Context: an optimization exercise on an open-source flow, tuned for small area, a short achievable clock period and few clock cycles per item. The choices shown serve that exercise and are no tape-out recipe.
RTL that was checked went through simulation tests only; none was proved equivalent to the original.
Some runs may be left out. An edit can pass the tests and still lose a function that they never use.
No functional check of the RTL was part of run 10.

**run.sh**
```bash
#!/bin/bash
# synth_recipe.tcl (not shown) runs the flow's synth.tcl, then flattens the netlist and writes it again
# the make line also repeats each setting of config.mk as NAME=value (left out here)
make -C /OpenROAD-flow-scripts/flow DESIGN_CONFIG=/design/flow/config.mk WORK_HOME=/design/flow/orfs CLKGATE_MAP_FILE= SYNTH_SCRIPT=/design/flow/synth_recipe.tcl finish
```
**config.mk**
```make
export PLATFORM = sky130hd
export DESIGN_NAME = bcd_calc
export DESIGN_NICKNAME = bcd_calc
export VERILOG_FILES = /design/flow/design.v
export SDC_FILE = /design/flow/constraint.sdc
export NUM_CORES = 4
export LEC_CHECK = 0
export CAP_MARGIN = 20
export CORE_MARGIN = 2
export CORE_UTILIZATION = 40
export PLACE_DENSITY = 0.6
export SLEW_MARGIN = 20
```
**constraint.sdc**
```tcl
create_clock -name core_clock -period 42.0 [get_ports {clk}]
set_input_delay 8.4000 -clock core_clock [delete_from_list [all_inputs] [get_ports {clk}]]
set_output_delay 8.4000 -clock core_clock [all_outputs]
set_load 0.01 [all_outputs]
```
**design.v**
```verilog
`timescale 1ns / 1ps
module n2bcd(
input signed [15:0] n,
input clk,
output reg [19:0] bcd
);
reg signed [15:0] abs_n;     
wire [15:0] d1,d2,d3;        
wire [15:0] q1,q2,q3;        
wire [15:0] f1,f2,f3;        
	assign d1=16'd1000;
	assign d2=16'd100;
	assign d3=16'd10;
always@(posedge clk)
begin
	bcd[19:16]<=n>=0?4'd0:4'd5;
	bcd[15:12]<=q1[3:0];
	bcd[11:8]<=q2[3:0];
	bcd[7:4] <=q3[3:0];
	bcd[3:0] <=f3[3:0];
end
always@(*)
	abs_n=n>0?n:-n;
assign q1=abs_n/d1;
assign f1=abs_n%d1;
assign q2=f1/d2;
assign f2=f1%d2;
assign q3=f2/d3;
assign f3=f2%d3;
endmodule
module bcd2n(
input signed [19:0] bcd,
input en,
input clk,
output reg signed [15:0] n
);
always@(posedge clk)
if(en)
	n<=(bcd[19:16]==4'd5)?(-bcd[15:12]*1000-bcd[11:8]*100-bcd[7:4]*10-bcd[3:0]):(bcd[15:12]*1000+bcd[11:8]*100+bcd[7:4]*10+bcd[3:0]);
else
	n<=0;
endmodule
`timescale 1ns / 1ps
module bcd_calc(
	input clk,
	input rst,
	input in_valid,
	input [19:0] in_a,
	input [19:0] in_b,
	input [1:0] in_op,        
	output in_ready,
	output out_valid,
	output [19:0] out_result,
	output out_error
);
wire signed [15:0] lo,ro;
wire signed [31:0] mult_re;
wire signed [15:0] div_re;
reg signed [31:0] result;
wire [19:0] re_bcd;
reg [1:0] op1;
reg v1,v2,v3;
reg dz2;
reg error;
assign in_ready = 1'b1;
bcd2n lb(in_a,1'b1,clk,lo);				 
bcd2n rb(in_b,1'b1,clk,ro);
n2bcd reb(result[15:0],clk,re_bcd);		 
assign mult_re = lo*ro;					 
assign div_re = lo/ro;					 
always@(posedge clk)
begin
	op1<=in_op;
	if(op1==2'd0)
		result<=lo+ro;
	else if(op1==2'd1)
		result<=lo-ro;
	else if(op1==2'd2)
		result<=mult_re;
	else
		result<=div_re;
	dz2<=(op1==2'd3)&&(ro==0);
	error<=dz2||(result>9999)||(result<-9999);
end
always@(posedge clk)
if(rst)
begin
	v1<=0;
	v2<=0;
	v3<=0;
end
else
begin
	v1<=in_valid;
	v2<=v1;
	v3<=v2;
end
assign out_valid = v3;
assign out_error = error;
assign out_result = error ? 20'd0 : re_bcd;
endmodule
```
Figure 1. Metal 2 (run 1).
The bar under the picture is 100 µm long. Cells faint in the background.
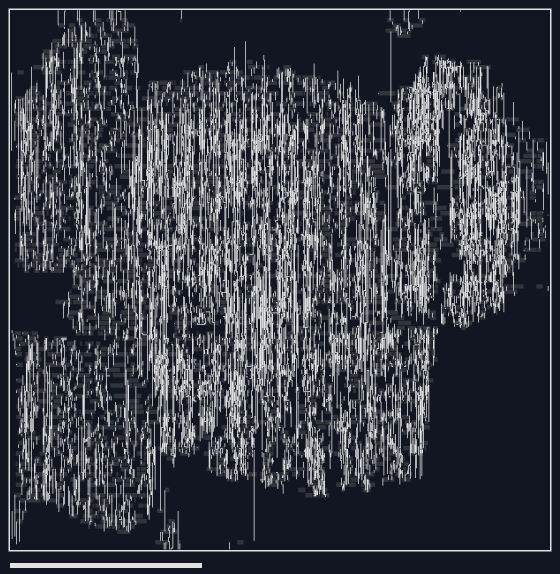
- main direction: vertical
- share of all routed wire: 47%
Routed WL: 80640 µm
met2 GRT Util: 35.85%
vias: 25590

Figure 2. Top view of the die (run 1).
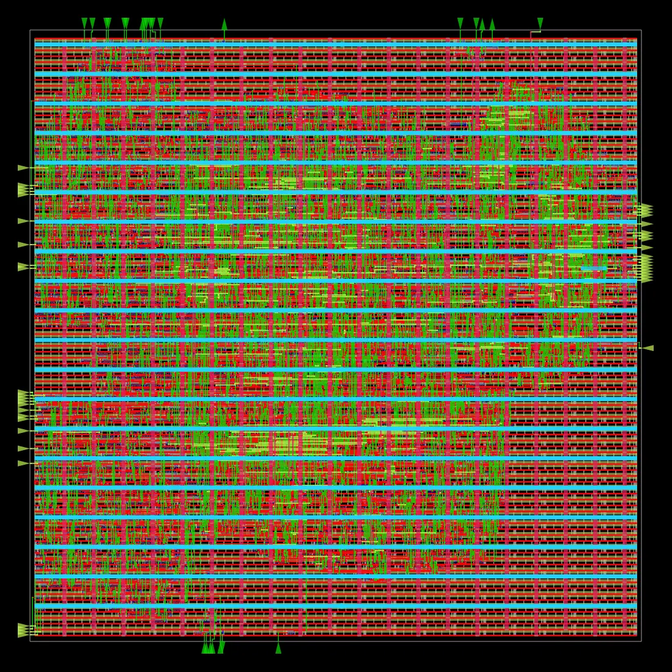
die extent in x: 281.4 µm
design area: 33140 µm²
fin util: 43.57%
Die ar.: 79170 µm²

==> impl_results.md, run 1 <==
* Final hold vios at 0
* Dpl cells at 4784
* Critical path peak fanout at 20
* Data buffer area share at 3.416%
* Max cap viols at 0
* H-tree level count at 3
* Inverters at 595
* Post-CTS Setup Repair Bufs at 0
* Gr usage total at 21.01%
* Clock Skew at 0.03666 ns
* Status: timing/DRC/antenna clean
* Async set-reset flop share out of synthesis at 0%
* Seq cells at 88
* Fin nets at 4622
* Reg clk slew, reported paths at 0.07 ns
* GP Congestion at 0.9277
* Most frequent cells in the layout: inv_1, ha_1, fa_1, nand2_1, nor2_1
* Largest family of logic cells by synthesized area: adder cells
* Post-Synth Adder-Cell Area at 41.71%
* R2R setup slack at 2.87 ns
* Most common cell after layout, fill and taps aside: inv_1
* Worst Hold Path EP: v3
* Footprint of the multi-input gates at 26430 µm²
* # rows at 101
* Post_cts resized at 0
* N_taps at 1030
* Final setup violation count at 0
* Multi-input combinational area share at 79.75%
* Setup_tns at 0 ns
* Drt pass-1 iters at 6
* Min-Delay Path Depth at 1
* Critical Path Source Type: flop
* Antenna violations before repair at 1
* Max incr delay on CP at 0.46 ns
* Post-synth cell types at 107
* Synth Register Bits at 88
* Fill count at 7725
* Worst endpoint data arrival time at 39.39 ns
* WHS at 0.4401 ns
* Flip-flop and latch area at 1765 µm²
* Top class by area: multi-input combinational cells
* Worst path bufs/invs at 8
* Reg2reg start: rb.n[2]
* CP top delay family: compound AO/OA/AOI/OAI gates
* Vias in the first global route at 25630
* Seq area share at 5.327%
* Worst Setup EP: result[10]
* Clock latency on the worst-skew pair at 0.41 ns
* Post-synth top area cell: fa_1
* Fin worst setup slack at 2.867 ns
* DR WL/cell at 16.78 µm
* CTS buffer count at 9
* Multiplexer share of the synthesized area at 3.810%
* TritonCTS clock tree: built
* Clk buf depth at 2
* Largest register FFs at 32
* Final worst path period share at 93.17%
* Largest net degree at the start of global routing at 52
* Pre-CTS WS at 0.1927 ns
* Slew Limit Fails at 0
Testbench counts for the RTL of run 1, summed over its fixed seeds: cycles 8,024, items 8,000.
Figure 3. Metal 4 (run 1).
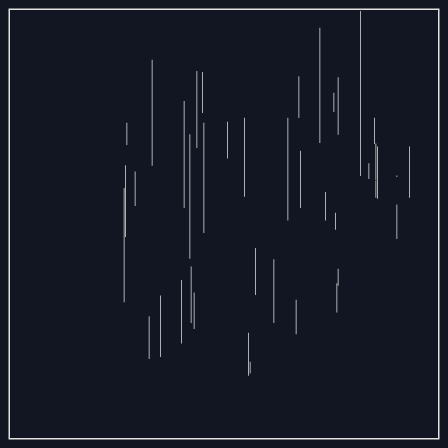
- longest straight run: 108 µm
- wire length on this layer: 1480 µm
- main direction: vertical

## run 1: synthesized netlist by cell type, drive strengths merged, types with 6 or more instances
| cell | number |
|---|---|
| inv | 591 |
| ha | 445 |
| fa | 362 |
| nand2 | 298 |
| nor2 | 244 |
| a21oi | 210 |
| xnor2 | 180 |
| o21ai | 160 |
| nor3 | 138 |
| clkbuf | 102 |
| o21a | 102 |
| dfxtp | 88 |
| and2 | 82 |
| mux2 | 75 |
| o21bai | 56 |
| xor2 | 48 |
| a21o | 45 |
| nand2b | 43 |
| o31ai | 42 |
| nor2b | 40 |
| nand3 | 39 |
| nand4 | 35 |
| mux2i | 32 |
| buf | 26 |
| nor4 | 25 |
| a31oi | 24 |
| o211ai | 23 |
| or3 | 20 |
| a211oi | 18 |
| and3 | 16 |
| a2111oi | 11 |
| or2 | 11 |
| a211o | 7 |
| a31o | 7 |
| o311ai | 7 |
| or4 | 7 |
| and4 | 6 |
## run 1: per-layer routing
metal  global-route usage (%)  vias to the layer above  share of wire [%]
li1                         -                    12670                  -
met1                    28.59                    12220                 46
met2                    35.85                      603                 47
met3                    2.428                       91                4.8
met4                    4.405                        2                1.8
met5                        0                        -              0.012
## Run 2: files that changed since run 1, shown whole
==> design.v <==
`timescale 1ns / 1ps
module radd #(parameter W = 8, parameter FAST = 0) (
	input  [W-1:0] a,
	input  [W-1:0] b,
	input          ci,
	output [W-1:0] s,
	output         co
);
wire [W:0] c;
assign c[0] = ci;
genvar i;
generate for (i = 0; i < W; i = i + 1) begin : g
	wire p = a[i] ^ b[i];
	assign s[i] = p ^ c[i];
	if (FAST) begin : f
		assign c[i+1] = p ? c[i] : a[i];
	end else begin : r
		assign c[i+1] = (a[i] & b[i]) | (c[i] & p);
	end
end endgenerate
assign co = c[W];
endmodule
module dig10(
	input  [3:0] d,
	input  [3:0] e,
	output [6:0] y
);
wire [5:0] d5;		 
assign d5[1:0] = d[1:0];
radd #(4) a0(.a({2'b00, d[3:2]}), .b(d), .ci(1'b0), .s(d5[5:2]), .co());
assign y[0] = e[0];
radd #(6) a1(.a(d5), .b({3'b000, e[3:1]}), .ci(1'b0), .s(y[6:1]), .co());
endmodule
module bcd2n(
	input  [15:0] bcd,
	output [13:0] n
);
wire [6:0] t, u;
dig10 h(bcd[15:12], bcd[11:8], t);
dig10 l(bcd[7:4], bcd[3:0], u);
wire [8:0] v;		 
assign v[1:0] = u[1:0];
radd #(7) a1(.a(t), .b({2'b00, u[6:2]}), .ci(1'b0), .s(v[8:2]), .co());
wire [8:0] w;		 
assign w[0] = t[0];
radd #(7) a2(.a(t), .b({1'b0, t[6:1]}), .ci(1'b0), .s(w[7:1]), .co(w[8]));
assign n[4:0] = v[4:0];
radd #(9) a3(.a(w), .b({5'd0, v[8:5]}), .ci(1'b0), .s(n[13:5]), .co());
endmodule
module n2bcd(
	input  [13:0] n,
	output [15:0] bcd
);
function [4:0] dbl;	 
	input [3:0] d;
	input b;
	reg c;
	begin
		c = d[3] | (d[2] & (d[1] | d[0]));
		dbl = {c, (d[2] & ~d[1] & ~d[0]) | (d[3] & d[0]),
		          (d[1] & ~d[2]) | (d[1] & d[0]) | (d[3] & ~d[0]),
		          d[0] ^ c, b};
	end
endfunction
reg [3:0] d0, d1, d2, d3;
reg c0, c1, c2;
integer k;
always @(*) begin
	d0 = {1'b0, n[13:11]}; d1 = 4'd0; d2 = 4'd0; d3 = 4'd0;
	for (k = 10; k >= 0; k = k - 1) begin
		{c0, d0} = dbl(d0, n[k]);
		{c1, d1} = dbl(d1, c0);
		{c2, d2} = dbl(d2, c1);
		d3 = {d3[2:0], c2};
	end
end
assign bcd = {d3, d2, d1, d0};
endmodule
`timescale 1ns / 1ps
module bcd_calc(
	input clk,
	input rst,
	input in_valid,
	input [19:0] in_a,
	input [19:0] in_b,
	input [1:0] in_op,        
	output in_ready,
	output out_valid,
	output [19:0] out_result,
	output out_error
);
localparam K1 = 3;
localparam K2 = 8;
localparam K3 = 13;
assign in_ready = 1'b1;
reg [4:0] vp;
always @(posedge clk)
	if (rst) vp <= 5'd0;
	else vp <= {vp[3:0], in_valid};
assign out_valid = vp[4];
reg [15:0] a0, b0;
reg sa0, sb0;
reg [1:0] op0;
always @(posedge clk) begin
	a0 <= in_a[15:0];
	b0 <= in_b[15:0];
	sa0 <= in_a[16];	 
	sb0 <= in_b[16];
	op0 <= in_op;
end
wire [13:0] ma, mb;
bcd2n ca(a0, ma);
bcd2n cb(b0, mb);
wire gt = a0 > b0;
wire is_div0 = op0 == 2'd3;
wire is_mul0 = op0 == 2'd2;
wire is_add0 = ~op0[1];
wire esb = sb0 ^ op0[0];
wire diff = sa0 ^ esb;		 
wire sub_b = is_div0 | (is_add0 & diff & gt);
wire inv_a = is_add0 & diff & ~gt;
wire cin0 = is_div0 | (is_add0 & diff);
wire sign0 = is_add0 ? ((~diff | gt) ? sa0 : esb) : (sa0 ^ sb0);
wire [14:0] bor;	 
assign bor[14] = 1'b0;
genvar i;
generate for (i = 13; i >= 0; i = i - 1) begin : borg
	assign bor[i] = bor[i+1] | mb[i];
end endgenerate
wire m_hi = |(ma[13:1] & {bor[1], bor[2], bor[3], bor[4], bor[5], bor[6], bor[7],
	bor[8], bor[9], bor[10], bor[11], bor[12], bor[13]});
wire err0 = (is_div0 & (b0 == 16'd0)) | (is_mul0 & m_hi);
wire [13:0] xs [0:14];
wire [13:0] zs [0:14];
wire [13:0] ys [0:14];
wire [5:0]  fs [0:14];	 
assign xs[0] = 14'd0;
assign zs[0] = ma;
assign ys[0] = mb ^ {14{sub_b}};
assign fs[0] = {is_div0, is_mul0, inv_a, cin0, err0, sign0};
genvar k;
generate for (k = 1; k <= 14; k = k + 1) begin : row
	wire [13:0] xi, zi, yi;
	wire [5:0] fi;
	if (k - 1 == K1 || k - 1 == K2 || k - 1 == K3) begin : cut
		reg [13:0] xr, zr, yr;
		reg [5:0] fr;
		always @(posedge clk) begin
			xr <= xs[k-1];
			zr <= zs[k-1];
			yr <= ys[k-1];
			fr <= fs[k-1];
		end
		assign xi = xr; assign zi = zr; assign yi = yr; assign fi = fr;
	end else begin : nocut
		assign xi = xs[k-1]; assign zi = zs[k-1]; assign yi = ys[k-1]; assign fi = fs[k-1];
	end
	wire f_div = fi[5], f_mul = fi[4], f_inva = fi[3], f_cin = fi[2];
	wire zb = zi[13];
	wire inj = ~f_mul & (zb ^ f_inva);
	wire [k-1:0] p;
	if (k == 1) begin : p1
		assign p = inj;
	end else begin : pk
		assign p = {xi[k-2:0], inj};
	end
	wire [k-1:0] s;
	wire co;
	radd #(.W(k), .FAST(1)) ad(.a(p), .b(yi[k-1:0]), .ci(f_cin), .s(s), .co(co));
	wire yok;	 
	if (k == 14) begin : yk14
		assign yok = 1'b1;
	end else begin : ykn
		assign yok = &yi[13:k];
	end
	wire q = co & yok;
	wire sel = f_div ? q : f_mul ? zb : ((k == 14) & ~f_div & ~f_mul);
	wire [k-1:0] xo = sel ? s : p;
	if (k == 14) begin : x14
		assign xs[k] = xo;
	end else begin : xk
		assign xs[k] = {{(14-k){1'b0}}, xo};
	end
	assign zs[k] = {zi[12:0], q};
	assign ys[k] = yi;
	wire ovf = (f_mul & zb & co) | ((k == 14) & ~f_div & ~f_mul & ~f_cin & co);
	assign fs[k] = {fi[5:2], fi[1] | ovf, fi[0]};
end endgenerate
wire [5:0] ff = fs[14];
wire [13:0] mag = ff[5] ? zs[14] : xs[14];
wire err3 = ff[1] | (mag > 14'd9999);
wire neg3 = ff[0] & (mag != 14'd0) & ~err3;
wire [15:0] dig;
n2bcd cv(mag, dig);
reg [15:0] res5;
reg neg5, err5;
always @(posedge clk) begin
	res5 <= err3 ? 16'd0 : dig;
	neg5 <= neg3;
	err5 <= err3;
end
assign out_result = {1'b0, neg5, 1'b0, neg5, res5};
assign out_error = err5;
endmodule
==> config.mk <==
export PLATFORM = sky130hd
export DESIGN_NAME = bcd_calc
export DESIGN_NICKNAME = bcd_calc
export VERILOG_FILES = /design/flow/design.v
export SDC_FILE = /design/flow/constraint.sdc
export NUM_CORES = 4
export LEC_CHECK = 0
export ABC_AREA = 1
export CAP_MARGIN = 20
export CORE_MARGIN = 2
export CORE_UTILIZATION = 65
export PLACE_DENSITY = 0.8
export SLEW_MARGIN = 20
Figure 4. Top view of the die (run 2).
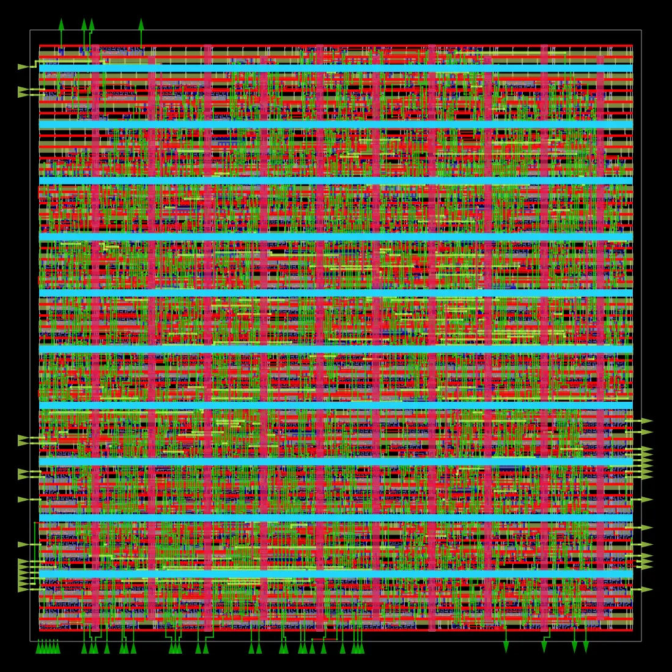
Routed WL: 30470 µm
I/O pins: 68
fin cells: 2267
fin util: 72.69%

Figure 5. Metal 4 (run 2).
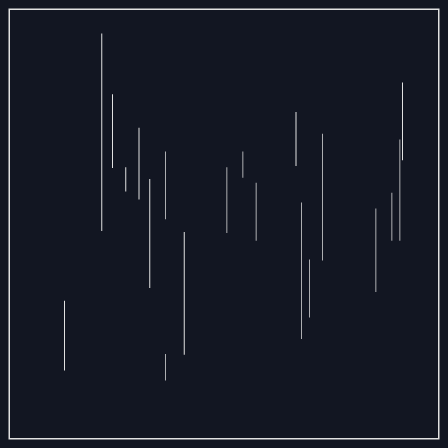
- share of all routed wire: 1.8%
- main direction: vertical
- wire length on this layer: 547 µm
- longest straight run: 68.0 µm

==> run 2 against run 1 <==
  * Via count decreased by 53%
  * Die area decreased by 72%
  * Worst setup slack improved by 28 ns
  * Synthesized cell count decreased by 48%
  * Sequential cell count increased by 97
  * Count of clock-buffer cells in the layout increased by 8
  * Highest routed layer is now met4
  * Cell count decreased by 53%
  * Clock skew decreased by 0.024 ns
==> impl_results.md, run 2 <==
* Worst Setup EP: row[14].cut.xr[8]
* Max incr delay on CP at 0.73 ns (+0.27 ns)
* Critical path peak fanout at 21 (+5.0%)
* Setup_tns at 0 ns (unchanged)
* Async set-reset flop share out of synthesis at 0% (unchanged)
* Worst endpoint data arrival time at 11.13 ns (-28.26 ns)
* Clock latency on the worst-skew pair at 0.44 ns (+0.03 ns)
* Post-CTS Setup Repair Bufs at 0 (unchanged)
* Worst Hold Path EP: row[14].cut.zr[6]
* Met2 GRT Util at 52.71% (+17 points)
* Drt pass-1 iters at 6 (unchanged)
* Die extent in x at 148.0 µm (-47%)
* Fin worst setup slack at 31.18 ns (+28.32 ns)
* Synth Register Bits at 185 (+110%)
* Final setup violation count at 0 (unchanged)
* WHS at 0.3272 ns (-0.1130 ns)
* Status: timing/DRC/antenna clean
* Routed Antenna Nets at 0
* # rows at 52 (-49%)
* Gr busiest metal: met2
* Clk buf depth at 2 (unchanged)
* Largest net degree at the start of global routing at 28 (-46%)
* Slew Limit Fails at 0 (unchanged)
* H-tree level count at 4 (+1)
* Vias at 11970 (-53%)
* Gr usage total at 28.73% (+7.7 points)
* CTS buffer count at 17 (+8)
* Post_cts resized at 0 (unchanged)
* Final worst path period share at 25.75% (-67 points)
* Pre-CTS WS at 31.27 ns (+31.08 ns)
* Die ar. at 21900 µm² (-72%)
* Final hold vios at 0 (unchanged)
* Dpl cells at 2235 (-53%)
* Post-synth cell types at 59 (-45%)
* R2R setup slack at 31.18 ns (+28.32 ns)
* Reg clk slew, reported paths at 0.07 ns (about the same)
* GP Congestion at 0.8971 (-3.3%)
* M1 GR Usage at 34.87% (+6.3 points)
* Most frequent cells in the layout: nand2_1, inv_1, dfxtp_1, nand3_1, nor2_1
* Antenna violations before repair at 0 (-1)
* Fin nets at 2117 (-54%)
* Met3 global-route usage at 4.444% (+2.0 points)
* Post-synth top area cell: dfxtp_1
* Max cap viols at 0 (unchanged)
* Reg2reg start: row[9].cut.fr[4]
* Count leader, synth: nand2_1
Testbench counts for the RTL of run 2, summed over its fixed seeds: cycles 8,040, items 8,000.
Figure 6. M1 wires (run 2).
The bar under the picture is 50 µm long. Cells faint in the background.
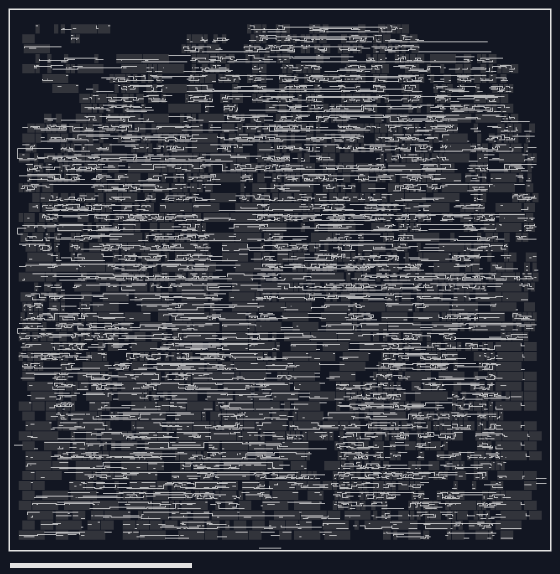
- longest straight run: 55.4 µm
- share of all routed wire: 43%
- wire length on this layer: 13200 µm
- main direction: horizontal
- nets with wire on the layer: 1993

## run 2: layout make-up
type | instances | area (µm²)
Sequential cell | 185 | 3704
Inverter | 335 | 1257
Tap cell | 270 | 337.8
Multi-Input combinational cell | 1385 | 8268
Clock buffer | 18 | 429.2
Fill cell | 1683 | 5543
Timing Repair Buffer | 60 | 595.6
Clock inverter | 14 | 165.2
## run 2: worst max-delay path, delay by kind of cell, from the launching register on
family | cells | cell delay (ns)
buffers and inverters | 4 | 0.27
AOI/OAI and AO/OA | 2 | 0.16
and+or+nand+nor | 109 | 9.53
DFF | 1 | 0.73
## run 2: kinds of logic after synthesis
logic type	synth area share (%)
flip-flops	27.49
AND/OR/NAND/NOR	33.40
XOR/XNOR	6.825
other	0.05574
buffers and inverters	11.18
AO/OA/AOI/OAI	10.34
adder cells (fa/ha/maj)	10.71
## run 2: per-layer routing
| metal | vias to the layer above | wire length, µm |
|---|---|---|
| li1 | 6215 | - |
| met2 | 265 | 15270 |
| met4 | 0 | 546 |
| met3 | 45 | 1419 |
| met1 | 5448 | 13230 |
| met5 | - | 0 |
==> run 3: changes to the inputs <==
--- a/config.mk
+++ b/config.mk
@@ -8,6 +8,6 @@
 export ABC_AREA = 1
 export CAP_MARGIN = 20
 export CORE_MARGIN = 2
-export CORE_UTILIZATION = 65
-export PLACE_DENSITY = 0.8
+export CORE_UTILIZATION = 80
+export PLACE_DENSITY = 0.92
 export SLEW_MARGIN = 20
Figure 7. M3 wires (run 3).
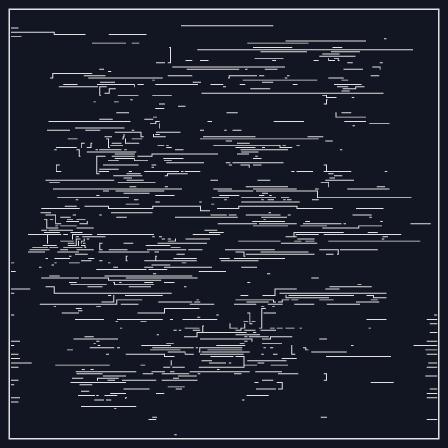
- wire length on this layer: 3510 µm
- nets with wire on the layer: 370
- longest straight run: 67.2 µm
- share of all routed wire: 9.5%
- main direction: horizontal

Figure 8. Metal 4 (run 3).
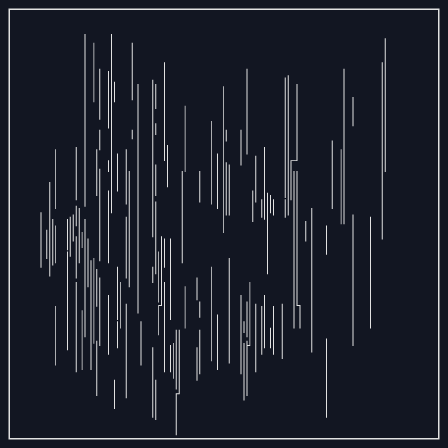
- main direction: vertical
- nets with wire on the layer: 111
- share of all routed wire: 6.8%
- longest straight run: 71.4 µm
- wire length on this layer: 2520 µm

==> run 3 against run 2 <==
  * Still clean on timing, DRC and antenna
  * Clock skew decreased by 0.0033 ns
  * Synthesized cell count unchanged
  * Non-clock buffer count did not move
  * Sequential share of layout area rose by 0.098 points
  * First-iteration DRC count grew 120%
  * Cell count is 2.2% lower
  * Worst setup slack worse by 0.37 ns
  * Hold slack better by 0.0011 ns
  * Cell area is 0.39% lower
  * Fmax is 3.3% lower
  * Critical endpoint is now row[14].cut.xr[2]
==> impl_results.md, run 3 <==
* Fin worst setup slack at 30.82 ns (-0.3676 ns)
* Max incr delay on CP at 0.51 ns (-0.22 ns)
* Fin nets at 2117 (unchanged)
* Multiplexer share of the synthesized area at 0% (unchanged)
* Cell count after synthesis at 1941
* # rows at 47 (-9.6%)
* Post-Synth XOR/XNOR Area at 6.825% (unchanged)
* Met2 wire length at 17920 µm (+17%)
* Critical path peak fanout at 21 (unchanged)
* Routed Antenna Nets at 0 (unchanged)
* Status: timing/DRC/antenna clean
* CP most frequent cell: nand2_2
* Wl on met1 at 12980 µm (-1.9%)
* Clock latency on the worst-skew pair at 0.45 ns (about the same)
* DR WL/cell at 16.66 µm
* Die extent in x at 133.8 µm (-9.6%)
* Hold_buf cts at 0
* Most frequent cells in the layout: nand2_1, inv_1, dfxtp_1, nand3_1, nor2_1
* Avg Inst Size Synth at 6.942 µm²
* RSZ-0062 raised after global routing: no
* Post-Synth Adder-Cell Area at 10.71% (unchanged)
* Reg clk slew, reported paths at 0.07 ns (about the same)
* Dpl cells at 2185 (-2.2%)
* Compound-Gate Fraction of Synth Area at 10.34% (unchanged)
* Post-CTS Setup Repair Bufs at 0 (unchanged)
* Fin cells at 2217 (-2.2%)
* Reg2reg start: row[9].cut.fr[4]
* Design area at 14700 µm²
* Setup_tns at 0 ns (unchanged)
* Gr busiest metal: met2
* Post-Synth Simple-Gate Area at 33.40% (unchanged)
* I/O pins at 68 (unchanged)
* Final setup violation count at 0 (unchanged)
* Worst endpoint data arrival time at 11.52 ns (+0.39 ns)
* Slew Limit Fails at 0 (unchanged)
* Largest cells by area after synthesis: dfxtp_1, nand2_1, inv_1
* Final hold vios at 0 (unchanged)
* Drt pass-1 iters at 9 (+3)
* Post-synth cell types at 59 (unchanged)
* M1 GR Usage at 46.13% (+11 points)
* Final worst path period share at 26.63% (+0.88 points)
* Fmax at 0.08942 GHz
* GP Congestion at 0.9480 (+5.7%)
* Max layer used: met4
* Largest net degree at the start of global routing at 27 (-3.6%)
* Hpwl dp at 26060 µm
* Met3 wire length at 3513 µm (+150%)
* Max cap viols at 0 (unchanged)
* Gr usage total at 42.02% (+13 points)
* Synth Register Bits at 185 (unchanged)
* Post-synth top area share at 27.49%
* Antenna violations before repair at 0 (unchanged)
* Die ar. at 17900 µm² (-18%)
* Post-synth top area cell: dfxtp_1
* WHS at 0.3282 ns (+0.001061 ns)
* DRC viols at 0
* Vias at 13470 (+12%)
* CP max-delay cell: dfxtp_1
* Largest family of logic cells by synthesized area: simple AND/OR/NAND/NOR gates
* H-tree level count at 4 (unchanged)
* Post_cts resized at 0 (unchanged)
* Synth top cells by count: nand2_1, inv_1, dfxtp_1
* CTS buffer count at 17 (unchanged)
* Fin util at 88.95% (+16 points)
* Vias in the first global route at 13230
* Pre-CTS WS at 31.27 ns (-0.001200 ns)
* Count leader, synth: nand2_1
* Number of vias per cell at 6.074
* DP Area at 14100 µm²
* Async set-reset flop share out of synthesis at 0% (unchanged)
* Met3 global-route usage at 7.937% (+3.5 points)
* Clk buf depth at 2 (unchanged)
* CP startpoint: row[9].cut.fr[4]
Figure 9. Metal 2 (run 3).
The bar under the picture is 50 µm long. Cells faint in the background.
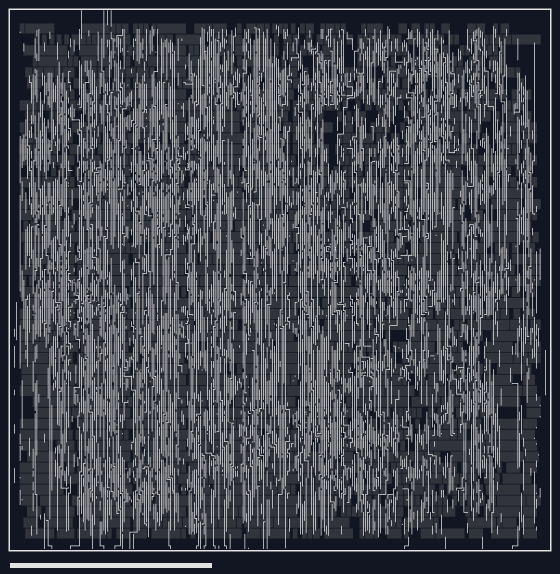
- share of all routed wire: 49%
- longest straight run: 42.3 µm
- main direction: vertical
- wire length on this layer: 17900 µm
- nets with wire on the layer: 1856
Routed WL: 36930 µm
met2 GRT Util: 74.16%

## run 3: cell counts after synthesis
No cell type changed its count.
## run 3: path summary, 6_finish.rpt
| kind | end | slack (ns) | cells past startpoint |
|---|---|---|---|
| setup / recovery | row[14].cut.xr[2] | 30.82 | 116 |
| hold / removal | row[14].cut.zr[11] | 0.33 | 0 |
| setup reg to reg | row[14].cut.xr[2] | 30.82 | 116 |
| hold reg to reg | row[14].cut.zr[11] | 0.33 | 0 |
## run 3: area by class of cell
cell class | count | area (µm²)
Multi-Input combinational cell | 1385 | 8268
Tap cell | 220 | 275.3
Clock inverter | 14 | 160.2
Sequential cell | 185 | 3704
Timing Repair Buffer | 60 | 595.6
Clock buffer | 18 | 439.2
Fill cell | 832 | 1826
Inverter | 335 | 1257
## run 3: critical path: cells and delay by family, from the launching register on
kind	cells	cell delay [ns]
AO/OA/AOI/OAI	2	0.30
buffers and inverters	5	0.39
flip-flops	1	0.51
AND/OR/NAND/NOR	109	9.84
==> run 4: changes to the inputs <==
--- a/config.mk
+++ b/config.mk
@@ -8,6 +8,6 @@
 export ABC_AREA = 1
 export CAP_MARGIN = 20
 export CORE_MARGIN = 2
-export CORE_UTILIZATION = 80
-export PLACE_DENSITY = 0.92
+export CORE_UTILIZATION = 40
+export PLACE_DENSITY = 0.6
 export SLEW_MARGIN = 20
Figure 10. Top view of the die (run 4).
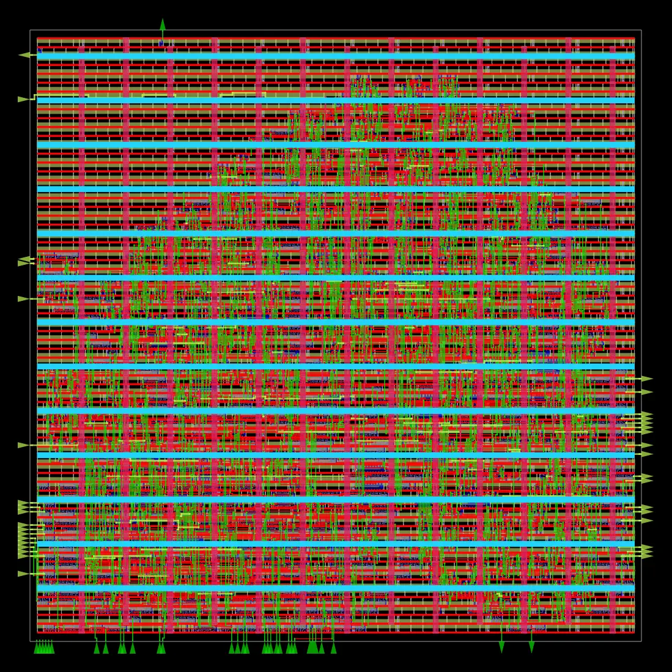
Routed WL: 31120 µm
die extent in x: 187.5 µm
# rows: 67
fin cells: 2444
design area: 15000 µm²

Figure 11. Metal 2 (run 4).
The bar under the picture is 50 µm long. Cells faint in the background.
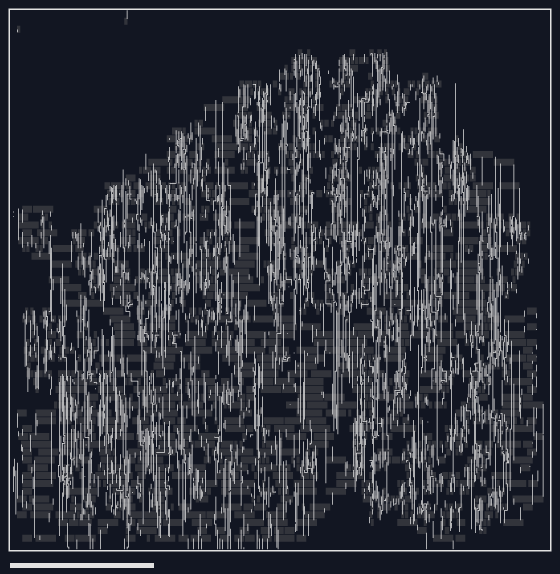
- wire length on this layer: 14600 µm
- main direction: vertical
- nets with wire on the layer: 1669
- share of all routed wire: 47%

==> run 4 against run 3 <==
  * Highest routed layer unchanged
  * Still clean
  * Via count shrank 13%
  * Critical path depth down 2
  * Clock skew grew 0.0042 ns
==> impl_results.md, run 4 <==
* Met2 wire length at 14590 µm (-19%)
* Post_cts resized at 0 (unchanged)
* H-tree level count at 4 (unchanged)
* Slew Limit Fails at 0 (unchanged)
* Fin worst setup slack at 31.21 ns (+0.3966 ns)
* Reg2reg start: row[9].cut.fr[4]
* CP startpoint: row[9].cut.fr[4]
* Vias at 11720 (-13%)
* Async set-reset flop share out of synthesis at 0% (unchanged)
* Avg Inst Size Synth at 6.942 µm² (unchanged)
* Worst endpoint data arrival time at 11.10 ns (-0.42 ns)
* Wl on met1 at 14920 µm (+15%)
* Gr busiest metal: met2
* Setup_tns at 0 ns (unchanged)
* Fin util at 44.97% (-44 points)
* CTS buffer count at 17 (unchanged)
* I/O pins at 68 (unchanged)
* Status: timing/DRC/antenna clean
* Fin nets at 2116 (-0.047%)
* CP top delay family: simple AND/OR/NAND/NOR gates
* CP most frequent cell: nand2_2
* Number of vias per cell at 4.796 (-21%)
* Routed Antenna Nets at 0 (unchanged)
* Fmax at 0.09271 GHz (+3.7%)
* Cell count after synthesis at 1941 (unchanged)
* Dpl cells at 2412 (+10%)
* Synth Register Bits at 185 (unchanged)
* Largest cells by area after synthesis: dfxtp_1, nand2_1, inv_1
* Met2 GRT Util at 31.21% (-43 points)
* Max cap viols at 0 (unchanged)
* Post-CTS Setup Repair Bufs at 0 (unchanged)
* Max incr delay on CP at 0.71 ns (+0.20 ns)
* CP max-delay cell: dfxtp_1
* GP Congestion at 0.8471 (-11%)
* Post-synth cell types at 59 (unchanged)
* Antenna violations before repair at 0 (unchanged)
* RSZ-0062 raised after global routing: no
* Reg clk slew, reported paths at 0.08 ns (about the same)
* Most frequent cells in the layout: nand2_1, inv_1, dfxtp_1, nand3_1, nor2_1
* M1 GR Usage at 23.57% (-23 points)
* Vias in the first global route at 11050 (-16%)
Figure 12. M3 wires (run 4).
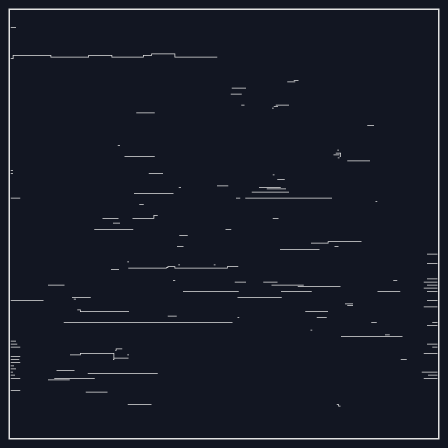
- longest straight run: 73.6 µm
- share of all routed wire: 3.0%
- main direction: horizontal
- nets with wire on the layer: 88
- wire length on this layer: 941 µm

[run 4: cell counts after synthesis]
Identical to the previous run, type by type.
[run 4: area by class of cell]
cell class | count | area (µm²) | share of cell area [%]
tap | 448 | 560.5 | 3.736
inverter | 335 | 1257 | 8.381
multi-input combinational | 1385 | 8268 | 55.11
clock inverter | 15 | 200.2 | 1.334
timing repair buffer | 59 | 588.1 | 3.920
sequential | 185 | 3704 | 24.69
clock buffer | 17 | 425.4 | 2.835
[run 4: worst paths after layout]
| check | endpoint | cells after the start | slack, ns |
|---|---|---|---|
| worst min-delay path | row[9].cut.zr[12] | 0 | 0.33 |
| worst max-delay path | row[14].cut.xr[8] | 114 | 31.21 |
| worst min register to register | row[9].cut.zr[12] | 0 | 0.33 |
| worst max register to register | row[14].cut.xr[8] | 114 | 31.21 |
[run 4: logic make-up (layout without fill, tap and decap cells)]
family	Yosys count	count (layout)	synth area share, %
buffers and inverters	372	426	11.18
xor gates and xnor gates	105	105	6.825
and+or+nand+nor	944	944	33.40
other	2	3	0.05574
DFF	185	185	27.49
AOI/OAI and AO/OA	240	240	10.34
adders and majority gates	93	93	10.71
==> run 5: changes to the inputs <==
==> flow/run.sh (new file) <==
#!/bin/bash
# Own layout flow: the standard ORFS flow (standard.sh), with the port
# buffers made from sky130_fd_sc_hd__buf_2 cells, and timing repair asked to
# leave a setup margin. Each ORFS step logs to orfs/logs/; the make output
# goes to flow.log in this folder.
set -euo pipefail
bash standard.sh "BUFFER_PORTS_ARGS=-buffer_cell sky130_fd_sc_hd__buf_2" "SETUP_SLACK_MARGIN=32.6" finish > flow.log 2>&1
==> standard.sh (new file) <==
#!/bin/bash
# synth_recipe.tcl (not shown) runs the flow's synth.tcl, then flattens the netlist and writes it again
# the make line also repeats each setting of config.mk as NAME=value (left out here)
make -C /OpenROAD-flow-scripts/flow DESIGN_CONFIG=/design/flow/config.mk WORK_HOME=/design/flow/orfs CLKGATE_MAP_FILE= SYNTH_SCRIPT=/design/flow/synth_recipe.tcl "${@:-finish}"
removed: run.sh
Figure 13. M3 wires (run 5).
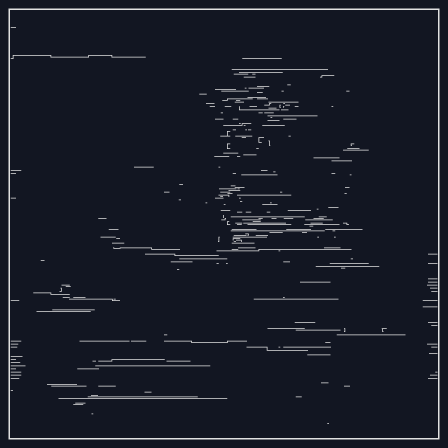
- main direction: horizontal
- share of all routed wire: 4.8%
- nets with wire on the layer: 171

Figure 14. Metal 2 (run 5).
The bar under the picture is 50 µm long. Cells faint in the background.
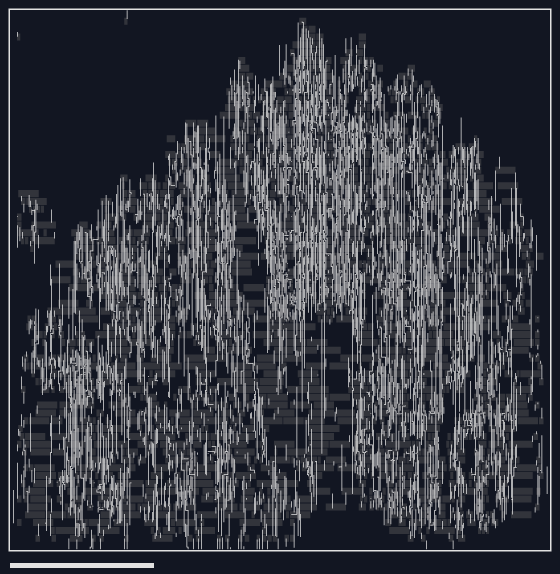
- main direction: vertical
- wire length on this layer: 19100 µm
- share of all routed wire: 50%

==> run 5 against run 4 <==
  * Via count rose by 16%
  * Non-clock buffer count increased by 277
==> impl_results.md, run 5 <==
* Status: timing/DRC/antenna clean
* Post-synth cell types at 59 (unchanged)
* Footprint of the multi-input gates at 9442 µm² (+14%)
* Fin util at 54.15% (+9.2 points)
* Synth Register Bits at 185 (unchanged)
* Worst endpoint data arrival time at 10.03 ns (-1.07 ns)
* Largest cells by area after synthesis: dfxtp_1, nand2_1, inv_1
* Multiplexer share of the synthesized area at 0% (unchanged)
* Async set-reset flop share out of synthesis at 0% (unchanged)
* Design area at 18070 µm² (+20%)
* Gr busiest metal: met2
* Clk_buf instances at 19 (+2)
* Met2 wire length at 19110 µm (+31%)
* Data buffer area share at 13.48% (+9.6 points)
* Setup_tns at 0 ns (unchanged)
* Vias in the first global route at 12740 (+15%)
* CTS buffer count at 17 (unchanged)
* Cell count after synthesis at 1941 (unchanged)
* Met2 GRT Util at 36.32% (+5.1 points)
* I/O pins at 68 (unchanged)
* CP top delay family: simple AND/OR/NAND/NOR gates
* Seq cells at 185 (unchanged)
* Slew Limit Fails at 0 (unchanged)
* N_taps at 448 (unchanged)
* CP most frequent cell: nand2_2
* # rows at 67 (unchanged)
* Top class by area: multi-input combinational cells
* Post-Synth XOR/XNOR Area at 6.825% (unchanged)
* Number of vias per cell at 4.978 (+3.8%)
* Most frequent cells in the layout: nand2_1, inv_1, buf_4, dfxtp_1, nand2_2
* Routed Antenna Nets at 0 (unchanged)
* Flip-flop and latch area at 3735 µm² (+0.84%)
* Multi-input gates at 1389 (+0.29%)
* H-tree level count at 4 (unchanged)
* Largest family of logic cells by synthesized area: simple AND/OR/NAND/NOR gates
* Dpl cells at 2412 (unchanged)
* Multi-input combinational area share at 52.26% (-2.9 points)
* M1 GR Usage at 25.21% (+1.6 points)
* Seq area share at 20.67% (-4.0 points)
Figure 15. Metal 4 (run 5).
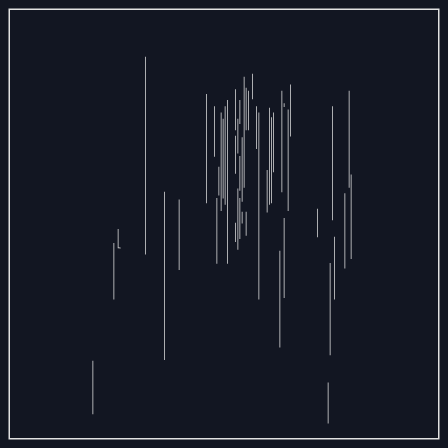
- main direction: vertical
- share of all routed wire: 3.9%
vias: 13580
Routed WL: 38460 µm

==> run 5: cell types whose count changed in the layout (fill, tap and decap cells not counted), moves of 15 or more <==
cell | previous run | this run
buf_2 | 0 | 58
nand3_1 | 142 | 117
nand2_4 | 9 | 38
nand2_1 | 463 | 363
o21ai_0 | 93 | 71
nor2_1 | 127 | 112
buf_4 | 1 | 269
clkdlybuf4s50_1 | 58 | 0
nand2_2 | 72 | 140
inv_1 | 318 | 302
==> run 5: what timing repair did <==
action / 4_1_cts / 5_1_grt
setup buffers: 186 / 91
gates cloned: 5 / 2
resized for setup: 136 / 209
pin swaps: 91 / 189
hold buffers: 0 / 0
endpoints found under the hold margin: 0 / 0
endpoints found under the setup margin: 40 / 43
==> run 5: worst paths after layout <==
kind                                         from                  to  slack, ns  depth (start not counted)
worst max-delay path            row[9].cut.zr[13]   row[14].cut.xr[4]      32.36                        110
worst min-delay path             row[9].cut.zr[8]  row[14].cut.zr[13]       0.31                          0
worst max register to register  row[9].cut.zr[13]   row[14].cut.xr[4]      32.36                        110
worst min register to register   row[9].cut.zr[8]  row[14].cut.zr[13]       0.31                          0
==> run 6: changes to the inputs <==
--- a/design.v
+++ b/design.v
@@ -89,15 +89,15 @@
 	output [19:0] out_result,
 	output out_error
 );
-localparam K1 = 3;
-localparam K2 = 8;
-localparam K3 = 13;
+localparam K1 = 2;
+localparam K2 = 6;
+localparam K3 = 10;
 assign in_ready = 1'b1;
-reg [4:0] vp;
+reg [5:0] vp;
 always @(posedge clk)
-	if (rst) vp <= 5'd0;
-	else vp <= {vp[3:0], in_valid};
-assign out_valid = vp[4];
+	if (rst) vp <= 6'd0;
+	else vp <= {vp[4:0], in_valid};
+assign out_valid = vp[5];
 reg [15:0] a0, b0;
 reg sa0, sb0;
 reg [1:0] op0;
@@ -188,16 +188,22 @@
 end endgenerate
 wire [5:0] ff = fs[14];
 wire [13:0] mag = ff[5] ? zs[14] : xs[14];
-wire err3 = ff[1] | (mag > 14'd9999);
-wire neg3 = ff[0] & (mag != 14'd0) & ~err3;
+reg [13:0] mag4;
+reg err4, sg4;
+always @(posedge clk) begin
+	mag4 <= mag;
+	err4 <= ff[1];
+	sg4 <= ff[0];
+end
+wire err = err4 | (mag4 > 14'd9999);
 wire [15:0] dig;
-n2bcd cv(mag, dig);
+n2bcd cv(mag4, dig);
 reg [15:0] res5;
 reg neg5, err5;
 always @(posedge clk) begin
-	res5 <= err3 ? 16'd0 : dig;
-	neg5 <= neg3;
-	err5 <= err3;
+	res5 <= err ? 16'd0 : dig;
+	neg5 <= sg4 & (mag4 != 14'd0) & ~err;
+	err5 <= err;
 end
 assign out_result = {1'b0, neg5, 1'b0, neg5, res5};
 assign out_error = err5;
==> run.sh (new file) <==
#!/bin/bash
# synth_recipe.tcl (not shown) runs the flow's synth.tcl, then flattens the netlist and writes it again
# the make line also repeats each setting of config.mk as NAME=value (left out here)
make -C /OpenROAD-flow-scripts/flow DESIGN_CONFIG=/design/flow/config.mk WORK_HOME=/design/flow/orfs CLKGATE_MAP_FILE= SYNTH_SCRIPT=/design/flow/synth_recipe.tcl finish
removed: flow/run.sh
removed: standard.sh
Figure 16. M1 wires (run 6).
The bar under the picture is 50 µm long. Cells faint in the background.
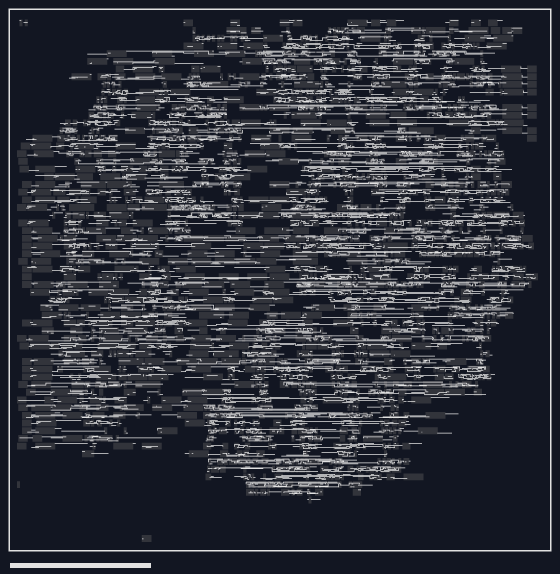
- longest straight run: 57.0 µm
- share of all routed wire: 46%
- nets with wire on the layer: 2038
- main direction: horizontal

Figure 17. M3 wires (run 6).
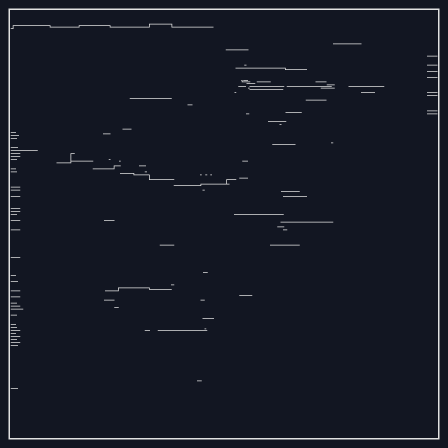
- main direction: horizontal
- nets with wire on the layer: 81
vias: 11640
Routed WL: 30300 µm

==> run 6 against run 5 <==
  * Sequential share of layout area is 4.7 points higher
  * Non-clock buffer count is 276 lower
  * Core utilization fell by 9.2 points
  * First-iteration DRC count fell by 45%
  * Global-route usage is 3.2 points lower
  * Critical path type is now reg2out
  * Highest routed layer unchanged
==> impl_results.md, run 6 <==
* Type of the worst min-delay path: reg2reg
* Status: timing/DRC/antenna clean
* Met2 GRT Util at 31.95% (-4.4 points)
* Slew Limit Fails at 0 (unchanged)
* Met2 wire length at 14930 µm (-22%)
* Avg Inst Size Synth at 7.068 µm²
* Die extent in x at 190.9 µm
* Post-CTS Setup Repair Bufs at 0 (-100%)
* Fin util at 44.92% (-9.2 points)
* M1 GR Usage at 21.04% (-4.2 points)
* Setup_tns at 0 ns (unchanged)
* Largest family of logic cells by synthesized area: simple AND/OR/NAND/NOR gates
* Setup crit end kind: output port
* Most used DFF post-synth: dfxtp_1
* CTS buffer count at 17 (unchanged)
* CP max-delay cell: clkdlybuf4s50_1
* Max incr delay on CP at 0.53 ns
* CTS root buf: clkbuf_16
* Multiplexer share of the synthesized area at 0.08062% (+0.081 points)
* I/O pins at 68 (unchanged)
* Headroom to the max-slew limit at 52.99%
* Design area at 15480 µm² (-14%)
* EDFF count, synth at 0
* # rows at 68 (+1.5%)
* Drt pass-1 iters at 5
* Final worst path period share at 23.13%
* H-tree level count at 4 (unchanged)
* Met3 wire length at 754 µm
* Post-synth cell types at 63 (+6.8%)
* CP top delay family: buffers and inverters
* Post-synth top area share at 28.09%
* Synth Register Bits at 196 (+5.9%)
* Async set-reset flop share out of synthesis at 0% (unchanged)
* Worst endpoint data arrival time at 1.31 ns (-8.72 ns)
* Hold_buf cts at 0 (unchanged)
* Cell count after synthesis at 1976 (+1.8%)
* Wl on met1 at 13980 µm
* Crit Path Class: reg2out
* Most frequent cells in the layout: nand2_1, inv_1, dfxtp_1, nand3_1, nor2_1
* Reg clk slew, reported paths at 0.08 ns
* Leading registers by flop count: row.cut.yr: 42 flops, row.cut.zr: 42 flops
* Number of vias per cell at 4.673 (-6.1%)
* Post_cts resized at 0 (-100%)
* Max cap viols at 0
* Cell Area, Synth at 13970 µm²
* Post-Synth XOR/XNOR Area at 6.575% (-0.25 points)
* Largest cells by area after synthesis: dfxtp_1, nand2_1, inv_1
* Gr busiest metal: met2
* Vias in the first global route at 10910 (-14%)
* First-iteration detailed-routing DRC count at 462
* Initial core utilization at 40.53%
* Dpl cells at 2458 (+1.9%)
* Final hold vios at 0
* Routed Antenna Nets at 0 (unchanged)
Testbench counts for the RTL of run 6, summed over its fixed seeds: cycles 8,048, items 8,000.
Figure 18. Metal 4 (run 6).
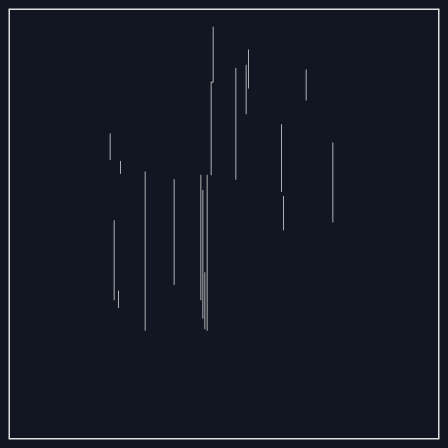
- share of all routed wire: 2.1%
- wire length on this layer: 634 µm
- nets with wire on the layer: 13

-- run 6: cell count changes in the layout (fill, tap and decap cells not counted), sizes merged, moves of 10 or more --
cell           change
buf              -334
clkdlybuf4s50     +58
dfxtp             +11
inv               +15
nand2             +50
nand3             -10
o21ai             -15
-- run 6: worst paths after layout --
| path | cells past startpoint | slack, ns | start | endpoint |
|---|---|---|---|---|
| worst min register to register | 0 | 0.33 | row[3].cut.zr[9] | row[7].cut.zr[13] |
| worst max register to register | 86 | 33.42 | row[7].cut.fr[3] | row[11].cut.xr[5] |
| worst max-delay path | 1 | 32.29 | neg5 | out_result[18] |
| worst min-delay path | 0 | 0.33 | row[3].cut.zr[9] | row[7].cut.zr[13] |
-- run 6: area by class of cell --
| type | instances | area, µm² |
|---|---|---|
| fillers | 3538 | 18980 |
| multi-input cells | 1395 | 8404 |
| flip-flops and latches | 196 | 3924 |
| inverters | 352 | 1331 |
| repair buffers | 60 | 595.6 |
| well taps | 455 | 569.3 |
| clock buffers | 17 | 425.4 |
| clock inverters | 15 | 229.0 |
==> run 7: changes to the inputs <==
==> flow/run.sh (new file) <==
#!/bin/bash
# Own layout flow: the standard ORFS flow (standard.sh), with the port
# buffers made from sky130_fd_sc_hd__buf_2 cells instead of the cell
# buffer_ports picks by default. Each ORFS step logs to orfs/logs/; the make
# output goes to flow.log in this folder.
set -euo pipefail
bash standard.sh "BUFFER_PORTS_ARGS=-buffer_cell sky130_fd_sc_hd__buf_1" finish > flow.log 2>&1
==> standard.sh (new file) <==
#!/bin/bash
# synth_recipe.tcl (not shown) runs the flow's synth.tcl, then flattens the netlist and writes it again
# the make line also repeats each setting of config.mk as NAME=value (left out here)
make -C /OpenROAD-flow-scripts/flow DESIGN_CONFIG=/design/flow/config.mk WORK_HOME=/design/flow/orfs CLKGATE_MAP_FILE= SYNTH_SCRIPT=/design/flow/synth_recipe.tcl "${@:-finish}"
removed: run.sh
Figure 19. Metal 4 (run 7).
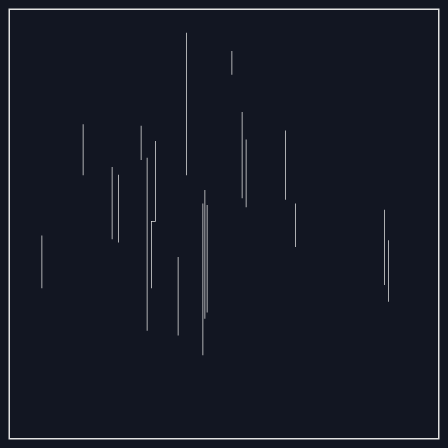
- nets with wire on the layer: 16
- longest straight run: 76.8 µm
- main direction: vertical
- share of all routed wire: 2.4%
Routed WL: 30450 µm
vias: 11710

Figure 20. M1 wires (run 7).
The bar under the picture is 50 µm long. Cells faint in the background.
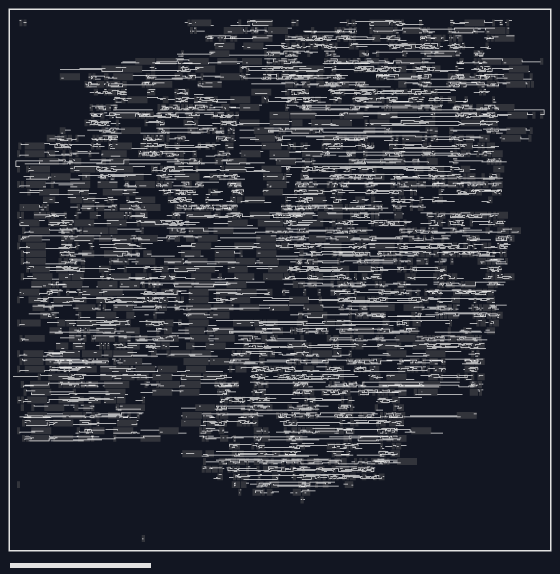
- main direction: horizontal
- longest straight run: 46.9 µm

==> run 7 against run 6 <==
  * Global-route usage increased by 0.13 points
  * Critical path depth unchanged
  * Via count increased by 0.68%
  * Worst setup slack gained 0.39 ns
  * Count of clock-buffer cells in the layout unchanged
  * Register-to-register slack got worse by 0.07 ns
  * Sequential share of layout area grew 0.71 points
  * Critical path type unchanged
==> impl_results.md, run 7 <==
* DR WL/cell at 12.23 µm
* Max cap viols at 0 (unchanged)
* Die ar. at 36430 µm²
* Cell count after synthesis at 1976 (unchanged)
* I/O pins at 68 (unchanged)
* DRC viols at 0
* Flip-flop and latch area at 3924 µm² (unchanged)
* Clock Skew at 0.01131 ns
* WHS at 0.3286 ns
* Inverters at 352 (unchanged)
* Req. time, crit path at 33.60 ns
* Seq/Total Area, Yosys at 28.09%
* Worst path bufs/invs at 1
* Top class by area: multi-input combinational cells
* Most frequent cells in the layout: nand2_1, inv_1, dfxtp_1, nand3_1, nor2_1
* Largest net degree at the start of global routing at 24
* Met3 global-route usage at 2.282%
* Seq cells at 196 (unchanged)
* Drt pass-1 iters at 6 (+1)
* Slew Limit Fails at 0 (unchanged)
* Max incr delay on CP at 0.33 ns (-0.20 ns)
* Post_cts resized at 0 (unchanged)
* Final worst path period share at 22.20% (-0.93 points)
* ANT cells at 0
* Post-synth cell types at 63 (unchanged)
* Largest cells by area after synthesis: dfxtp_1, nand2_1, inv_1
* Met2 GRT Util at 31.87% (-0.084 points)
* Multi-input gates at 1395 (unchanged)
* TritonCTS clock tree: built
* Core Box Area at 34460 µm²
* # clock sinks at 196
* Number of vias per cell at 4.704 (+0.68%)
* Clock latency on the worst-skew pair at 0.45 ns
* CTS buffer count at 17 (unchanged)
* Hpwl dp at 25080 µm
* Area Growth Syn to Fin at 7.820%
* Buffers outside the clock class at 60 (unchanged)
* Hold_buf cts at 0 (unchanged)
* RSZ-0062 raised after global routing: no
* Post-synth top area share at 28.09% (unchanged)
* Footprint of the multi-input gates at 8404 µm² (unchanged)
* Data buffer area share at 1.545% (-2.3 points)
* GP Congestion at 0.8341
* Setup crit end kind: output port
* Final hold vios at 0 (unchanged)
* Crit Path Class: reg2out
* Post-Synth Simple-Gate Area at 33.69%
* Setup_tns at 0 ns (unchanged)
* M1 GR Usage at 21.25% (+0.21 points)
* Post-Synth XOR/XNOR Area at 6.575% (unchanged)
* Avg Inst Size Synth at 7.068 µm² (unchanged)
* Status: timing/DRC/antenna clean
* Fill count at 3517 (-0.59%)
* First-iteration detailed-routing DRC count at 498 (+7.8%)
* Initial core utilization at 40.53% (unchanged)
* Leading registers by flop count: row.cut.yr: 42 flops, row.cut.zr: 42 flops
* Gr usage total at 17.58%
* Synth Register Bits at 196 (unchanged)
* Seq area share at 26.06% (+0.71 points)
* Async set-reset flop share out of synthesis at 0% (unchanged)
* Most common cell after layout, fill and taps aside: nand2_1
* Critical Path Source Type: flop
* Die extent in x at 190.9 µm (unchanged)
* CTS root buf: clkbuf_16
* Critical path peak fanout at 2
* Share of cells above drive strength 1 at 13.17%
* Reg clk slew, reported paths at 0.08 ns (about the same)
* Routed Antenna Nets at 0 (unchanged)
* Most used DFF post-synth: dfxtp_1
* Vias in the first global route at 11130 (+2.0%)
* Multi-input combinational area share at 55.81% (+1.5 points)
* Headroom to the max-slew limit at 53.57% (+0.58 points)
* Largest family of logic cells by synthesized area: simple AND/OR/NAND/NOR gates
* Worst endpoint data arrival time at 0.92 ns (-0.39 ns)
* # rows at 68 (unchanged)
* Clk_buf instances at 17 (unchanged)
* H-tree level count at 4 (unchanged)
* CP max-delay cell: dfxtp_1
* Type of the worst min-delay path: reg2reg
* Fraction of area in clock buffers and inverters at 3.971% (-0.26 points)
* Post-synth top area cell: dfxtp_1
* Antenna violations before repair at 0
* Gr busiest metal: met2
* Synth top cells by count: nand2_1, inv_1, dfxtp_1
* Fin nets at 2155
* Post-CTS Setup Repair Bufs at 0 (unchanged)
* EDFF count, synth at 0 (unchanged)
* Worst path cell trace: buf_1
* Design area at 15060 µm² (-2.7%)
* Cell Area, Synth at 13970 µm² (unchanged)
* Synth warnings at 2
* DP Area at 14460 µm²
* Multiplexer share of the synthesized area at 0.08062% (unchanged)
* CP top delay family: flip-flops
* Fin util at 43.70% (-1.2 points)
* N_taps at 455 (unchanged)
Figure 21. M3 wires (run 7).
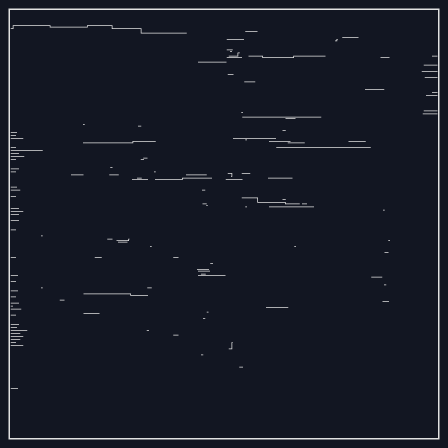
- main direction: horizontal
- wire length on this layer: 760 µm
- share of all routed wire: 2.5%
- longest straight run: 41.9 µm
- nets with wire on the layer: 97

-- run 7: changes by cell type in the layout (fill, tap and decap cells not counted), sizes merged --
| cell | previous run | this run |
|---|---|---|
| buf | 2 | 60 |
| clkdlybuf4s50 | 58 | 0 |
-- run 7: metal layers --
metal | vias to the layer above | routed length (µm)
met5 | - | 0
met4 | 0 | 724
met3 | 44 | 760
met2 | 169 | 14930
met1 | 5223 | 14030
li1 | 6278 | -
-- run 7: worst paths after layout --
check / from / to / slack, ns / cells past startpoint
hold reg to reg: row[7].cut.zr[2] / row[11].cut.zr[6] / 0.33 / 0
hold / removal: row[7].cut.zr[2] / row[11].cut.zr[6] / 0.33 / 0
setup reg to reg: row[7].cut.fr[3] / row[11].cut.xr[4] / 33.35 / 86
setup / recovery: neg5 / out_result[16] / 32.68 / 1
-- run 7: metrics by stage --
stage	instances
after floorplan	1977
after global placement	2458
after detailed placement	2458
after CTS	2490
after global routing	2490
final	2490
==> run 8: changes to the inputs <==
==> flow/run.sh (replaced) <==
#!/bin/bash
# Own layout flow: the standard ORFS flow (standard.sh), with the port
# buffers made from sky130_fd_sc_hd__buf_2 cells instead of the cell
# buffer_ports picks by default. Each ORFS step logs to orfs/logs/; the make
# output goes to flow.log in this folder.
set -euo pipefail
bash standard.sh "BUFFER_PORTS_ARGS=-buffer_cell sky130_fd_sc_hd__buf_2" finish > flow.log 2>&1
Figure 22. Top view of the die (run 8).
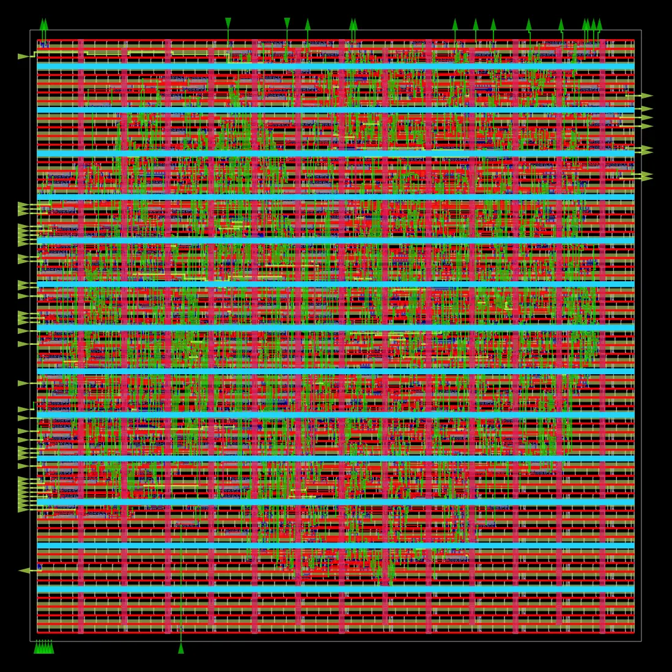
Die Y: 190.9 µm
Die ar.: 36430 µm²
fin util: 43.93%

Figure 23. M1 wires (run 8).
The bar under the picture is 50 µm long. Cells faint in the background.
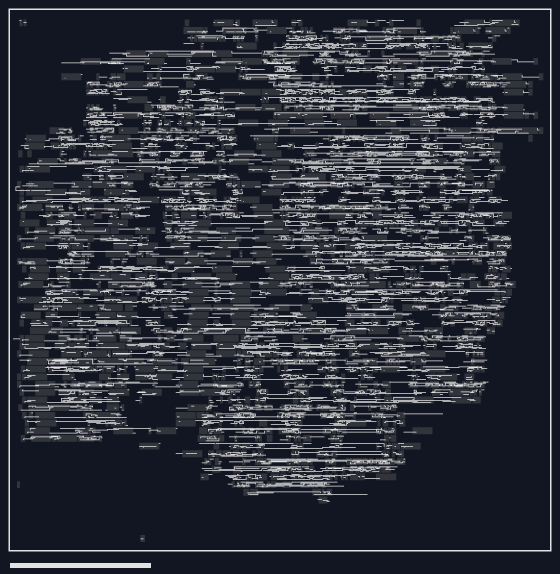
- share of all routed wire: 47%
- nets with wire on the layer: 1999
- longest straight run: 58.9 µm

==> run 8 against run 7 <==
  * Still clean on timing, DRC and antenna
  * Via count decreased by 0.51%
  * Wire length down 0.42%
  * Cell count did not move
==> impl_results.md, run 8 <==
* Status: timing/DRC/antenna clean
* Most frequent cells in the layout: nand2_1, inv_1, dfxtp_1, nand3_1, nor2_1
* Max cap viols at 0 (unchanged)
* Met2 GRT Util at 32.29% (+0.42 points)
* WP depth at 1 (unchanged)
* Clock Skew at 0.01416 ns (+0.002849 ns)
* Gr usage total at 17.71% (+0.13 points)
* Number of cells on the worst reg-to-reg path at 85 (-1.2%)
* # clock sinks at 196 (unchanged)
* M1 GR Usage at 21.30% (+0.046 points)
* Worst Hold Path EP: row[11].cut.zr[4]
* TritonCTS clock tree: built
* Post-synth cell types at 63 (unchanged)
* Fin cells at 2490 (unchanged)
* CP startpoint: neg5
* Dpl cells at 2458 (unchanged)
* Met3 wire length at 618 µm (-19%)
* H-tree level count at 4 (unchanged)
* Flip-flop and latch area at 3924 µm² (unchanged)
* Core Box Area at 34460 µm² (unchanged)
* Post-synth top area share at 28.09% (unchanged)
* Routed Antenna Nets at 0 (unchanged)
* DRC viols at 0 (unchanged)
* Largest family of logic cells by synthesized area: simple AND/OR/NAND/NOR gates
* RSZ-0062 raised after global routing: no
* Final hold vios at 0 (unchanged)
* HP Start: row[7].cut.zr[0]
* Most used DFF post-synth: dfxtp_1
* CTS buffer count at 17 (unchanged)
* Min-Delay Path Depth at 0 (unchanged)
* Synth warnings at 2 (unchanged)
* Hpwl dp at 25220 µm (+0.55%)
* Drt pass-1 iters at 5 (-1)
* First-iteration detailed-routing DRC count at 519 (+4.2%)
* Final worst path period share at 22.13% (-0.069 points)
* Most common cell after layout, fill and taps aside: nand2_1
* Synth top cells by count: nand2_1, inv_1, dfxtp_1
* Headroom to the max-slew limit at 52.84% (-0.73 points)
* Clock latency on the worst-skew pair at 0.45 ns (about the same)
* Number of vias per cell at 4.680 (-0.51%)
* Die extent in x at 190.9 µm (unchanged)
* WHS at 0.3289 ns (+0.0003120 ns)
* Multiplexer share of the synthesized area at 0.08062% (unchanged)
* Cell Area, Synth at 13970 µm² (unchanged)
* Antenna violations before repair at 0 (unchanged)
* Worst R2R End: row[11].cut.xr[0]
* Critical Path Source Type: flop
* Setup_tns at 0 ns (unchanged)
* Worst path cell trace: buf_2
* Hold_buf cts at 0 (unchanged)
* CP top delay family: flip-flops
* Area Growth Syn to Fin at 8.376%
* Avg Inst Size Synth at 7.068 µm² (unchanged)
* Largest cells by area after synthesis: dfxtp_1, nand2_1, inv_1
* R2R setup slack at 33.37 ns (+0.02 ns)
* Reg2reg start: row[7].cut.fr[3]
* Worst path bufs/invs at 1 (unchanged)
* Fin nets at 2155 (unchanged)
* Share of cells above drive strength 1 at 15.97% (+2.8 points)
* Vias in the first global route at 11270 (+1.3%)
* DP Area at 14530 µm² (+0.50%)
* Crit Path Class: reg2out
* EDFF count, synth at 0 (unchanged)
* CTS root buf: clkbuf_16
Figure 24. M3 wires (run 8).
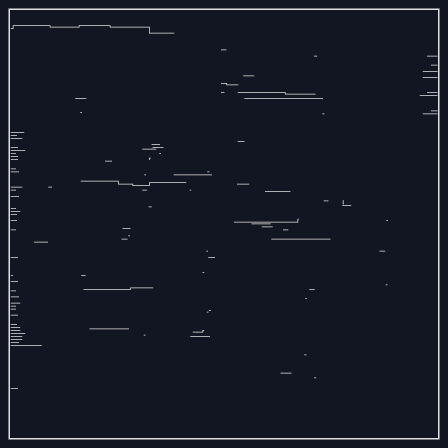
- main direction: horizontal
- nets with wire on the layer: 77
- longest straight run: 34.7 µm
- share of all routed wire: 2.0%
- wire length on this layer: 618 µm
vias: 11650
met3 global-route usage: 2.503%
Routed WL: 30320 µm

==> run 8: cell types whose count changed in the layout (fill, tap and decap cells not counted) <==
cell and change:
clkinv_8 +2, clkinv_2 -1, buf_2 +58, clkinvlp_4 +1
buf_1 -58, inv_12 -1, inv_6 -2, clkbuf_1 +1
==> run 8: how the worst max path moves through the flow <==
stage	slack, ns	to
6_report	32.70	out_result[16]
5_1_grt	32.26	row[11].cut.xr[1]
4_1_cts	32.68	out_result[16]
3_5_place_dp	33.18	out_result[16]
3_3_place_gp	33.18	out_result[16]
2_1_floorplan	33.18	out_result[16]
==> run 8: cell type report <==
cell class              instances  area share, %
flip-flops and latches        196          25.92
inverters                     352          8.795
clock inverters                14          1.149
multi-input cells            1395          55.52
clock buffers                  18          2.835
well taps                     455          3.761
repair buffers                 60          2.017
==> run 9: changes to the inputs <==
--- a/config.mk
+++ b/config.mk
@@ -9,5 +9,7 @@
 export CAP_MARGIN = 20
 export CORE_MARGIN = 2
 export CORE_UTILIZATION = 40
+export CTS_BUF_LIST = sky130_fd_sc_hd__clkbuf_8
+export CTS_CLUSTER_SIZE = 10
 export PLACE_DENSITY = 0.6
 export SLEW_MARGIN = 20
Figure 25. M3 wires (run 9).
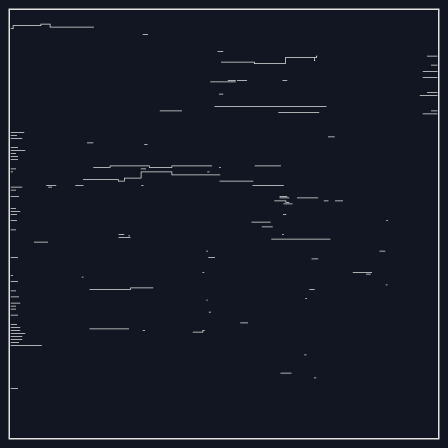
- wire length on this layer: 709 µm
- longest straight run: 49.7 µm
met3 global-route usage: 2.411%
Routed WL: 30170 µm

Figure 26. Metal 2 (run 9).
The bar under the picture is 50 µm long. Cells faint in the background.
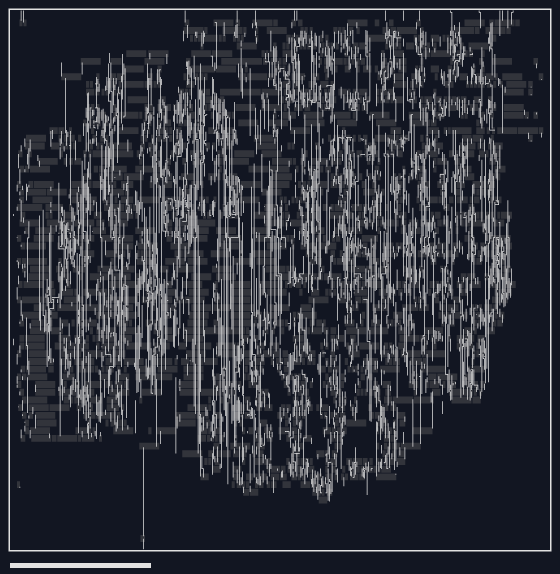
- main direction: vertical
- nets with wire on the layer: 1721
- longest straight run: 80.6 µm
met2 GRT Util: 32.30%

==> run 9 against run 8 <==
  * Critical path depth is the same
  * Largest cell class unchanged
  * Hold slack better by 0.0075 ns
  * Sequential share of layout area is 0.33 points higher
  * Synthesized cell count unchanged
  * Fmax down 0.51%
==> impl_results.md, run 9 <==
* Status: timing/DRC/antenna clean
* Reg clk slew, reported paths at 0.11 ns
* Fin nets at 2155 (unchanged)
* Crit Path Class: reg2out
* H-tree level count at 4 (unchanged)
* Clock latency on the worst-skew pair at 0.49 ns (+0.04 ns)
* CP top delay family: flip-flops
* Final worst path period share at 22.24% (+0.11 points)
* Post-synth top area share at 28.09% (unchanged)
* First-pass GRT wire length at 51840 µm
* Drt pass-1 iters at 8 (+3)
* # rows at 68
* Die ar. at 36430 µm² (unchanged)
* Headroom to the max-slew limit at 53.08% (+0.24 points)
* Setup_tns at 0 ns (unchanged)
* RSZ-0062 raised after global routing: no
* Worst endpoint data arrival time at 0.94 ns
* Fin cells at 2490 (unchanged)
* Vias at 11650 (unchanged)
* Most common cell after layout, fill and taps aside: nand2_1
* Gr usage total at 17.55% (-0.16 points)
* Flip-flop and latch area at 3924 µm² (unchanged)
* Worst Hold Path EP: row[7].cut.zr[10]
* Worst path cell trace: buf_2
* Most used DFF post-synth: dfxtp_1
* DRC viols at 0 (unchanged)
* Worst path bufs/invs at 1 (unchanged)
* Vias in the first global route at 11200 (-0.58%)
* Min-Delay Path Depth at 0 (unchanged)
* Fmax at 0.1070 GHz
* Hold_buf cts at 0 (unchanged)
* WHS at 0.3364 ns (+0.007507 ns)
* Max incr delay on CP at 0.34 ns
* Share of cells above drive strength 1 at 15.97% (unchanged)
* Max cap viols at 0 (unchanged)
* # clock sinks at 196 (unchanged)
* Grt ovf at 0
* First-iteration detailed-routing DRC count at 435 (-16%)
* Die Y at 190.9 µm (unchanged)
* Initial core utilization at 40.53%
* DP Area at 14530 µm² (unchanged)
* TritonCTS clock tree: built
* Cell Area, Synth at 13970 µm² (unchanged)
* EDFF count, synth at 0 (unchanged)
* Core Box Area at 34460 µm² (unchanged)
* Design area at 14950 µm²
* Synth top cells by count: nand2_1, inv_1, dfxtp_1
* HP Start: row[3].cut.zr[6]
* Reg2reg start: row[7].cut.fr[3]
* Routed Antenna Nets at 0 (unchanged)
* Hpwl dp at 25220 µm (unchanged)
* Worst Setup EP: out_result[16]
* Fin util at 43.37% (-0.56 points)
* Final hold vios at 0 (unchanged)
* Post-synth cell types at 63 (unchanged)
* Dpl cells at 2458 (unchanged)
* Critical path peak fanout at 2
* Number of cells on the worst reg-to-reg path at 85 (unchanged)
* I/O pins at 68
* Die extent in x at 190.9 µm (unchanged)
* Synth Register Bits at 196
* R2R setup slack at 33.34 ns (-0.03 ns)
* Post_cts resized at 0
* Critical Path Source Type: flop
* Most frequent cells in the layout: nand2_1, inv_1, dfxtp_1, nand3_1, nor2_1
* Fin worst setup slack at 32.66 ns
* Worst R2R End: row[11].cut.xr[0]
* CTS buffer count at 17 (unchanged)
* Area Growth Syn to Fin at 7.005%
* Synth warnings at 2 (unchanged)
* WP depth at 1 (unchanged)
* Number of vias per cell at 4.680 (unchanged)
* Antenna violations before repair at 0 (unchanged)
* Largest cells by area after synthesis: dfxtp_1, nand2_1, inv_1
* CP startpoint: neg5
* Footprint of the multi-input gates at 8404 µm²
* Avg Inst Size Synth at 7.068 µm² (unchanged)
* CTS root buf: clkbuf_8
* Clock Skew at 0.01773 ns (+0.003570 ns)
Figure 27. M1 wires (run 9).
The bar under the picture is 50 µm long. Cells faint in the background.
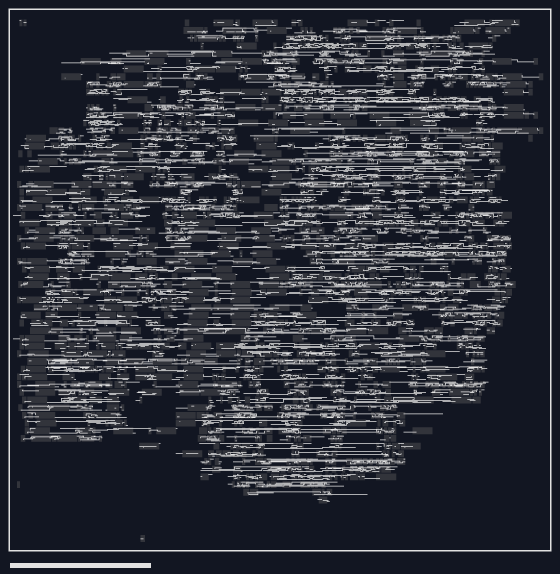
- longest straight run: 58.9 µm
- nets with wire on the layer: 2000
- main direction: horizontal
- wire length on this layer: 14000 µm

==> run 9: cell counts after synthesis <==
No cell type changed its count.
==> run 9: cell families after synthesis <==
kind of cell | after synthesis | synth area share [%]
AO/OA/AOI/OAI | 227 | 9.747
XOR/XNOR | 104 | 6.575
multiplexers | 1 | 0.08062
AND/OR/NAND/NOR | 971 | 33.69
other | 2 | 0.05377
adder cells (fa/ha/maj) | 89 | 9.997
buffers and inverters | 386 | 11.76
flip-flops | 196 | 28.09
==> run 9: cell type report <==
cell class / count / area share [%]
clock buffer: 17 / 1.566
clock inverter: 15 / 1.189
inverter: 352 / 8.908
multi-input combinational: 1395 / 56.23
sequential: 196 / 26.25
tap: 455 / 3.809
timing repair buffer: 60 / 2.043
==> run 9: metal layers <==
metal | GRT usage, % | share of wire (%) | vias up
met1 | 21.27 | 46 | 5202
met4 | 4.621 | 1.9 | 0
met5 | 0 | 0 | -
met2 | 32.30 | 49 | 149
li1 | - | - | 6271
met3 | 2.411 | 2.4 | 32
==> run 10: changes to the inputs <==
--- a/design.v
+++ b/design.v
@@ -111,15 +111,16 @@
 wire [13:0] ma, mb;
 bcd2n ca(a0, ma);
 bcd2n cb(b0, mb);
-wire gt = a0 > b0;
+wire gt;	 
+radd #(14) cmp(.a(ma), .b(~mb), .ci(1'b0), .s(), .co(gt));
 wire is_div0 = op0 == 2'd3;
 wire is_mul0 = op0 == 2'd2;
 wire is_add0 = ~op0[1];
 wire esb = sb0 ^ op0[0];
 wire diff = sa0 ^ esb;		 
-wire sub_b = is_div0 | (is_add0 & diff & gt);
-wire inv_a = is_add0 & diff & ~gt;
-wire cin0 = is_div0 | (is_add0 & diff);
+wire sub_b = is_div0 | (is_add0 & diff);
+wire inv_r = is_add0 & diff & ~gt;	 
+wire cin0 = is_div0 | (is_add0 & diff & gt);
 wire sign0 = is_add0 ? ((~diff | gt) ? sa0 : esb) : (sa0 ^ sb0);
 wire [14:0] bor;	 
 assign bor[14] = 1'b0;
@@ -137,7 +138,7 @@
 assign xs[0] = 14'd0;
 assign zs[0] = ma;
 assign ys[0] = mb ^ {14{sub_b}};
-assign fs[0] = {is_div0, is_mul0, inv_a, cin0, err0, sign0};
+assign fs[0] = {is_div0, is_mul0, inv_r, cin0, err0, sign0};
 genvar k;
 generate for (k = 1; k <= 14; k = k + 1) begin : row
 	wire [13:0] xi, zi, yi;
@@ -155,9 +156,9 @@
 	end else begin : nocut
 		assign xi = xs[k-1]; assign zi = zs[k-1]; assign yi = ys[k-1]; assign fi = fs[k-1];
 	end
-	wire f_div = fi[5], f_mul = fi[4], f_inva = fi[3], f_cin = fi[2];
+	wire f_div = fi[5], f_mul = fi[4], f_cin = fi[2];
 	wire zb = zi[13];
-	wire inj = ~f_mul & (zb ^ f_inva);
+	wire inj = ~f_mul & zb;
 	wire [k-1:0] p;
 	if (k == 1) begin : p1
 		assign p = inj;
@@ -166,7 +167,8 @@
 	end
 	wire [k-1:0] s;
 	wire co;
-	radd #(.W(k), .FAST(1)) ad(.a(p), .b(yi[k-1:0]), .ci(f_cin), .s(s), .co(co));
+	wire ci = (k == 14) ? f_cin : f_div;
+	radd #(.W(k), .FAST(1)) ad(.a(p), .b(yi[k-1:0]), .ci(ci), .s(s), .co(co));
 	wire yok;	 
 	if (k == 14) begin : yk14
 		assign yok = 1'b1;
@@ -187,7 +189,7 @@
 	assign fs[k] = {fi[5:2], fi[1] | ovf, fi[0]};
 end endgenerate
 wire [5:0] ff = fs[14];
-wire [13:0] mag = ff[5] ? zs[14] : xs[14];
+wire [13:0] mag = ff[5] ? zs[14] : xs[14] ^ {14{ff[3]}};
 reg [13:0] mag4;
 reg err4, sg4;
 always @(posedge clk) begin
Figure 28. M1 wires (run 10).
The bar under the picture is 50 µm long. Cells faint in the background.
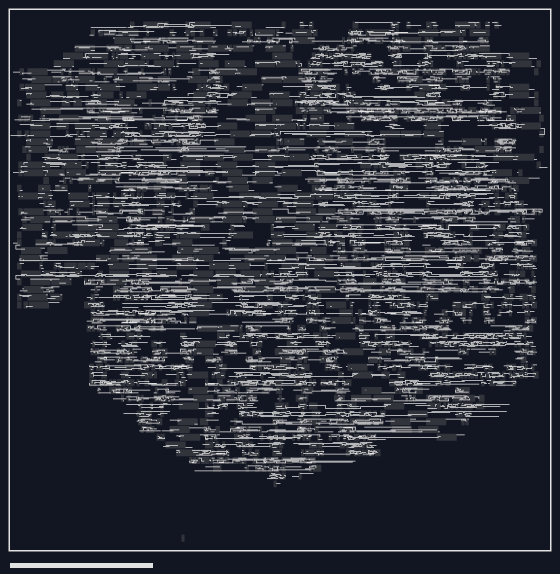
- share of all routed wire: 48%
- main direction: horizontal
vias: 11620
Routed WL: 29300 µm
M1 GR Usage: 20.80%

Figure 29. Top view of the die (run 10).
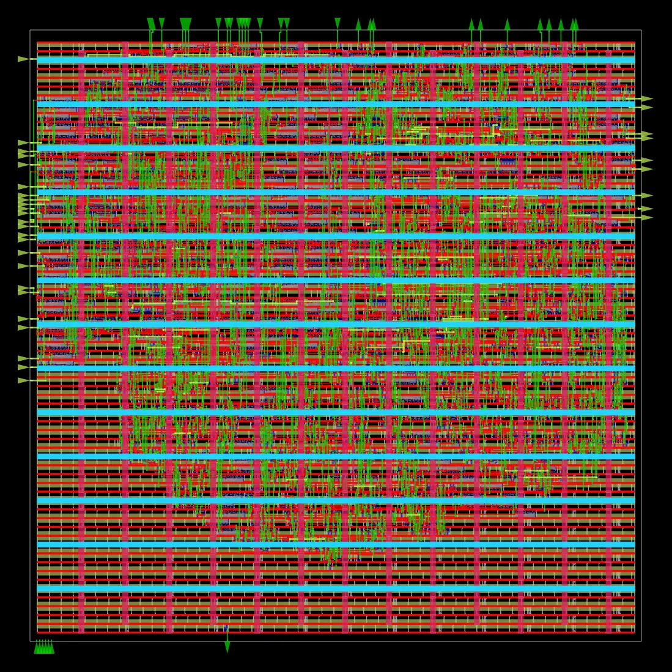
design area: 14650 µm²
fin util: 43.59%
Die ar.: 35660 µm²
Die Y: 188.8 µm

==> run 10 against run 9 <==
  * Register-to-register slack worse by 1.1 ns
  * Cell count is 1.8% lower
  * Non-clock buffer count stayed put
  * Die area is 2.1% lower
  * Clock skew is 0.0056 ns higher
  * Critical path type is now reg2reg
==> impl_results.md, run 10 <==
* Status: timing/DRC/antenna clean
* First-iteration detailed-routing DRC count at 544 (+25%)
* Worst endpoint data arrival time at 10.13 ns (+9.19 ns)
* Share of cells above drive strength 1 at 14.82% (-1.1 points)
* Met2 GRT Util at 30.80% (-1.5 points)
* Die extent in x at 188.8 µm (-1.1%)
* Initial core utilization at 40.65% (+0.12 points)
* Most frequent cells in the layout: nand2_1, inv_1, dfxtp_1, nand3_1, nand2_2
* Data buffer area share at 2.084% (+0.041 points)
* Met3 global-route usage at 2.347% (-0.064 points)
* CTS buffer count at 17 (unchanged)
* Core Box Area at 33620 µm² (-2.4%)
* Clock latency on the worst-skew pair at 0.48 ns (about the same)
* First-pass GRT wire length at 49820 µm (-3.9%)
* Fin nets at 2114 (-1.9%)
* Drt pass-1 iters at 5 (-3)
* Max layer used: met4
* Clk_buf instances at 17 (unchanged)
* DRC viols at 0 (unchanged)
* Worst path bufs/invs at 3 (+2)
* Post_cts resized at 0 (unchanged)
* Headroom to the max-slew limit at 29.88% (-23 points)
* Synth Register Bits at 196 (unchanged)
* Post-synth cell types at 57 (-9.5%)
* Multi-input gates at 1379 (-1.1%)
* Final worst path period share at 23.26% (+1.0 points)
* CP max-delay cell: dfxtp_1
* Critical path peak fanout at 25 (+23)
* Hold_buf cts at 0 (unchanged)
* Multi-input combinational area share at 55.82% (-0.42 points)
* Area Growth Syn to Fin at 7.215%
* Met2 wire length at 14060 µm (-5.8%)
* Seq cells at 196 (unchanged)
* Footprint of the multi-input gates at 8178 µm² (-2.7%)
* Post-Synth Simple-Gate Area at 33.38% (-0.31 points)
* RSZ-0062 raised after global routing: no
* CTS root buf: clkbuf_8
* Crit Path Class: reg2reg
* Met3 wire length at 826 µm (+17%)
* Max incr delay on CP at 0.33 ns (about the same)
* Multiplexer share of the synthesized area at 0% (-0.081 points)
* Most common cell after layout, fill and taps aside: nand2_1
* Avg Inst Size Synth at 7.062 µm² (about the same)
* Gr busiest metal: met2
* Fmax at 0.1024 GHz (-4.4%)
* Seq area share at 26.78% (+0.53 points)
* TritonCTS clock tree: built
* Fraction of area in clock buffers and inverters at 2.912% (+0.16 points)
* Post-Synth Adder-Cell Area at 10.36% (+0.36 points)
* Antenna violations before repair at 0 (unchanged)
* Hpwl dp at 23870 µm (-5.4%)
* Synth warnings at 2 (unchanged)
* Top class by area: multi-input combinational cells
* Reg clk slew, reported paths at 0.12 ns (about the same)
* Clock Skew at 0.02334 ns (+0.005613 ns)
* Flip-flop and latch area at 3924 µm² (unchanged)
* H-tree level count at 4 (unchanged)
* Cell Area, Synth at 13670 µm² (-2.2%)
* Gr usage total at 16.94% (-0.61 points)
* Slew Limit Fails at 0
* Vias in the first global route at 11070 (-1.2%)
* Number of vias per cell at 4.754 (+1.6%)
* Buffers outside the clock class at 60 (unchanged)
* Synth top cells by count: nand2_1, inv_1, dfxtp_1
* # clock sinks at 196 (unchanged)
* Compound-Gate Fraction of Synth Area at 8.845% (-0.90 points)
* EDFF count, synth at 0 (unchanged)
* N_taps at 448 (-1.5%)
* Inverters at 330 (-6.3%)
* Post-Synth XOR/XNOR Area at 7.178% (+0.60 points)
* # rows at 67 (-1.5%)
* Largest cells by area after synthesis: dfxtp_1, nand2_1, inv_1
Figure 30. Metal 4 (run 10).
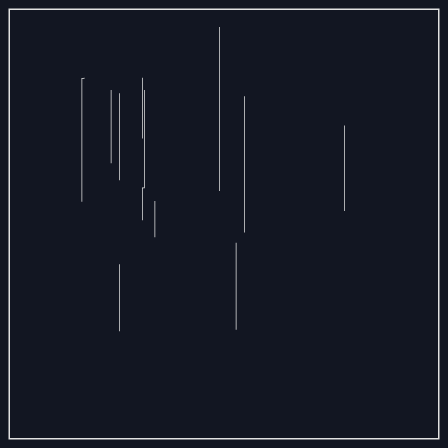
- longest straight run: 72.1 µm
- wire length on this layer: 462 µm
- main direction: vertical
- share of all routed wire: 1.6%
- nets with wire on the layer: 9

-- run 10: changes by cell type after synthesis, moves of 11 or more --
cell,delta
a21oi_1,-11
nor2_1,-28
nand2_1,+14
xor2_1,+11
nand2_4,-15
nand3_1,+31
o21ai_2,-11
nand2_2,+13
inv_1,-12
-- run 10: worst reg2reg max path: cells and delay by family, from the launching register on --
family,cells,cell delay (ns)
flip-flops,1,0.33
AND/OR/NAND/NOR,99,8.84
buffers and inverters,3,0.55
-- run 10: stage by stage --
stage,hold slack (ns),worst slack (ns),instance area [µm²],std cells
6_report,0.3237,32.23,14650,2445
5_1_grt,0.3401,31.05,14650,2445
4_1_cts,0.3313,32.22,14650,2445
2_1_floorplan,0.3096,33.18,13670,1936
3_5_place_dp,0.3121,32.26,14220,2413
3_3_place_gp,0.3101,32.42,14220,2413
-- run 10: worst paths after layout --
path	start	endpoint	slack [ns]	depth (start not counted)
min reg2reg	row[3].cut.zr[6]	row[7].cut.zr[10]	0.32	0
max reg2reg	row[11].cut.fr[5]	mag4[8]	32.23	102
min	row[3].cut.zr[6]	row[7].cut.zr[10]	0.32	0
max	row[11].cut.fr[5]	mag4[8]	32.23	102
==> run 11: changes to the inputs <==
--- a/design.v
+++ b/design.v
@@ -25,11 +25,11 @@
 	input  [3:0] e,
 	output [6:0] y
 );
-wire [5:0] d5;		 
-assign d5[1:0] = d[1:0];
-radd #(4) a0(.a({2'b00, d[3:2]}), .b(d), .ci(1'b0), .s(d5[5:2]), .co());
+wire c4 = d[2] & d[0];
+wire c5 = d[1] & c4;
+wire [6:0] d10 = {d[3] | (d[2] & c5), d[2] ^ c5, d[3] | (d[1] ^ c4), d[2] ^ d[0], d[1], d[0], 1'b0};
 assign y[0] = e[0];
-radd #(6) a1(.a(d5), .b({3'b000, e[3:1]}), .ci(1'b0), .s(y[6:1]), .co());
+radd #(6) a1(.a(d10[6:1]), .b({3'b000, e[3:1]}), .ci(1'b0), .s(y[6:1]), .co());
 endmodule
 module bcd2n(
 	input  [15:0] bcd,
@@ -189,22 +189,24 @@
 	assign fs[k] = {fi[5:2], fi[1] | ovf, fi[0]};
 end endgenerate
 wire [5:0] ff = fs[14];
-wire [13:0] mag = ff[5] ? zs[14] : xs[14] ^ {14{ff[3]}};
+wire [13:0] mag = ff[5] ? zs[14] : xs[14];
 reg [13:0] mag4;
-reg err4, sg4;
+reg err4, sg4, inv4;
 always @(posedge clk) begin
 	mag4 <= mag;
+	inv4 <= ff[3];
 	err4 <= ff[1];
 	sg4 <= ff[0];
 end
-wire err = err4 | (mag4 > 14'd9999);
+wire [13:0] m = mag4 ^ {14{inv4}};
+wire err = err4 | (m > 14'd9999);
 wire [15:0] dig;
-n2bcd cv(mag4, dig);
+n2bcd cv(m, dig);
 reg [15:0] res5;
 reg neg5, err5;
 always @(posedge clk) begin
 	res5 <= err ? 16'd0 : dig;
-	neg5 <= sg4 & (mag4 != 14'd0) & ~err;
+	neg5 <= sg4 & (m != 14'd0) & ~err;
 	err5 <= err;
 end
 assign out_result = {1'b0, neg5, 1'b0, neg5, res5};
--- a/config.mk
+++ b/config.mk
@@ -9,7 +9,6 @@
 export CAP_MARGIN = 20
 export CORE_MARGIN = 2
 export CORE_UTILIZATION = 40
-export CTS_BUF_LIST = sky130_fd_sc_hd__clkbuf_8
-export CTS_CLUSTER_SIZE = 10
+export CTS_BUF_LIST = sky130_fd_sc_hd__clkbuf_8 sky130_fd_sc_hd__clkbuf_16
 export PLACE_DENSITY = 0.6
 export SLEW_MARGIN = 20
Figure 31. Metal 4 (run 11).
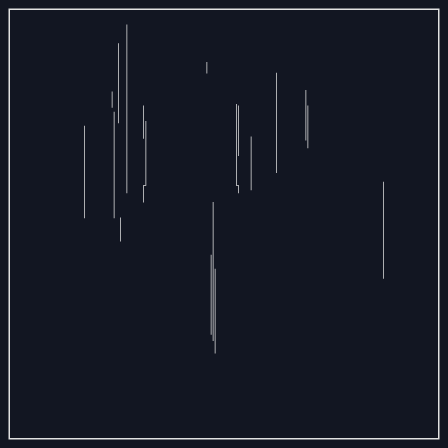
- nets with wire on the layer: 16
- longest straight run: 73.4 µm
- wire length on this layer: 609 µm
- share of all routed wire: 2.1%

Figure 32. Top view of the die (run 11).
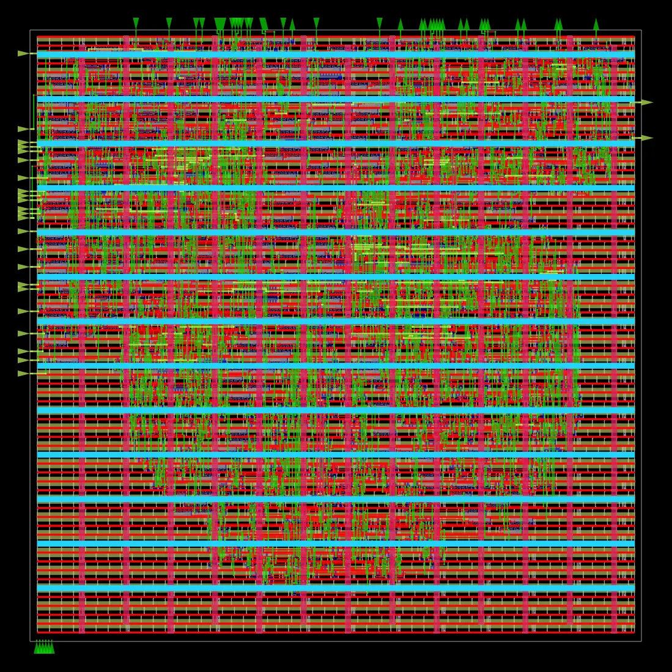
fin cells: 2400
Routed WL: 29060 µm
fin util: 43.94%
Die Y: 187.1 µm

==> run 11 against run 10 <==
  * Still clean on timing, DRC and antenna
  * Wire length is 0.82% lower
  * Global-route usage is 0.17 points higher
  * Worst setup slack better by 0.46 ns
  * Via count is 1.3% lower
  * Clock skew is 0.012 ns lower
  * Critical endpoint is now out_result[18]
==> impl_results.md, run 11 <==
* Worst Setup EP: out_result[18]
* Hold_buf cts at 0 (unchanged)
* Pre-CTS WS at 33.07 ns (+0.8023 ns)
* Fmax at 0.1075 GHz (+5.0%)
* # rows at 67 (unchanged)
* EDFF count, synth at 0 (unchanged)
* Worst endpoint data arrival time at 0.90 ns (-9.23 ns)
* Avg Inst Size Synth at 7.091 µm² (+0.41%)
* HP Start: row[7].cut.zr[6]
* Fin nets at 2069 (-2.1%)
* TritonCTS clock tree: built
* Antenna violations before repair at 0 (unchanged)
* Design area at 14620 µm² (-0.19%)
* Largest cells by area after synthesis: dfxtp_1, nand2_1, inv_1
* Critical path peak fanout at 2 (-92%)
* Min-Delay Path Depth at 0 (unchanged)
* # clock sinks at 197 (+0.51%)
* RSZ-0062 raised after global routing: no
* Slew Limit Fails at 0 (unchanged)
* Initial core utilization at 40.27% (-0.38 points)
* Vias at 11470 (-1.3%)
* Die extent in x at 187.1 µm (-0.95%)
* Worst R2R End: mag4[1]
* Clk buf depth at 2
* R2R setup slack at 32.99 ns (+0.76 ns)
* Vias in the first global route at 10960 (-0.97%)
* Most common cell after layout, fill and taps aside: nand2_1
* Dpl cells at 2368 (-1.9%)
* Synth Register Bits at 197 (+0.51%)
* GP Congestion at 0.8369
* Share of cells above drive strength 1 at 14.24% (-0.58 points)
* Max incr delay on CP at 0.34 ns (about the same)
* Most frequent cells in the layout: nand2_1, inv_1, dfxtp_1, nand3_1
* CP startpoint: neg5
* Hpwl dp at 23300 µm (-2.4%)
* First-iteration detailed-routing DRC count at 638 (+17%)
* Number of vias per cell at 4.778 (+0.52%)
* Final worst path period share at 22.15% (-1.1 points)
* Die ar. at 34990 µm² (-1.9%)
* First-pass GRT wire length at 50060 µm (+0.47%)
* DRC viols at 0 (unchanged)
* Clock latency on the worst-skew pair at 0.44 ns (-0.04 ns)
* Worst path bufs/invs at 1 (-2)
* Status: timing/DRC/antenna clean
* Post_cts resized at 0 (unchanged)
* Reg2reg start: row[11].cut.fr[5]
* Fin worst setup slack at 32.70 ns (+0.4649 ns)
* Core Box Area at 33280 µm² (-1.0%)
* Crit Path Class: reg2out
* CTS buffer count at 17 (unchanged)
* H-tree level count at 4 (unchanged)
* WHS at 0.3301 ns (+0.006367 ns)
* Gr usage total at 17.12% (+0.17 points)
* Synth top cells by count: nand2_1, inv_1, dfxtp_1
* Post-synth cell types at 62 (+8.8%)
* CTS root buf: clkbuf_16
Testbench counts for the RTL of run 11, summed over its fixed seeds: cycles 8,048, items 8,000.
Figure 33. M3 wires (run 11).
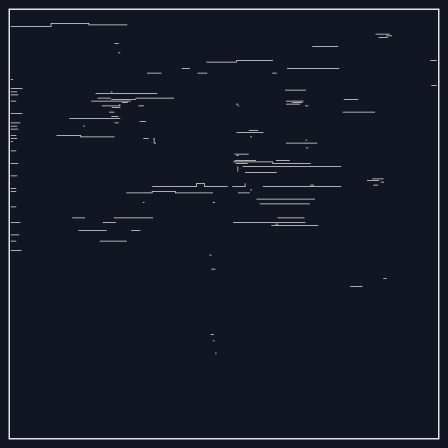
- longest straight run: 42.8 µm
- wire length on this layer: 872 µm
- nets with wire on the layer: 85
- main direction: horizontal

-- run 11: changes by cell type after synthesis, moves of 5 or more --
cell     before  now
or2_2        23   32
inv_1       319  294
nand2_2     112   92
xor2_1       89   77
xnor2_1      23   33
o21ai_0      87   95
nand3_1     168  140
or2_1         6   11
o21ai_1      12   22
-- run 11: cells by family (layout without fill, tap and decap cells) --
group	count (synthesis)	count (layout)	synth area share, %
mux	2	2	0.1680
simple gates	922	922	32.22
other cells	2	3	0.05603
flops	197	197	29.42
xor+xnor	110	110	7.188
buf+inv	336	397	10.75
compound gates	234	234	10.19
fa+ha+maj	87	87	9.998
-- run 11: cell type report --
type | count | area, µm² | area share [%]
multi-input combinational | 1358 | 8021 | 54.85
sequential | 197 | 3944 | 26.97
inverter | 306 | 1157 | 7.914
tap | 448 | 560.5 | 3.833
clock buffer | 17 | 425.4 | 2.909
timing repair buffer | 59 | 297.8 | 2.036
clock inverter | 15 | 217.7 | 1.489
-- run 11: layer usage --
layer	vias up	share of wire (%)	global-route usage [%]
li1	6065	-	-
met1	5190	46	21.18
met2	172	49	31.04
met3	41	3.0	2.064
met4	0	2.1	5.098
met5	-	0	0
==> run 12: changes to the inputs <==
--- a/config.mk
+++ b/config.mk
@@ -9,6 +9,6 @@
 export CAP_MARGIN = 20
 export CORE_MARGIN = 2
 export CORE_UTILIZATION = 40
-export CTS_BUF_LIST = sky130_fd_sc_hd__clkbuf_8 sky130_fd_sc_hd__clkbuf_16
+export CTS_CLUSTER_SIZE = 24
 export PLACE_DENSITY = 0.6
 export SLEW_MARGIN = 20
Figure 34. M1 wires (run 12).
The bar under the picture is 50 µm long. Cells faint in the background.
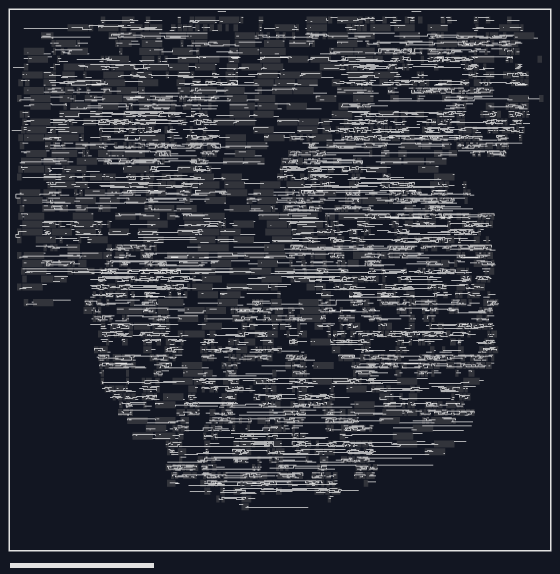
- longest straight run: 37.7 µm
- nets with wire on the layer: 1962

==> run 12 against run 11 <==
  * Sequential share of layout area unchanged
  * Wire length is the same
  * Area after synthesis stayed put
  * Register-to-register slack about the same
  * Cell area did not move
  * Fmax stayed put
  * Still clean
  * Die area is the same
  * Critical path type unchanged
  * Clock skew stayed put
  * Critical path depth unchanged
  * Critical endpoint unchanged
==> impl_results.md, run 12 <==
* Status: timing/DRC/antenna clean
* Cell count after synthesis at 1890
* Tmin final at 9.304 ns
* Leading registers by flop count: row.cut.yr: 42 flops, row.cut.zr: 42 flops
* Die extent in x at 187.1 µm (unchanged)
* Crit Path Class: reg2out
* Largest net degree at the start of global routing at 29
* EDFF count, synth at 0 (unchanged)
* Area Growth Syn to Fin at 9.111%
* Fin worst setup slack at 32.70 ns (unchanged)
* Worst path bufs/invs at 1 (unchanged)
* Post-synth top area cell: dfxtp_1
* Die Y at 187.1 µm (unchanged)
* Final hold vios at 0
* GP Congestion at 0.8369 (unchanged)
* Drt pass-1 iters at 5
* Routed WL at 29060 µm (unchanged)
* Most frequent cells in the layout: nand2_1, inv_1, dfxtp_1, nand3_1
* Grt ovf at 0
* Headroom to the max-slew limit at 48.10%
* Hold_buf cts at 0 (unchanged)
* Max cap viols at 0
* Synth Register Bits at 197 (unchanged)
* CP startpoint: neg5
* HP Start: row[7].cut.zr[6]
* Number of buffers added on ports at 58
* Worst path cell trace: buf_2
* Setup_tns at 0 ns
* Post-CTS Setup Repair Bufs at 0
* First-iteration detailed-routing DRC count at 638 (unchanged)
* Async set-reset flop share out of synthesis at 0%
* CTS buffer count at 17 (unchanged)
* Core Box Area at 33280 µm² (unchanged)
* Routed Antenna Nets at 0
* Gr usage total at 17.12% (unchanged)
* Clock Skew at 0.01152 ns
* H-tree level count at 4 (unchanged)
* Final worst path period share at 22.15% (unchanged)
* Number of vias per cell at 4.778 (unchanged)
* Worst Setup EP: out_result[18]
* Worst R2R End: mag4[1]
* RSZ-0062 raised after global routing: no
* Share of cells above drive strength 1 at 14.24% (unchanged)
* Die ar. at 34990 µm² (unchanged)
* # clock sinks at 197 (unchanged)
* Post-synth cell types at 62 (unchanged)
* Critical Path Source Type: flop
* Avg Inst Size Synth at 7.091 µm² (unchanged)
* Final setup violation count at 0
* Most common cell after layout, fill and taps aside: nand2_1
* Fin nets at 2069 (unchanged)
* Max incr delay on CP at 0.34 ns (about the same)
* Pre-CTS WS at 33.07 ns (unchanged)
* R2R setup slack at 32.99 ns (about the same)
* Seq/Total Area, Yosys at 29.42%
* Worst Tran Pin Value at 0.7775 ns
* Worst endpoint data arrival time at 0.90 ns (about the same)
* I/O pins at 68
* Post-synth top area share at 29.42%
* Count leader, synth: nand2_1
* Hpwl dp at 23300 µm (unchanged)
* Clk buf depth at 2 (unchanged)
* Most used DFF post-synth: dfxtp_1
* CTS root buf: clkbuf_16
* Slew Limit Fails at 0 (unchanged)
* Min-Delay Path Depth at 0 (unchanged)
* ANT cells at 0
* Critical path peak fanout at 2 (unchanged)
* Post_cts resized at 0 (unchanged)
* Clock latency on the worst-skew pair at 0.44 ns (about the same)
* Reg clk slew, reported paths at 0.08 ns
* Initial core utilization at 40.27% (unchanged)
* CP top delay family: flip-flops
* Vias in the first global route at 10960 (unchanged)
* DRC viols at 0 (unchanged)
* WP depth at 1
* Vias at 11470 (unchanged)
* Reg2reg start: row[11].cut.fr[5]
* Type of the worst min-delay path: reg2reg
* # rows at 67 (unchanged)
* CP max-delay cell: dfxtp_1
* WHS at 0.3301 ns (unchanged)
* Req. time, crit path at 33.60 ns
* First-pass GRT wire length at 50060 µm (unchanged)
* Synth top cells by count: nand2_1, inv_1, dfxtp_1
* Largest cells by area after synthesis: dfxtp_1, nand2_1, inv_1
* Worst Hold Path EP: row[11].cut.zr[10]
* Antenna violations before repair at 0 (unchanged)
* TritonCTS clock tree: built
* Fmax at 0.1075 GHz (unchanged)
* Number of cells on the worst reg-to-reg path at 89
* Cell Area, Synth at 13400 µm²
Figure 35. Metal 2 (run 12).
The bar under the picture is 50 µm long. Cells faint in the background.
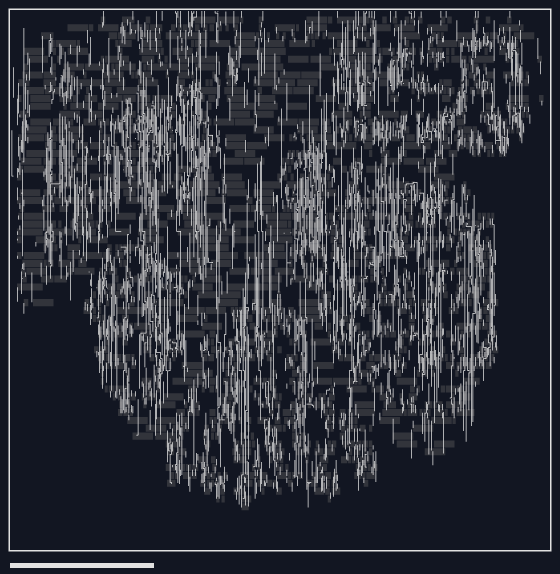
- longest straight run: 47.9 µm
- wire length on this layer: 14200 µm

==> run 12: cells by family after synthesis <==
family                     Yosys count  share of synthesized area, %
xor gates and xnor gates           110                         7.188
other                                2                       0.05603
muxes                                2                        0.1680
buffers and inverters              336                         10.75
DFF                                197                         29.42
AOI/OAI and AO/OA                  234                         10.19
adders and majority gates           87                         9.998
and+or+nand+nor                    922                         32.22
==> run 12: layout make-up <==
type                            count  area, µm²
Fill cell                        3390      18660
Multi-Input combinational cell   1358       8021
Sequential cell                   197       3944
Inverter                          306       1157
Tap cell                          448      560.5
Clock buffer                       17      425.4
Timing Repair Buffer               59      297.8
Clock inverter                     15      217.7
==> run 12: metrics by stage <==
stage / cells / area (µm²) / utilization, %
finish: 2400 / 14620 / 43.94
global route: 2400 / 14620 / 43.94
CTS: 2400 / 14620 / 43.94
detailed placement: 2368 / 13980 / 42.01
global placement: 2368 / 13980 / 42.01
floorplan: 1891 / 13410 / -
==> run 12: layer usage <==
layer,global-route usage (%),up-vias,share of wire (%)
li1,-,6065,-
met4,5.098,0,2.1
met5,0,-,0
met1,21.18,5190,46
met3,2.064,41,3.0
met2,31.04,172,49
==> run 13: changes to the inputs <==
--- a/config.mk
+++ b/config.mk
@@ -9,6 +9,6 @@
 export CAP_MARGIN = 20
 export CORE_MARGIN = 2
 export CORE_UTILIZATION = 40
-export CTS_CLUSTER_SIZE = 24
+export CTS_CLUSTER_SIZE = 32
 export PLACE_DENSITY = 0.6
 export SLEW_MARGIN = 20
==> run 13 against run 12 <==
  * Critical endpoint unchanged
  * Worst setup slack did not move
  * Cell area did not move
  * Still clean
  * Non-clock buffer count unchanged
  * Hold slack unchanged
  * Wire length stayed put
  * Largest cell class unchanged
==> impl_results.md, run 13 <==
* ANT cells at 0 (unchanged)
* Worst R2R End: mag4[1]
* I/O pins at 68 (unchanged)
* Worst Tran Pin Value at 0.7775 ns (unchanged)
* Post-CTS Setup Repair Bufs at 0 (unchanged)
* Final worst path period share at 22.15% (unchanged)
* DP Area at 13980 µm² (unchanged)
* # clock sinks at 197 (unchanged)
* Req. time, crit path at 33.60 ns (about the same)
* First-pass GRT wire length at 50060 µm (unchanged)
* Slew Limit Fails at 0 (unchanged)
* Critical path peak fanout at 2 (unchanged)
* Data buffer area share at 2.036% (unchanged)
* Die extent in x at 187.1 µm (unchanged)
* R2R setup slack at 32.99 ns (about the same)
* # rows at 67 (unchanged)
* CTS buffer count at 17 (unchanged)
* Crit Path Class: reg2out
* Fin worst setup slack at 32.70 ns (unchanged)
* Footprint of the multi-input gates at 8021 µm² (unchanged)
* Seq area share at 26.97% (unchanged)
* Post_cts resized at 0 (unchanged)
* Synth Register Bits at 197 (unchanged)
* Die ar. at 34990 µm² (unchanged)
* Initial core utilization at 40.27% (unchanged)
* Multi-input gates at 1358 (unchanged)
* Status: timing/DRC/antenna clean
* Largest cells by area after synthesis: dfxtp_1, nand2_1, inv_1
* Setup_tns at 0 ns (unchanged)
* Cell Area, Synth at 13400 µm² (unchanged)
* Reg clk slew, reported paths at 0.08 ns (about the same)
* Vias at 11470 (unchanged)
* Seq cells at 197 (unchanged)
* Count leader, synth: nand2_1
* Core Box Area at 33280 µm² (unchanged)
* Most used DFF post-synth: dfxtp_1
* WHS at 0.3301 ns (unchanged)
* TritonCTS clock tree: built
* Grt ovf at 0 (unchanged)
* Reg2reg start: row[11].cut.fr[5]
* Die Y at 187.1 µm (unchanged)
* CTS root buf: clkbuf_16
* Post-synth cell types at 62 (unchanged)
* Inverters at 306 (unchanged)
* CP top delay family: flip-flops
* Cell count after synthesis at 1890 (unchanged)
* Fill count at 3390 (unchanged)
* Buffers outside the clock class at 59 (unchanged)
* GP Congestion at 0.8369 (unchanged)
* Fin util at 43.94% (unchanged)
* Worst Hold Path EP: row[11].cut.zr[10]
* First-iteration detailed-routing DRC count at 638 (unchanged)
* Number of cells on the worst reg-to-reg path at 89 (unchanged)
* Routed Antenna Nets at 0 (unchanged)
* Async set-reset flop share out of synthesis at 0% (unchanged)
* Routed WL at 29060 µm (unchanged)
* Number of buffers added on ports at 58 (unchanged)
* Gr usage total at 17.12% (unchanged)
* Clk buf depth at 2 (unchanged)
* Clock Skew at 0.01152 ns (unchanged)
* Hpwl dp at 23300 µm (unchanged)
* Hold_buf cts at 0 (unchanged)
* Seq/Total Area, Yosys at 29.42% (unchanged)
* Tmin final at 9.304 ns (unchanged)
* CP max-delay cell: dfxtp_1
* EDFF count, synth at 0 (unchanged)
* Max cap viols at 0 (unchanged)
* RSZ-0062 raised after global routing: no
* Critical Path Source Type: flop
* Leading registers by flop count: row.cut.yr: 42 flops, row.cut.zr: 42 flops
* Fin nets at 2069 (unchanged)
* Number of vias per cell at 4.778 (unchanged)
* Final hold vios at 0 (unchanged)
* Multi-input combinational area share at 54.85% (unchanged)
* Fin cells at 2400 (unchanged)
* N_taps at 448 (unchanged)
* Post-synth top area cell: dfxtp_1
* Area Growth Syn to Fin at 9.111% (unchanged)
* Share of cells above drive strength 1 at 14.24% (unchanged)
* Headroom to the max-slew limit at 48.10% (unchanged)
* Clock latency on the worst-skew pair at 0.44 ns (about the same)
* Final setup violation count at 0 (unchanged)
* Max incr delay on CP at 0.34 ns (about the same)
* Worst path bufs/invs at 1 (unchanged)
* DRC viols at 0 (unchanged)
* Type of the worst min-delay path: reg2reg
* Drt pass-1 iters at 5 (unchanged)
* Min-Delay Path Depth at 0 (unchanged)
* H-tree level count at 4 (unchanged)
* Synth top cells by count: nand2_1, inv_1, dfxtp_1
* Avg Inst Size Synth at 7.091 µm² (unchanged)
* Most frequent cells in the layout: nand2_1, inv_1, dfxtp_1, nand3_1
* Vias in the first global route at 10960 (unchanged)
[run 13: routing by layer]
layer / GRT usage [%] / vias to the layer above / routed length [µm]
met2: 31.04 / 172 / 14180
met3: 2.064 / 41 / 872
met5: 0 / - / 0
met4: 5.098 / 0 / 609
met1: 21.18 / 5190 / 13400
li1: - / 6065 / -
[run 13: how the worst max path moves through the flow]
stage,startpoint,to,slack (ns),cells past startpoint
after floorplan,neg5,out_result[16],33.18,1
after global placement,neg5,out_result[16],33.16,1
after global routing,row[11].cut.fr[5],mag4[1],31.87,89
after detailed placement,row[11].cut.fr[5],mag4[1],33.07,89
final,neg5,out_result[18],32.70,1
after CTS,neg5,out_result[18],32.67,1
[run 13: logic make-up (layout without fill, tap and decap cells)]
group,count (synthesis),count (layout),share of synthesized area [%]
AND/OR/NAND/NOR,922,922,32.22
flip-flops,197,197,29.42
buffers and inverters,336,397,10.75
multiplexers,2,2,0.1680
AO/OA/AOI/OAI,234,234,10.19
adder cells (fa/ha/maj),87,87,9.998
other,2,3,0.05603
XOR/XNOR,110,110,7.188
==> run 14: changes to the inputs <==
--- a/config.mk
+++ b/config.mk
@@ -9,6 +9,5 @@
 export CAP_MARGIN = 20
 export CORE_MARGIN = 2
 export CORE_UTILIZATION = 40
-export CTS_CLUSTER_SIZE = 32
 export PLACE_DENSITY = 0.6
 export SLEW_MARGIN = 20
==> run 14 against run 13 <==
  * Still clean
  * Register-to-register slack about the same
  * Die area is the same
  * Largest cell class unchanged
==> impl_results.md, run 14 <==
* Slew Limit Fails at 0 (unchanged)
* Multiplexer share of the synthesized area at 0.1680% (unchanged)
* Vias in the first global route at 10960 (unchanged)
* Clock latency on the worst-skew pair at 0.44 ns (about the same)
* Fin worst setup slack at 32.70 ns (unchanged)
* CP top delay family: flip-flops
* Number of buffers added on ports at 58 (unchanged)
* I/O pins at 68 (unchanged)
* Die Y at 187.1 µm (unchanged)
* Worst R2R End: mag4[1]
* Reg clk slew, reported paths at 0.08 ns (about the same)
* CP startpoint: neg5
* Post-synth cell types at 62 (unchanged)
* CTS root buf: clkbuf_16
* Die ar. at 34990 µm² (unchanged)
* Post-synth top area cell: dfxtp_1
* WP depth at 1 (unchanged)
* Setup_tns at 0 ns (unchanged)
* H-tree level count at 4 (unchanged)
* Post-Synth XOR/XNOR Area at 7.188% (unchanged)
* Inverters at 306 (unchanged)
* Post-Synth Adder-Cell Area at 9.998% (unchanged)
* Cell Area, Synth at 13400 µm² (unchanged)
* Number of cells on the worst reg-to-reg path at 89 (unchanged)
* Crit Path Class: reg2out
* CTS buffer count at 17 (unchanged)
* Routed WL at 29060 µm (unchanged)
* Die extent in x at 187.1 µm (unchanged)
* DP Area at 13980 µm² (unchanged)
* Wl on met1 at 13400 µm (unchanged)
* Synth Register Bits at 197 (unchanged)
* Fin util at 43.94% (unchanged)
* Footprint of the multi-input gates at 8021 µm² (unchanged)
* Req. time, crit path at 33.60 ns (about the same)
* Tmin final at 9.304 ns (unchanged)
* Critical Path Source Type: flop
* CP max-delay cell: dfxtp_1
* Most frequent cells in the layout: nand2_1, inv_1, dfxtp_1, nand3_1
* Met2 wire length at 14180 µm (unchanged)
* Largest cells by area after synthesis: dfxtp_1, nand2_1, inv_1
* Worst Tran Pin Value at 0.7775 ns (unchanged)
* Post-CTS Setup Repair Bufs at 0 (unchanged)
* Gr usage total at 17.12% (unchanged)
* Most used DFF post-synth: dfxtp_1
* Multi-input gates at 1358 (unchanged)
* R2R setup slack at 32.99 ns (about the same)
* Final worst path period share at 22.15% (unchanged)
* Max incr delay on CP at 0.34 ns (about the same)
* Buffers outside the clock class at 59 (unchanged)
* GP Congestion at 0.8369 (unchanged)
* Area Growth Syn to Fin at 9.111% (unchanged)
* Headroom to the max-slew limit at 48.10% (unchanged)
* # rows at 67 (unchanged)
* Worst Setup EP: out_result[18]
* Multi-input combinational area share at 54.85% (unchanged)
* Share of cells above drive strength 1 at 14.24% (unchanged)
* Synth top cells by count: nand2_1, inv_1, dfxtp_1
* Compound-Gate Fraction of Synth Area at 10.19% (unchanged)
* Status: timing/DRC/antenna clean
* Vias at 11470 (unchanged)
* Fin nets at 2069 (unchanged)
* Avg Inst Size Synth at 7.091 µm² (unchanged)
* EDFF count, synth at 0 (unchanged)
* Post-Synth Simple-Gate Area at 32.22% (unchanged)
* Core Box Area at 33280 µm² (unchanged)
* Fin cells at 2400 (unchanged)
* Seq cells at 197 (unchanged)
* First-pass GRT wire length at 50060 µm (unchanged)
* DRC viols at 0 (unchanged)
* Worst path bufs/invs at 1 (unchanged)
* Post_cts resized at 0 (unchanged)
* Count leader, synth: nand2_1
* TritonCTS clock tree: built
* Hpwl dp at 23300 µm (unchanged)
* ANT cells at 0 (unchanged)
* Clk buf depth at 2 (unchanged)
* Fill count at 3390 (unchanged)
* Type of the worst min-delay path: reg2reg
* Drt pass-1 iters at 5 (unchanged)
* Leading registers by flop count: row.cut.yr: 42 flops, row.cut.zr: 42 flops
* Clock Skew at 0.01152 ns (unchanged)
* Critical path peak fanout at 2 (unchanged)
* Largest family of logic cells by synthesized area: simple AND/OR/NAND/NOR gates
run 14: cell counts after synthesis:
Identical to the previous run, type by type.
run 14: worst min-delay path by stage:
stage | endpoint | slack [ns]
6_report | row[11].cut.zr[10] | 0.33
3_3_place_gp | row[11].cut.zr[8] | 0.31
3_5_place_dp | inv4 | 0.31
5_1_grt | row[7].cut.zr[13] | 0.33
2_1_floorplan | inv4 | 0.31
4_1_cts | row[7].cut.zr[11] | 0.33
run 14: cell families after synthesis:
family,after synthesis
buf+inv,336
compound gates,234
mux,2
other cells,2
fa+ha+maj,87
xor+xnor,110
flops,197
simple gates,922
run 14: layer usage:
| layer | track usage [%] | up-vias |
|---|---|---|
| li1 | - | 6065 |
| met1 | 21.18 | 5190 |
| met2 | 31.04 | 172 |
| met3 | 2.064 | 41 |
| met4 | 5.098 | 0 |
| met5 | 0 | - |
==> run 15: changes to the inputs <==
--- a/config.mk
+++ b/config.mk
@@ -6,8 +6,8 @@
 export NUM_CORES = 4
 export LEC_CHECK = 0
 export ABC_AREA = 1
-export CAP_MARGIN = 20
+export CAP_MARGIN = 0
 export CORE_MARGIN = 2
 export CORE_UTILIZATION = 40
 export PLACE_DENSITY = 0.6
-export SLEW_MARGIN = 20
+export SLEW_MARGIN = 0
==> run 15 against run 14 <==
  * Area after synthesis stayed put
  * Cell count stayed put
  * Clock skew stayed put
  * Sequential share of layout area stayed put
  * Register-to-register slack hardly changed
  * Worst setup slack stayed put
  * Fmax stayed put
==> impl_results.md, run 15 <==
* Synth top cells by count: nand2_1, inv_1, dfxtp_1
* Number of buffers added on ports at 58 (unchanged)
* GP Congestion at 0.8369 (unchanged)
* I/O pins at 68 (unchanged)
* CP startpoint: neg5
* CP top delay family: flip-flops
* TritonCTS clock tree: built
* Leading registers by flop count: row.cut.yr: 42 flops, row.cut.zr: 42 flops
* Clock Skew at 0.01152 ns (unchanged)
* Post-synth top area cell: dfxtp_1
* # rows at 67 (unchanged)
* Largest cells by area after synthesis: dfxtp_1, nand2_1, inv_1
* Crit Path Class: reg2out
* Post-CTS Setup Repair Bufs at 0 (unchanged)
* Setup_tns at 0 ns (unchanged)
* Headroom to the max-slew limit at 48.10% (unchanged)
* Post_cts resized at 0 (unchanged)
* First-pass GRT wire length at 50060 µm (unchanged)
* M1 GR Usage at 21.18% (unchanged)
* Met2 wire length at 14180 µm (unchanged)
* Most used DFF post-synth: dfxtp_1
* ANT cells at 0 (unchanged)
* CTS buffer count at 17 (unchanged)
* Clock latency on the worst-skew pair at 0.44 ns (about the same)
* Gr busiest metal: met2
* Type of the worst min-delay path: reg2reg
* Most frequent cells in the layout: nand2_1, inv_1, dfxtp_1, nand3_1
* H-tree level count at 4 (unchanged)
* Post-synth cell types at 62 (unchanged)
* Critical Path Source Type: flop
* Cell Area, Synth at 13400 µm² (unchanged)
* Hpwl dp at 23300 µm (unchanged)
* Clk buf depth at 2 (unchanged)
* Die ar. at 34990 µm² (unchanged)
* Fin nets at 2069 (unchanged)
* Die extent in x at 187.1 µm (unchanged)
* Status: timing/DRC/antenna clean
* Count leader, synth: nand2_1
* Final worst path period share at 22.15% (unchanged)
* Share of cells above drive strength 1 at 14.24% (unchanged)
* Drt pass-1 iters at 5 (unchanged)
* Fin cells at 2400 (unchanged)
* Synth Register Bits at 197 (unchanged)
* Wl on met1 at 13400 µm (unchanged)
* Avg Inst Size Synth at 7.091 µm² (unchanged)
* DRC viols at 0 (unchanged)
* Fin worst setup slack at 32.70 ns (unchanged)
* CP max-delay cell: dfxtp_1
* Routed WL at 29060 µm (unchanged)
* CTS root buf: clkbuf_16
* Number of cells on the worst reg-to-reg path at 89 (unchanged)
* DP Area at 13980 µm² (unchanged)
* Critical path peak fanout at 2 (unchanged)
* WP depth at 1 (unchanged)
* Vias in the first global route at 10960 (unchanged)
-- run 15: cell families (layout without fill, tap and decap cells) --
group | Yosys count | after routing | share of synthesized area (%)
buffers and inverters | 336 | 397 | 10.75
other | 2 | 3 | 0.05603
AOI/OAI and AO/OA | 234 | 234 | 10.19
muxes | 2 | 2 | 0.1680
xor gates and xnor gates | 110 | 110 | 7.188
adders and majority gates | 87 | 87 | 9.998
and+or+nand+nor | 922 | 922 | 32.22
DFF | 197 | 197 | 29.42
-- run 15: cell type report --
type / count / area, µm²
sequential: 197 / 3944
tap: 448 / 560.5
fill: 3390 / 18660
clock inverter: 15 / 217.7
timing repair buffer: 59 / 297.8
clock buffer: 17 / 425.4
inverter: 306 / 1157
multi-input combinational: 1358 / 8021
-- run 15: path summary, 6_finish.rpt --
path | endpoint | slack, ns
max | out_result[18] | 32.70
min | row[11].cut.zr[10] | 0.33
max reg2reg | mag4[1] | 32.99
min reg2reg | row[11].cut.zr[10] | 0.33
==> run 16: changes to the inputs <==
--- a/config.mk
+++ b/config.mk
@@ -6,8 +6,8 @@
 export NUM_CORES = 4
 export LEC_CHECK = 0
 export ABC_AREA = 1
-export CAP_MARGIN = 0
+export CAP_MARGIN = 10
 export CORE_MARGIN = 2
 export CORE_UTILIZATION = 40
 export PLACE_DENSITY = 0.6
-export SLEW_MARGIN = 0
+export SLEW_MARGIN = 10
==> run 16 against run 15 <==
  * Still clean on timing, DRC and antenna
  * Die area did not move
  * Global-route usage did not move
  * Clock skew did not move
  * First-iteration DRC count did not move
  * Sequential share of layout area did not move
  * Wire length did not move
  * Synthesized cell count did not move
  * Area after synthesis did not move
  * Non-clock buffer count did not move
  * Critical endpoint unchanged
==> impl_results.md, run 16 <==
* Number of buffers added on ports at 58 (unchanged)
* Hpwl dp at 23300 µm (unchanged)
* Type of the worst min-delay path: reg2reg
* Buffers outside the clock class at 59 (unchanged)
* CP top delay family: flip-flops
* Gr busiest metal: met2
* Seq area share at 26.97% (unchanged)
* Clk buf depth at 2 (unchanged)
* Wl on met1 at 13400 µm (unchanged)
* Crit Path Class: reg2out
* Fin worst setup slack at 32.70 ns (unchanged)
* Leading registers by flop count: row.cut.yr: 42 flops, row.cut.zr: 42 flops
* M1 GR Usage at 21.18% (unchanged)
* Final worst path period share at 22.15% (unchanged)
* Clock latency on the worst-skew pair at 0.44 ns (about the same)
* Status: timing/DRC/antenna clean
* DRC viols at 0 (unchanged)
* Drt pass-1 iters at 5 (unchanged)
* Fraction of area in clock buffers and inverters at 4.398% (unchanged)
* Worst Hold Path EP: row[11].cut.zr[10]
* Vias in the first global route at 10960 (unchanged)
* Die ar. at 34990 µm² (unchanged)
* Worst R2R End: mag4[1]
* Clock Skew at 0.01152 ns (unchanged)
* Critical Path Source Type: flop
* Headroom to the max-slew limit at 48.10% (unchanged)
* Post-Synth Adder-Cell Area at 9.998% (unchanged)
* Met2 wire length at 14180 µm (unchanged)
* Share of cells above drive strength 1 at 14.24% (unchanged)
* # rows at 67 (unchanged)
* Critical path peak fanout at 2 (unchanged)
* GP Congestion at 0.8369 (unchanged)
* Most used DFF post-synth: dfxtp_1
* Synth Register Bits at 197 (unchanged)
* Largest family of logic cells by synthesized area: simple AND/OR/NAND/NOR gates
* Fin nets at 2069 (unchanged)
* CTS buffer count at 17 (unchanged)
* TritonCTS clock tree: built
run 16: cell counts after synthesis:
No cell type changed its count.
run 16: metrics by stage:
step / cells / area (µm²) / utilization, %
6_report: 2400 / 14620 / 43.94
5_1_grt: 2400 / 14620 / 43.94
4_1_cts: 2400 / 14620 / 43.94
3_5_place_dp: 2368 / 13980 / 42.01
3_3_place_gp: 2368 / 13980 / 42.01
2_1_floorplan: 1891 / 13410 / -
run 16: worst max path at each step:
stage | start | cells past startpoint | slack (ns) | to
final | neg5 | 1 | 32.70 | out_result[18]
after global routing | row[11].cut.fr[5] | 89 | 31.87 | mag4[1]
after CTS | neg5 | 1 | 32.67 | out_result[18]
after detailed placement | row[11].cut.fr[5] | 89 | 33.07 | mag4[1]
after global placement | neg5 | 1 | 33.16 | out_result[16]
after floorplan | neg5 | 1 | 33.18 | out_result[16]

## static timing again, ports no longer ideal
The results above use ideal ports. As a check the final layouts listed here were re-extracted and re-timed, cells and wires unchanged. Step 1: set_driving_cell puts a clkbuf_16 on clk and a buf_2 on each other input, an assumption about the parent block. Step 2 times the ports against the registers' clock, not the clock port: input delays grow and output delays shrink by t, the midpoint of the rising clock arrivals with the driver on. Three values: no drivers, after step 1, after step 2; two values: the first two.
run	t, ns	setup slack, ns	latest minus earliest clock arrival (ns)	worst register clock-pin slew, ns
run 1	0.449	2.867 / 2.867 / 2.867	0.038 / 0.039	0.10 / 0.10
run 2	0.487	31.185 / 31.185 / 31.185	0.018 / 0.017	0.08 / 0.08
run 3	0.488	30.817 / 30.817 / 30.817	0.012 / 0.012	0.08 / 0.08
run 4	0.486	31.214 / 31.214 / 31.214	0.014 / 0.014	0.08 / 0.08
run 5	0.494	32.360 / 32.360 / 32.360	0.015 / 0.015	0.08 / 0.08
run 6	0.492	32.287 / 32.240 / 32.732	0.014 / 0.014	0.09 / 0.09
run 7	0.491	32.676 / 32.629 / 33.120	0.012 / 0.012	0.08 / 0.08
run 8	0.496	32.705 / 32.655 / 33.152	0.015 / 0.015	0.08 / 0.08
run 9	0.525	32.657 / 32.613 / 33.138	0.018 / 0.018	0.12 / 0.12
run 10	0.520	32.231 / 32.231 / 32.231	0.023 / 0.024	0.12 / 0.12
run 11	0.485	32.696 / 32.645 / 32.993	0.011 / 0.011	0.09 / 0.09
run 12	0.485	32.696 / 32.645 / 32.993	0.011 / 0.011	0.09 / 0.09
run 13	0.485	32.696 / 32.645 / 32.993	0.011 / 0.011	0.09 / 0.09
run 14	0.485	32.696 / 32.645 / 32.993	0.011 / 0.011	0.09 / 0.09
run 15	0.485	32.696 / 32.645 / 32.993	0.011 / 0.011	0.09 / 0.09
run 16	0.485	32.696 / 32.645 / 32.993	0.011 / 0.011	0.09 / 0.09
After both steps setup and hold are still met in every run listed.
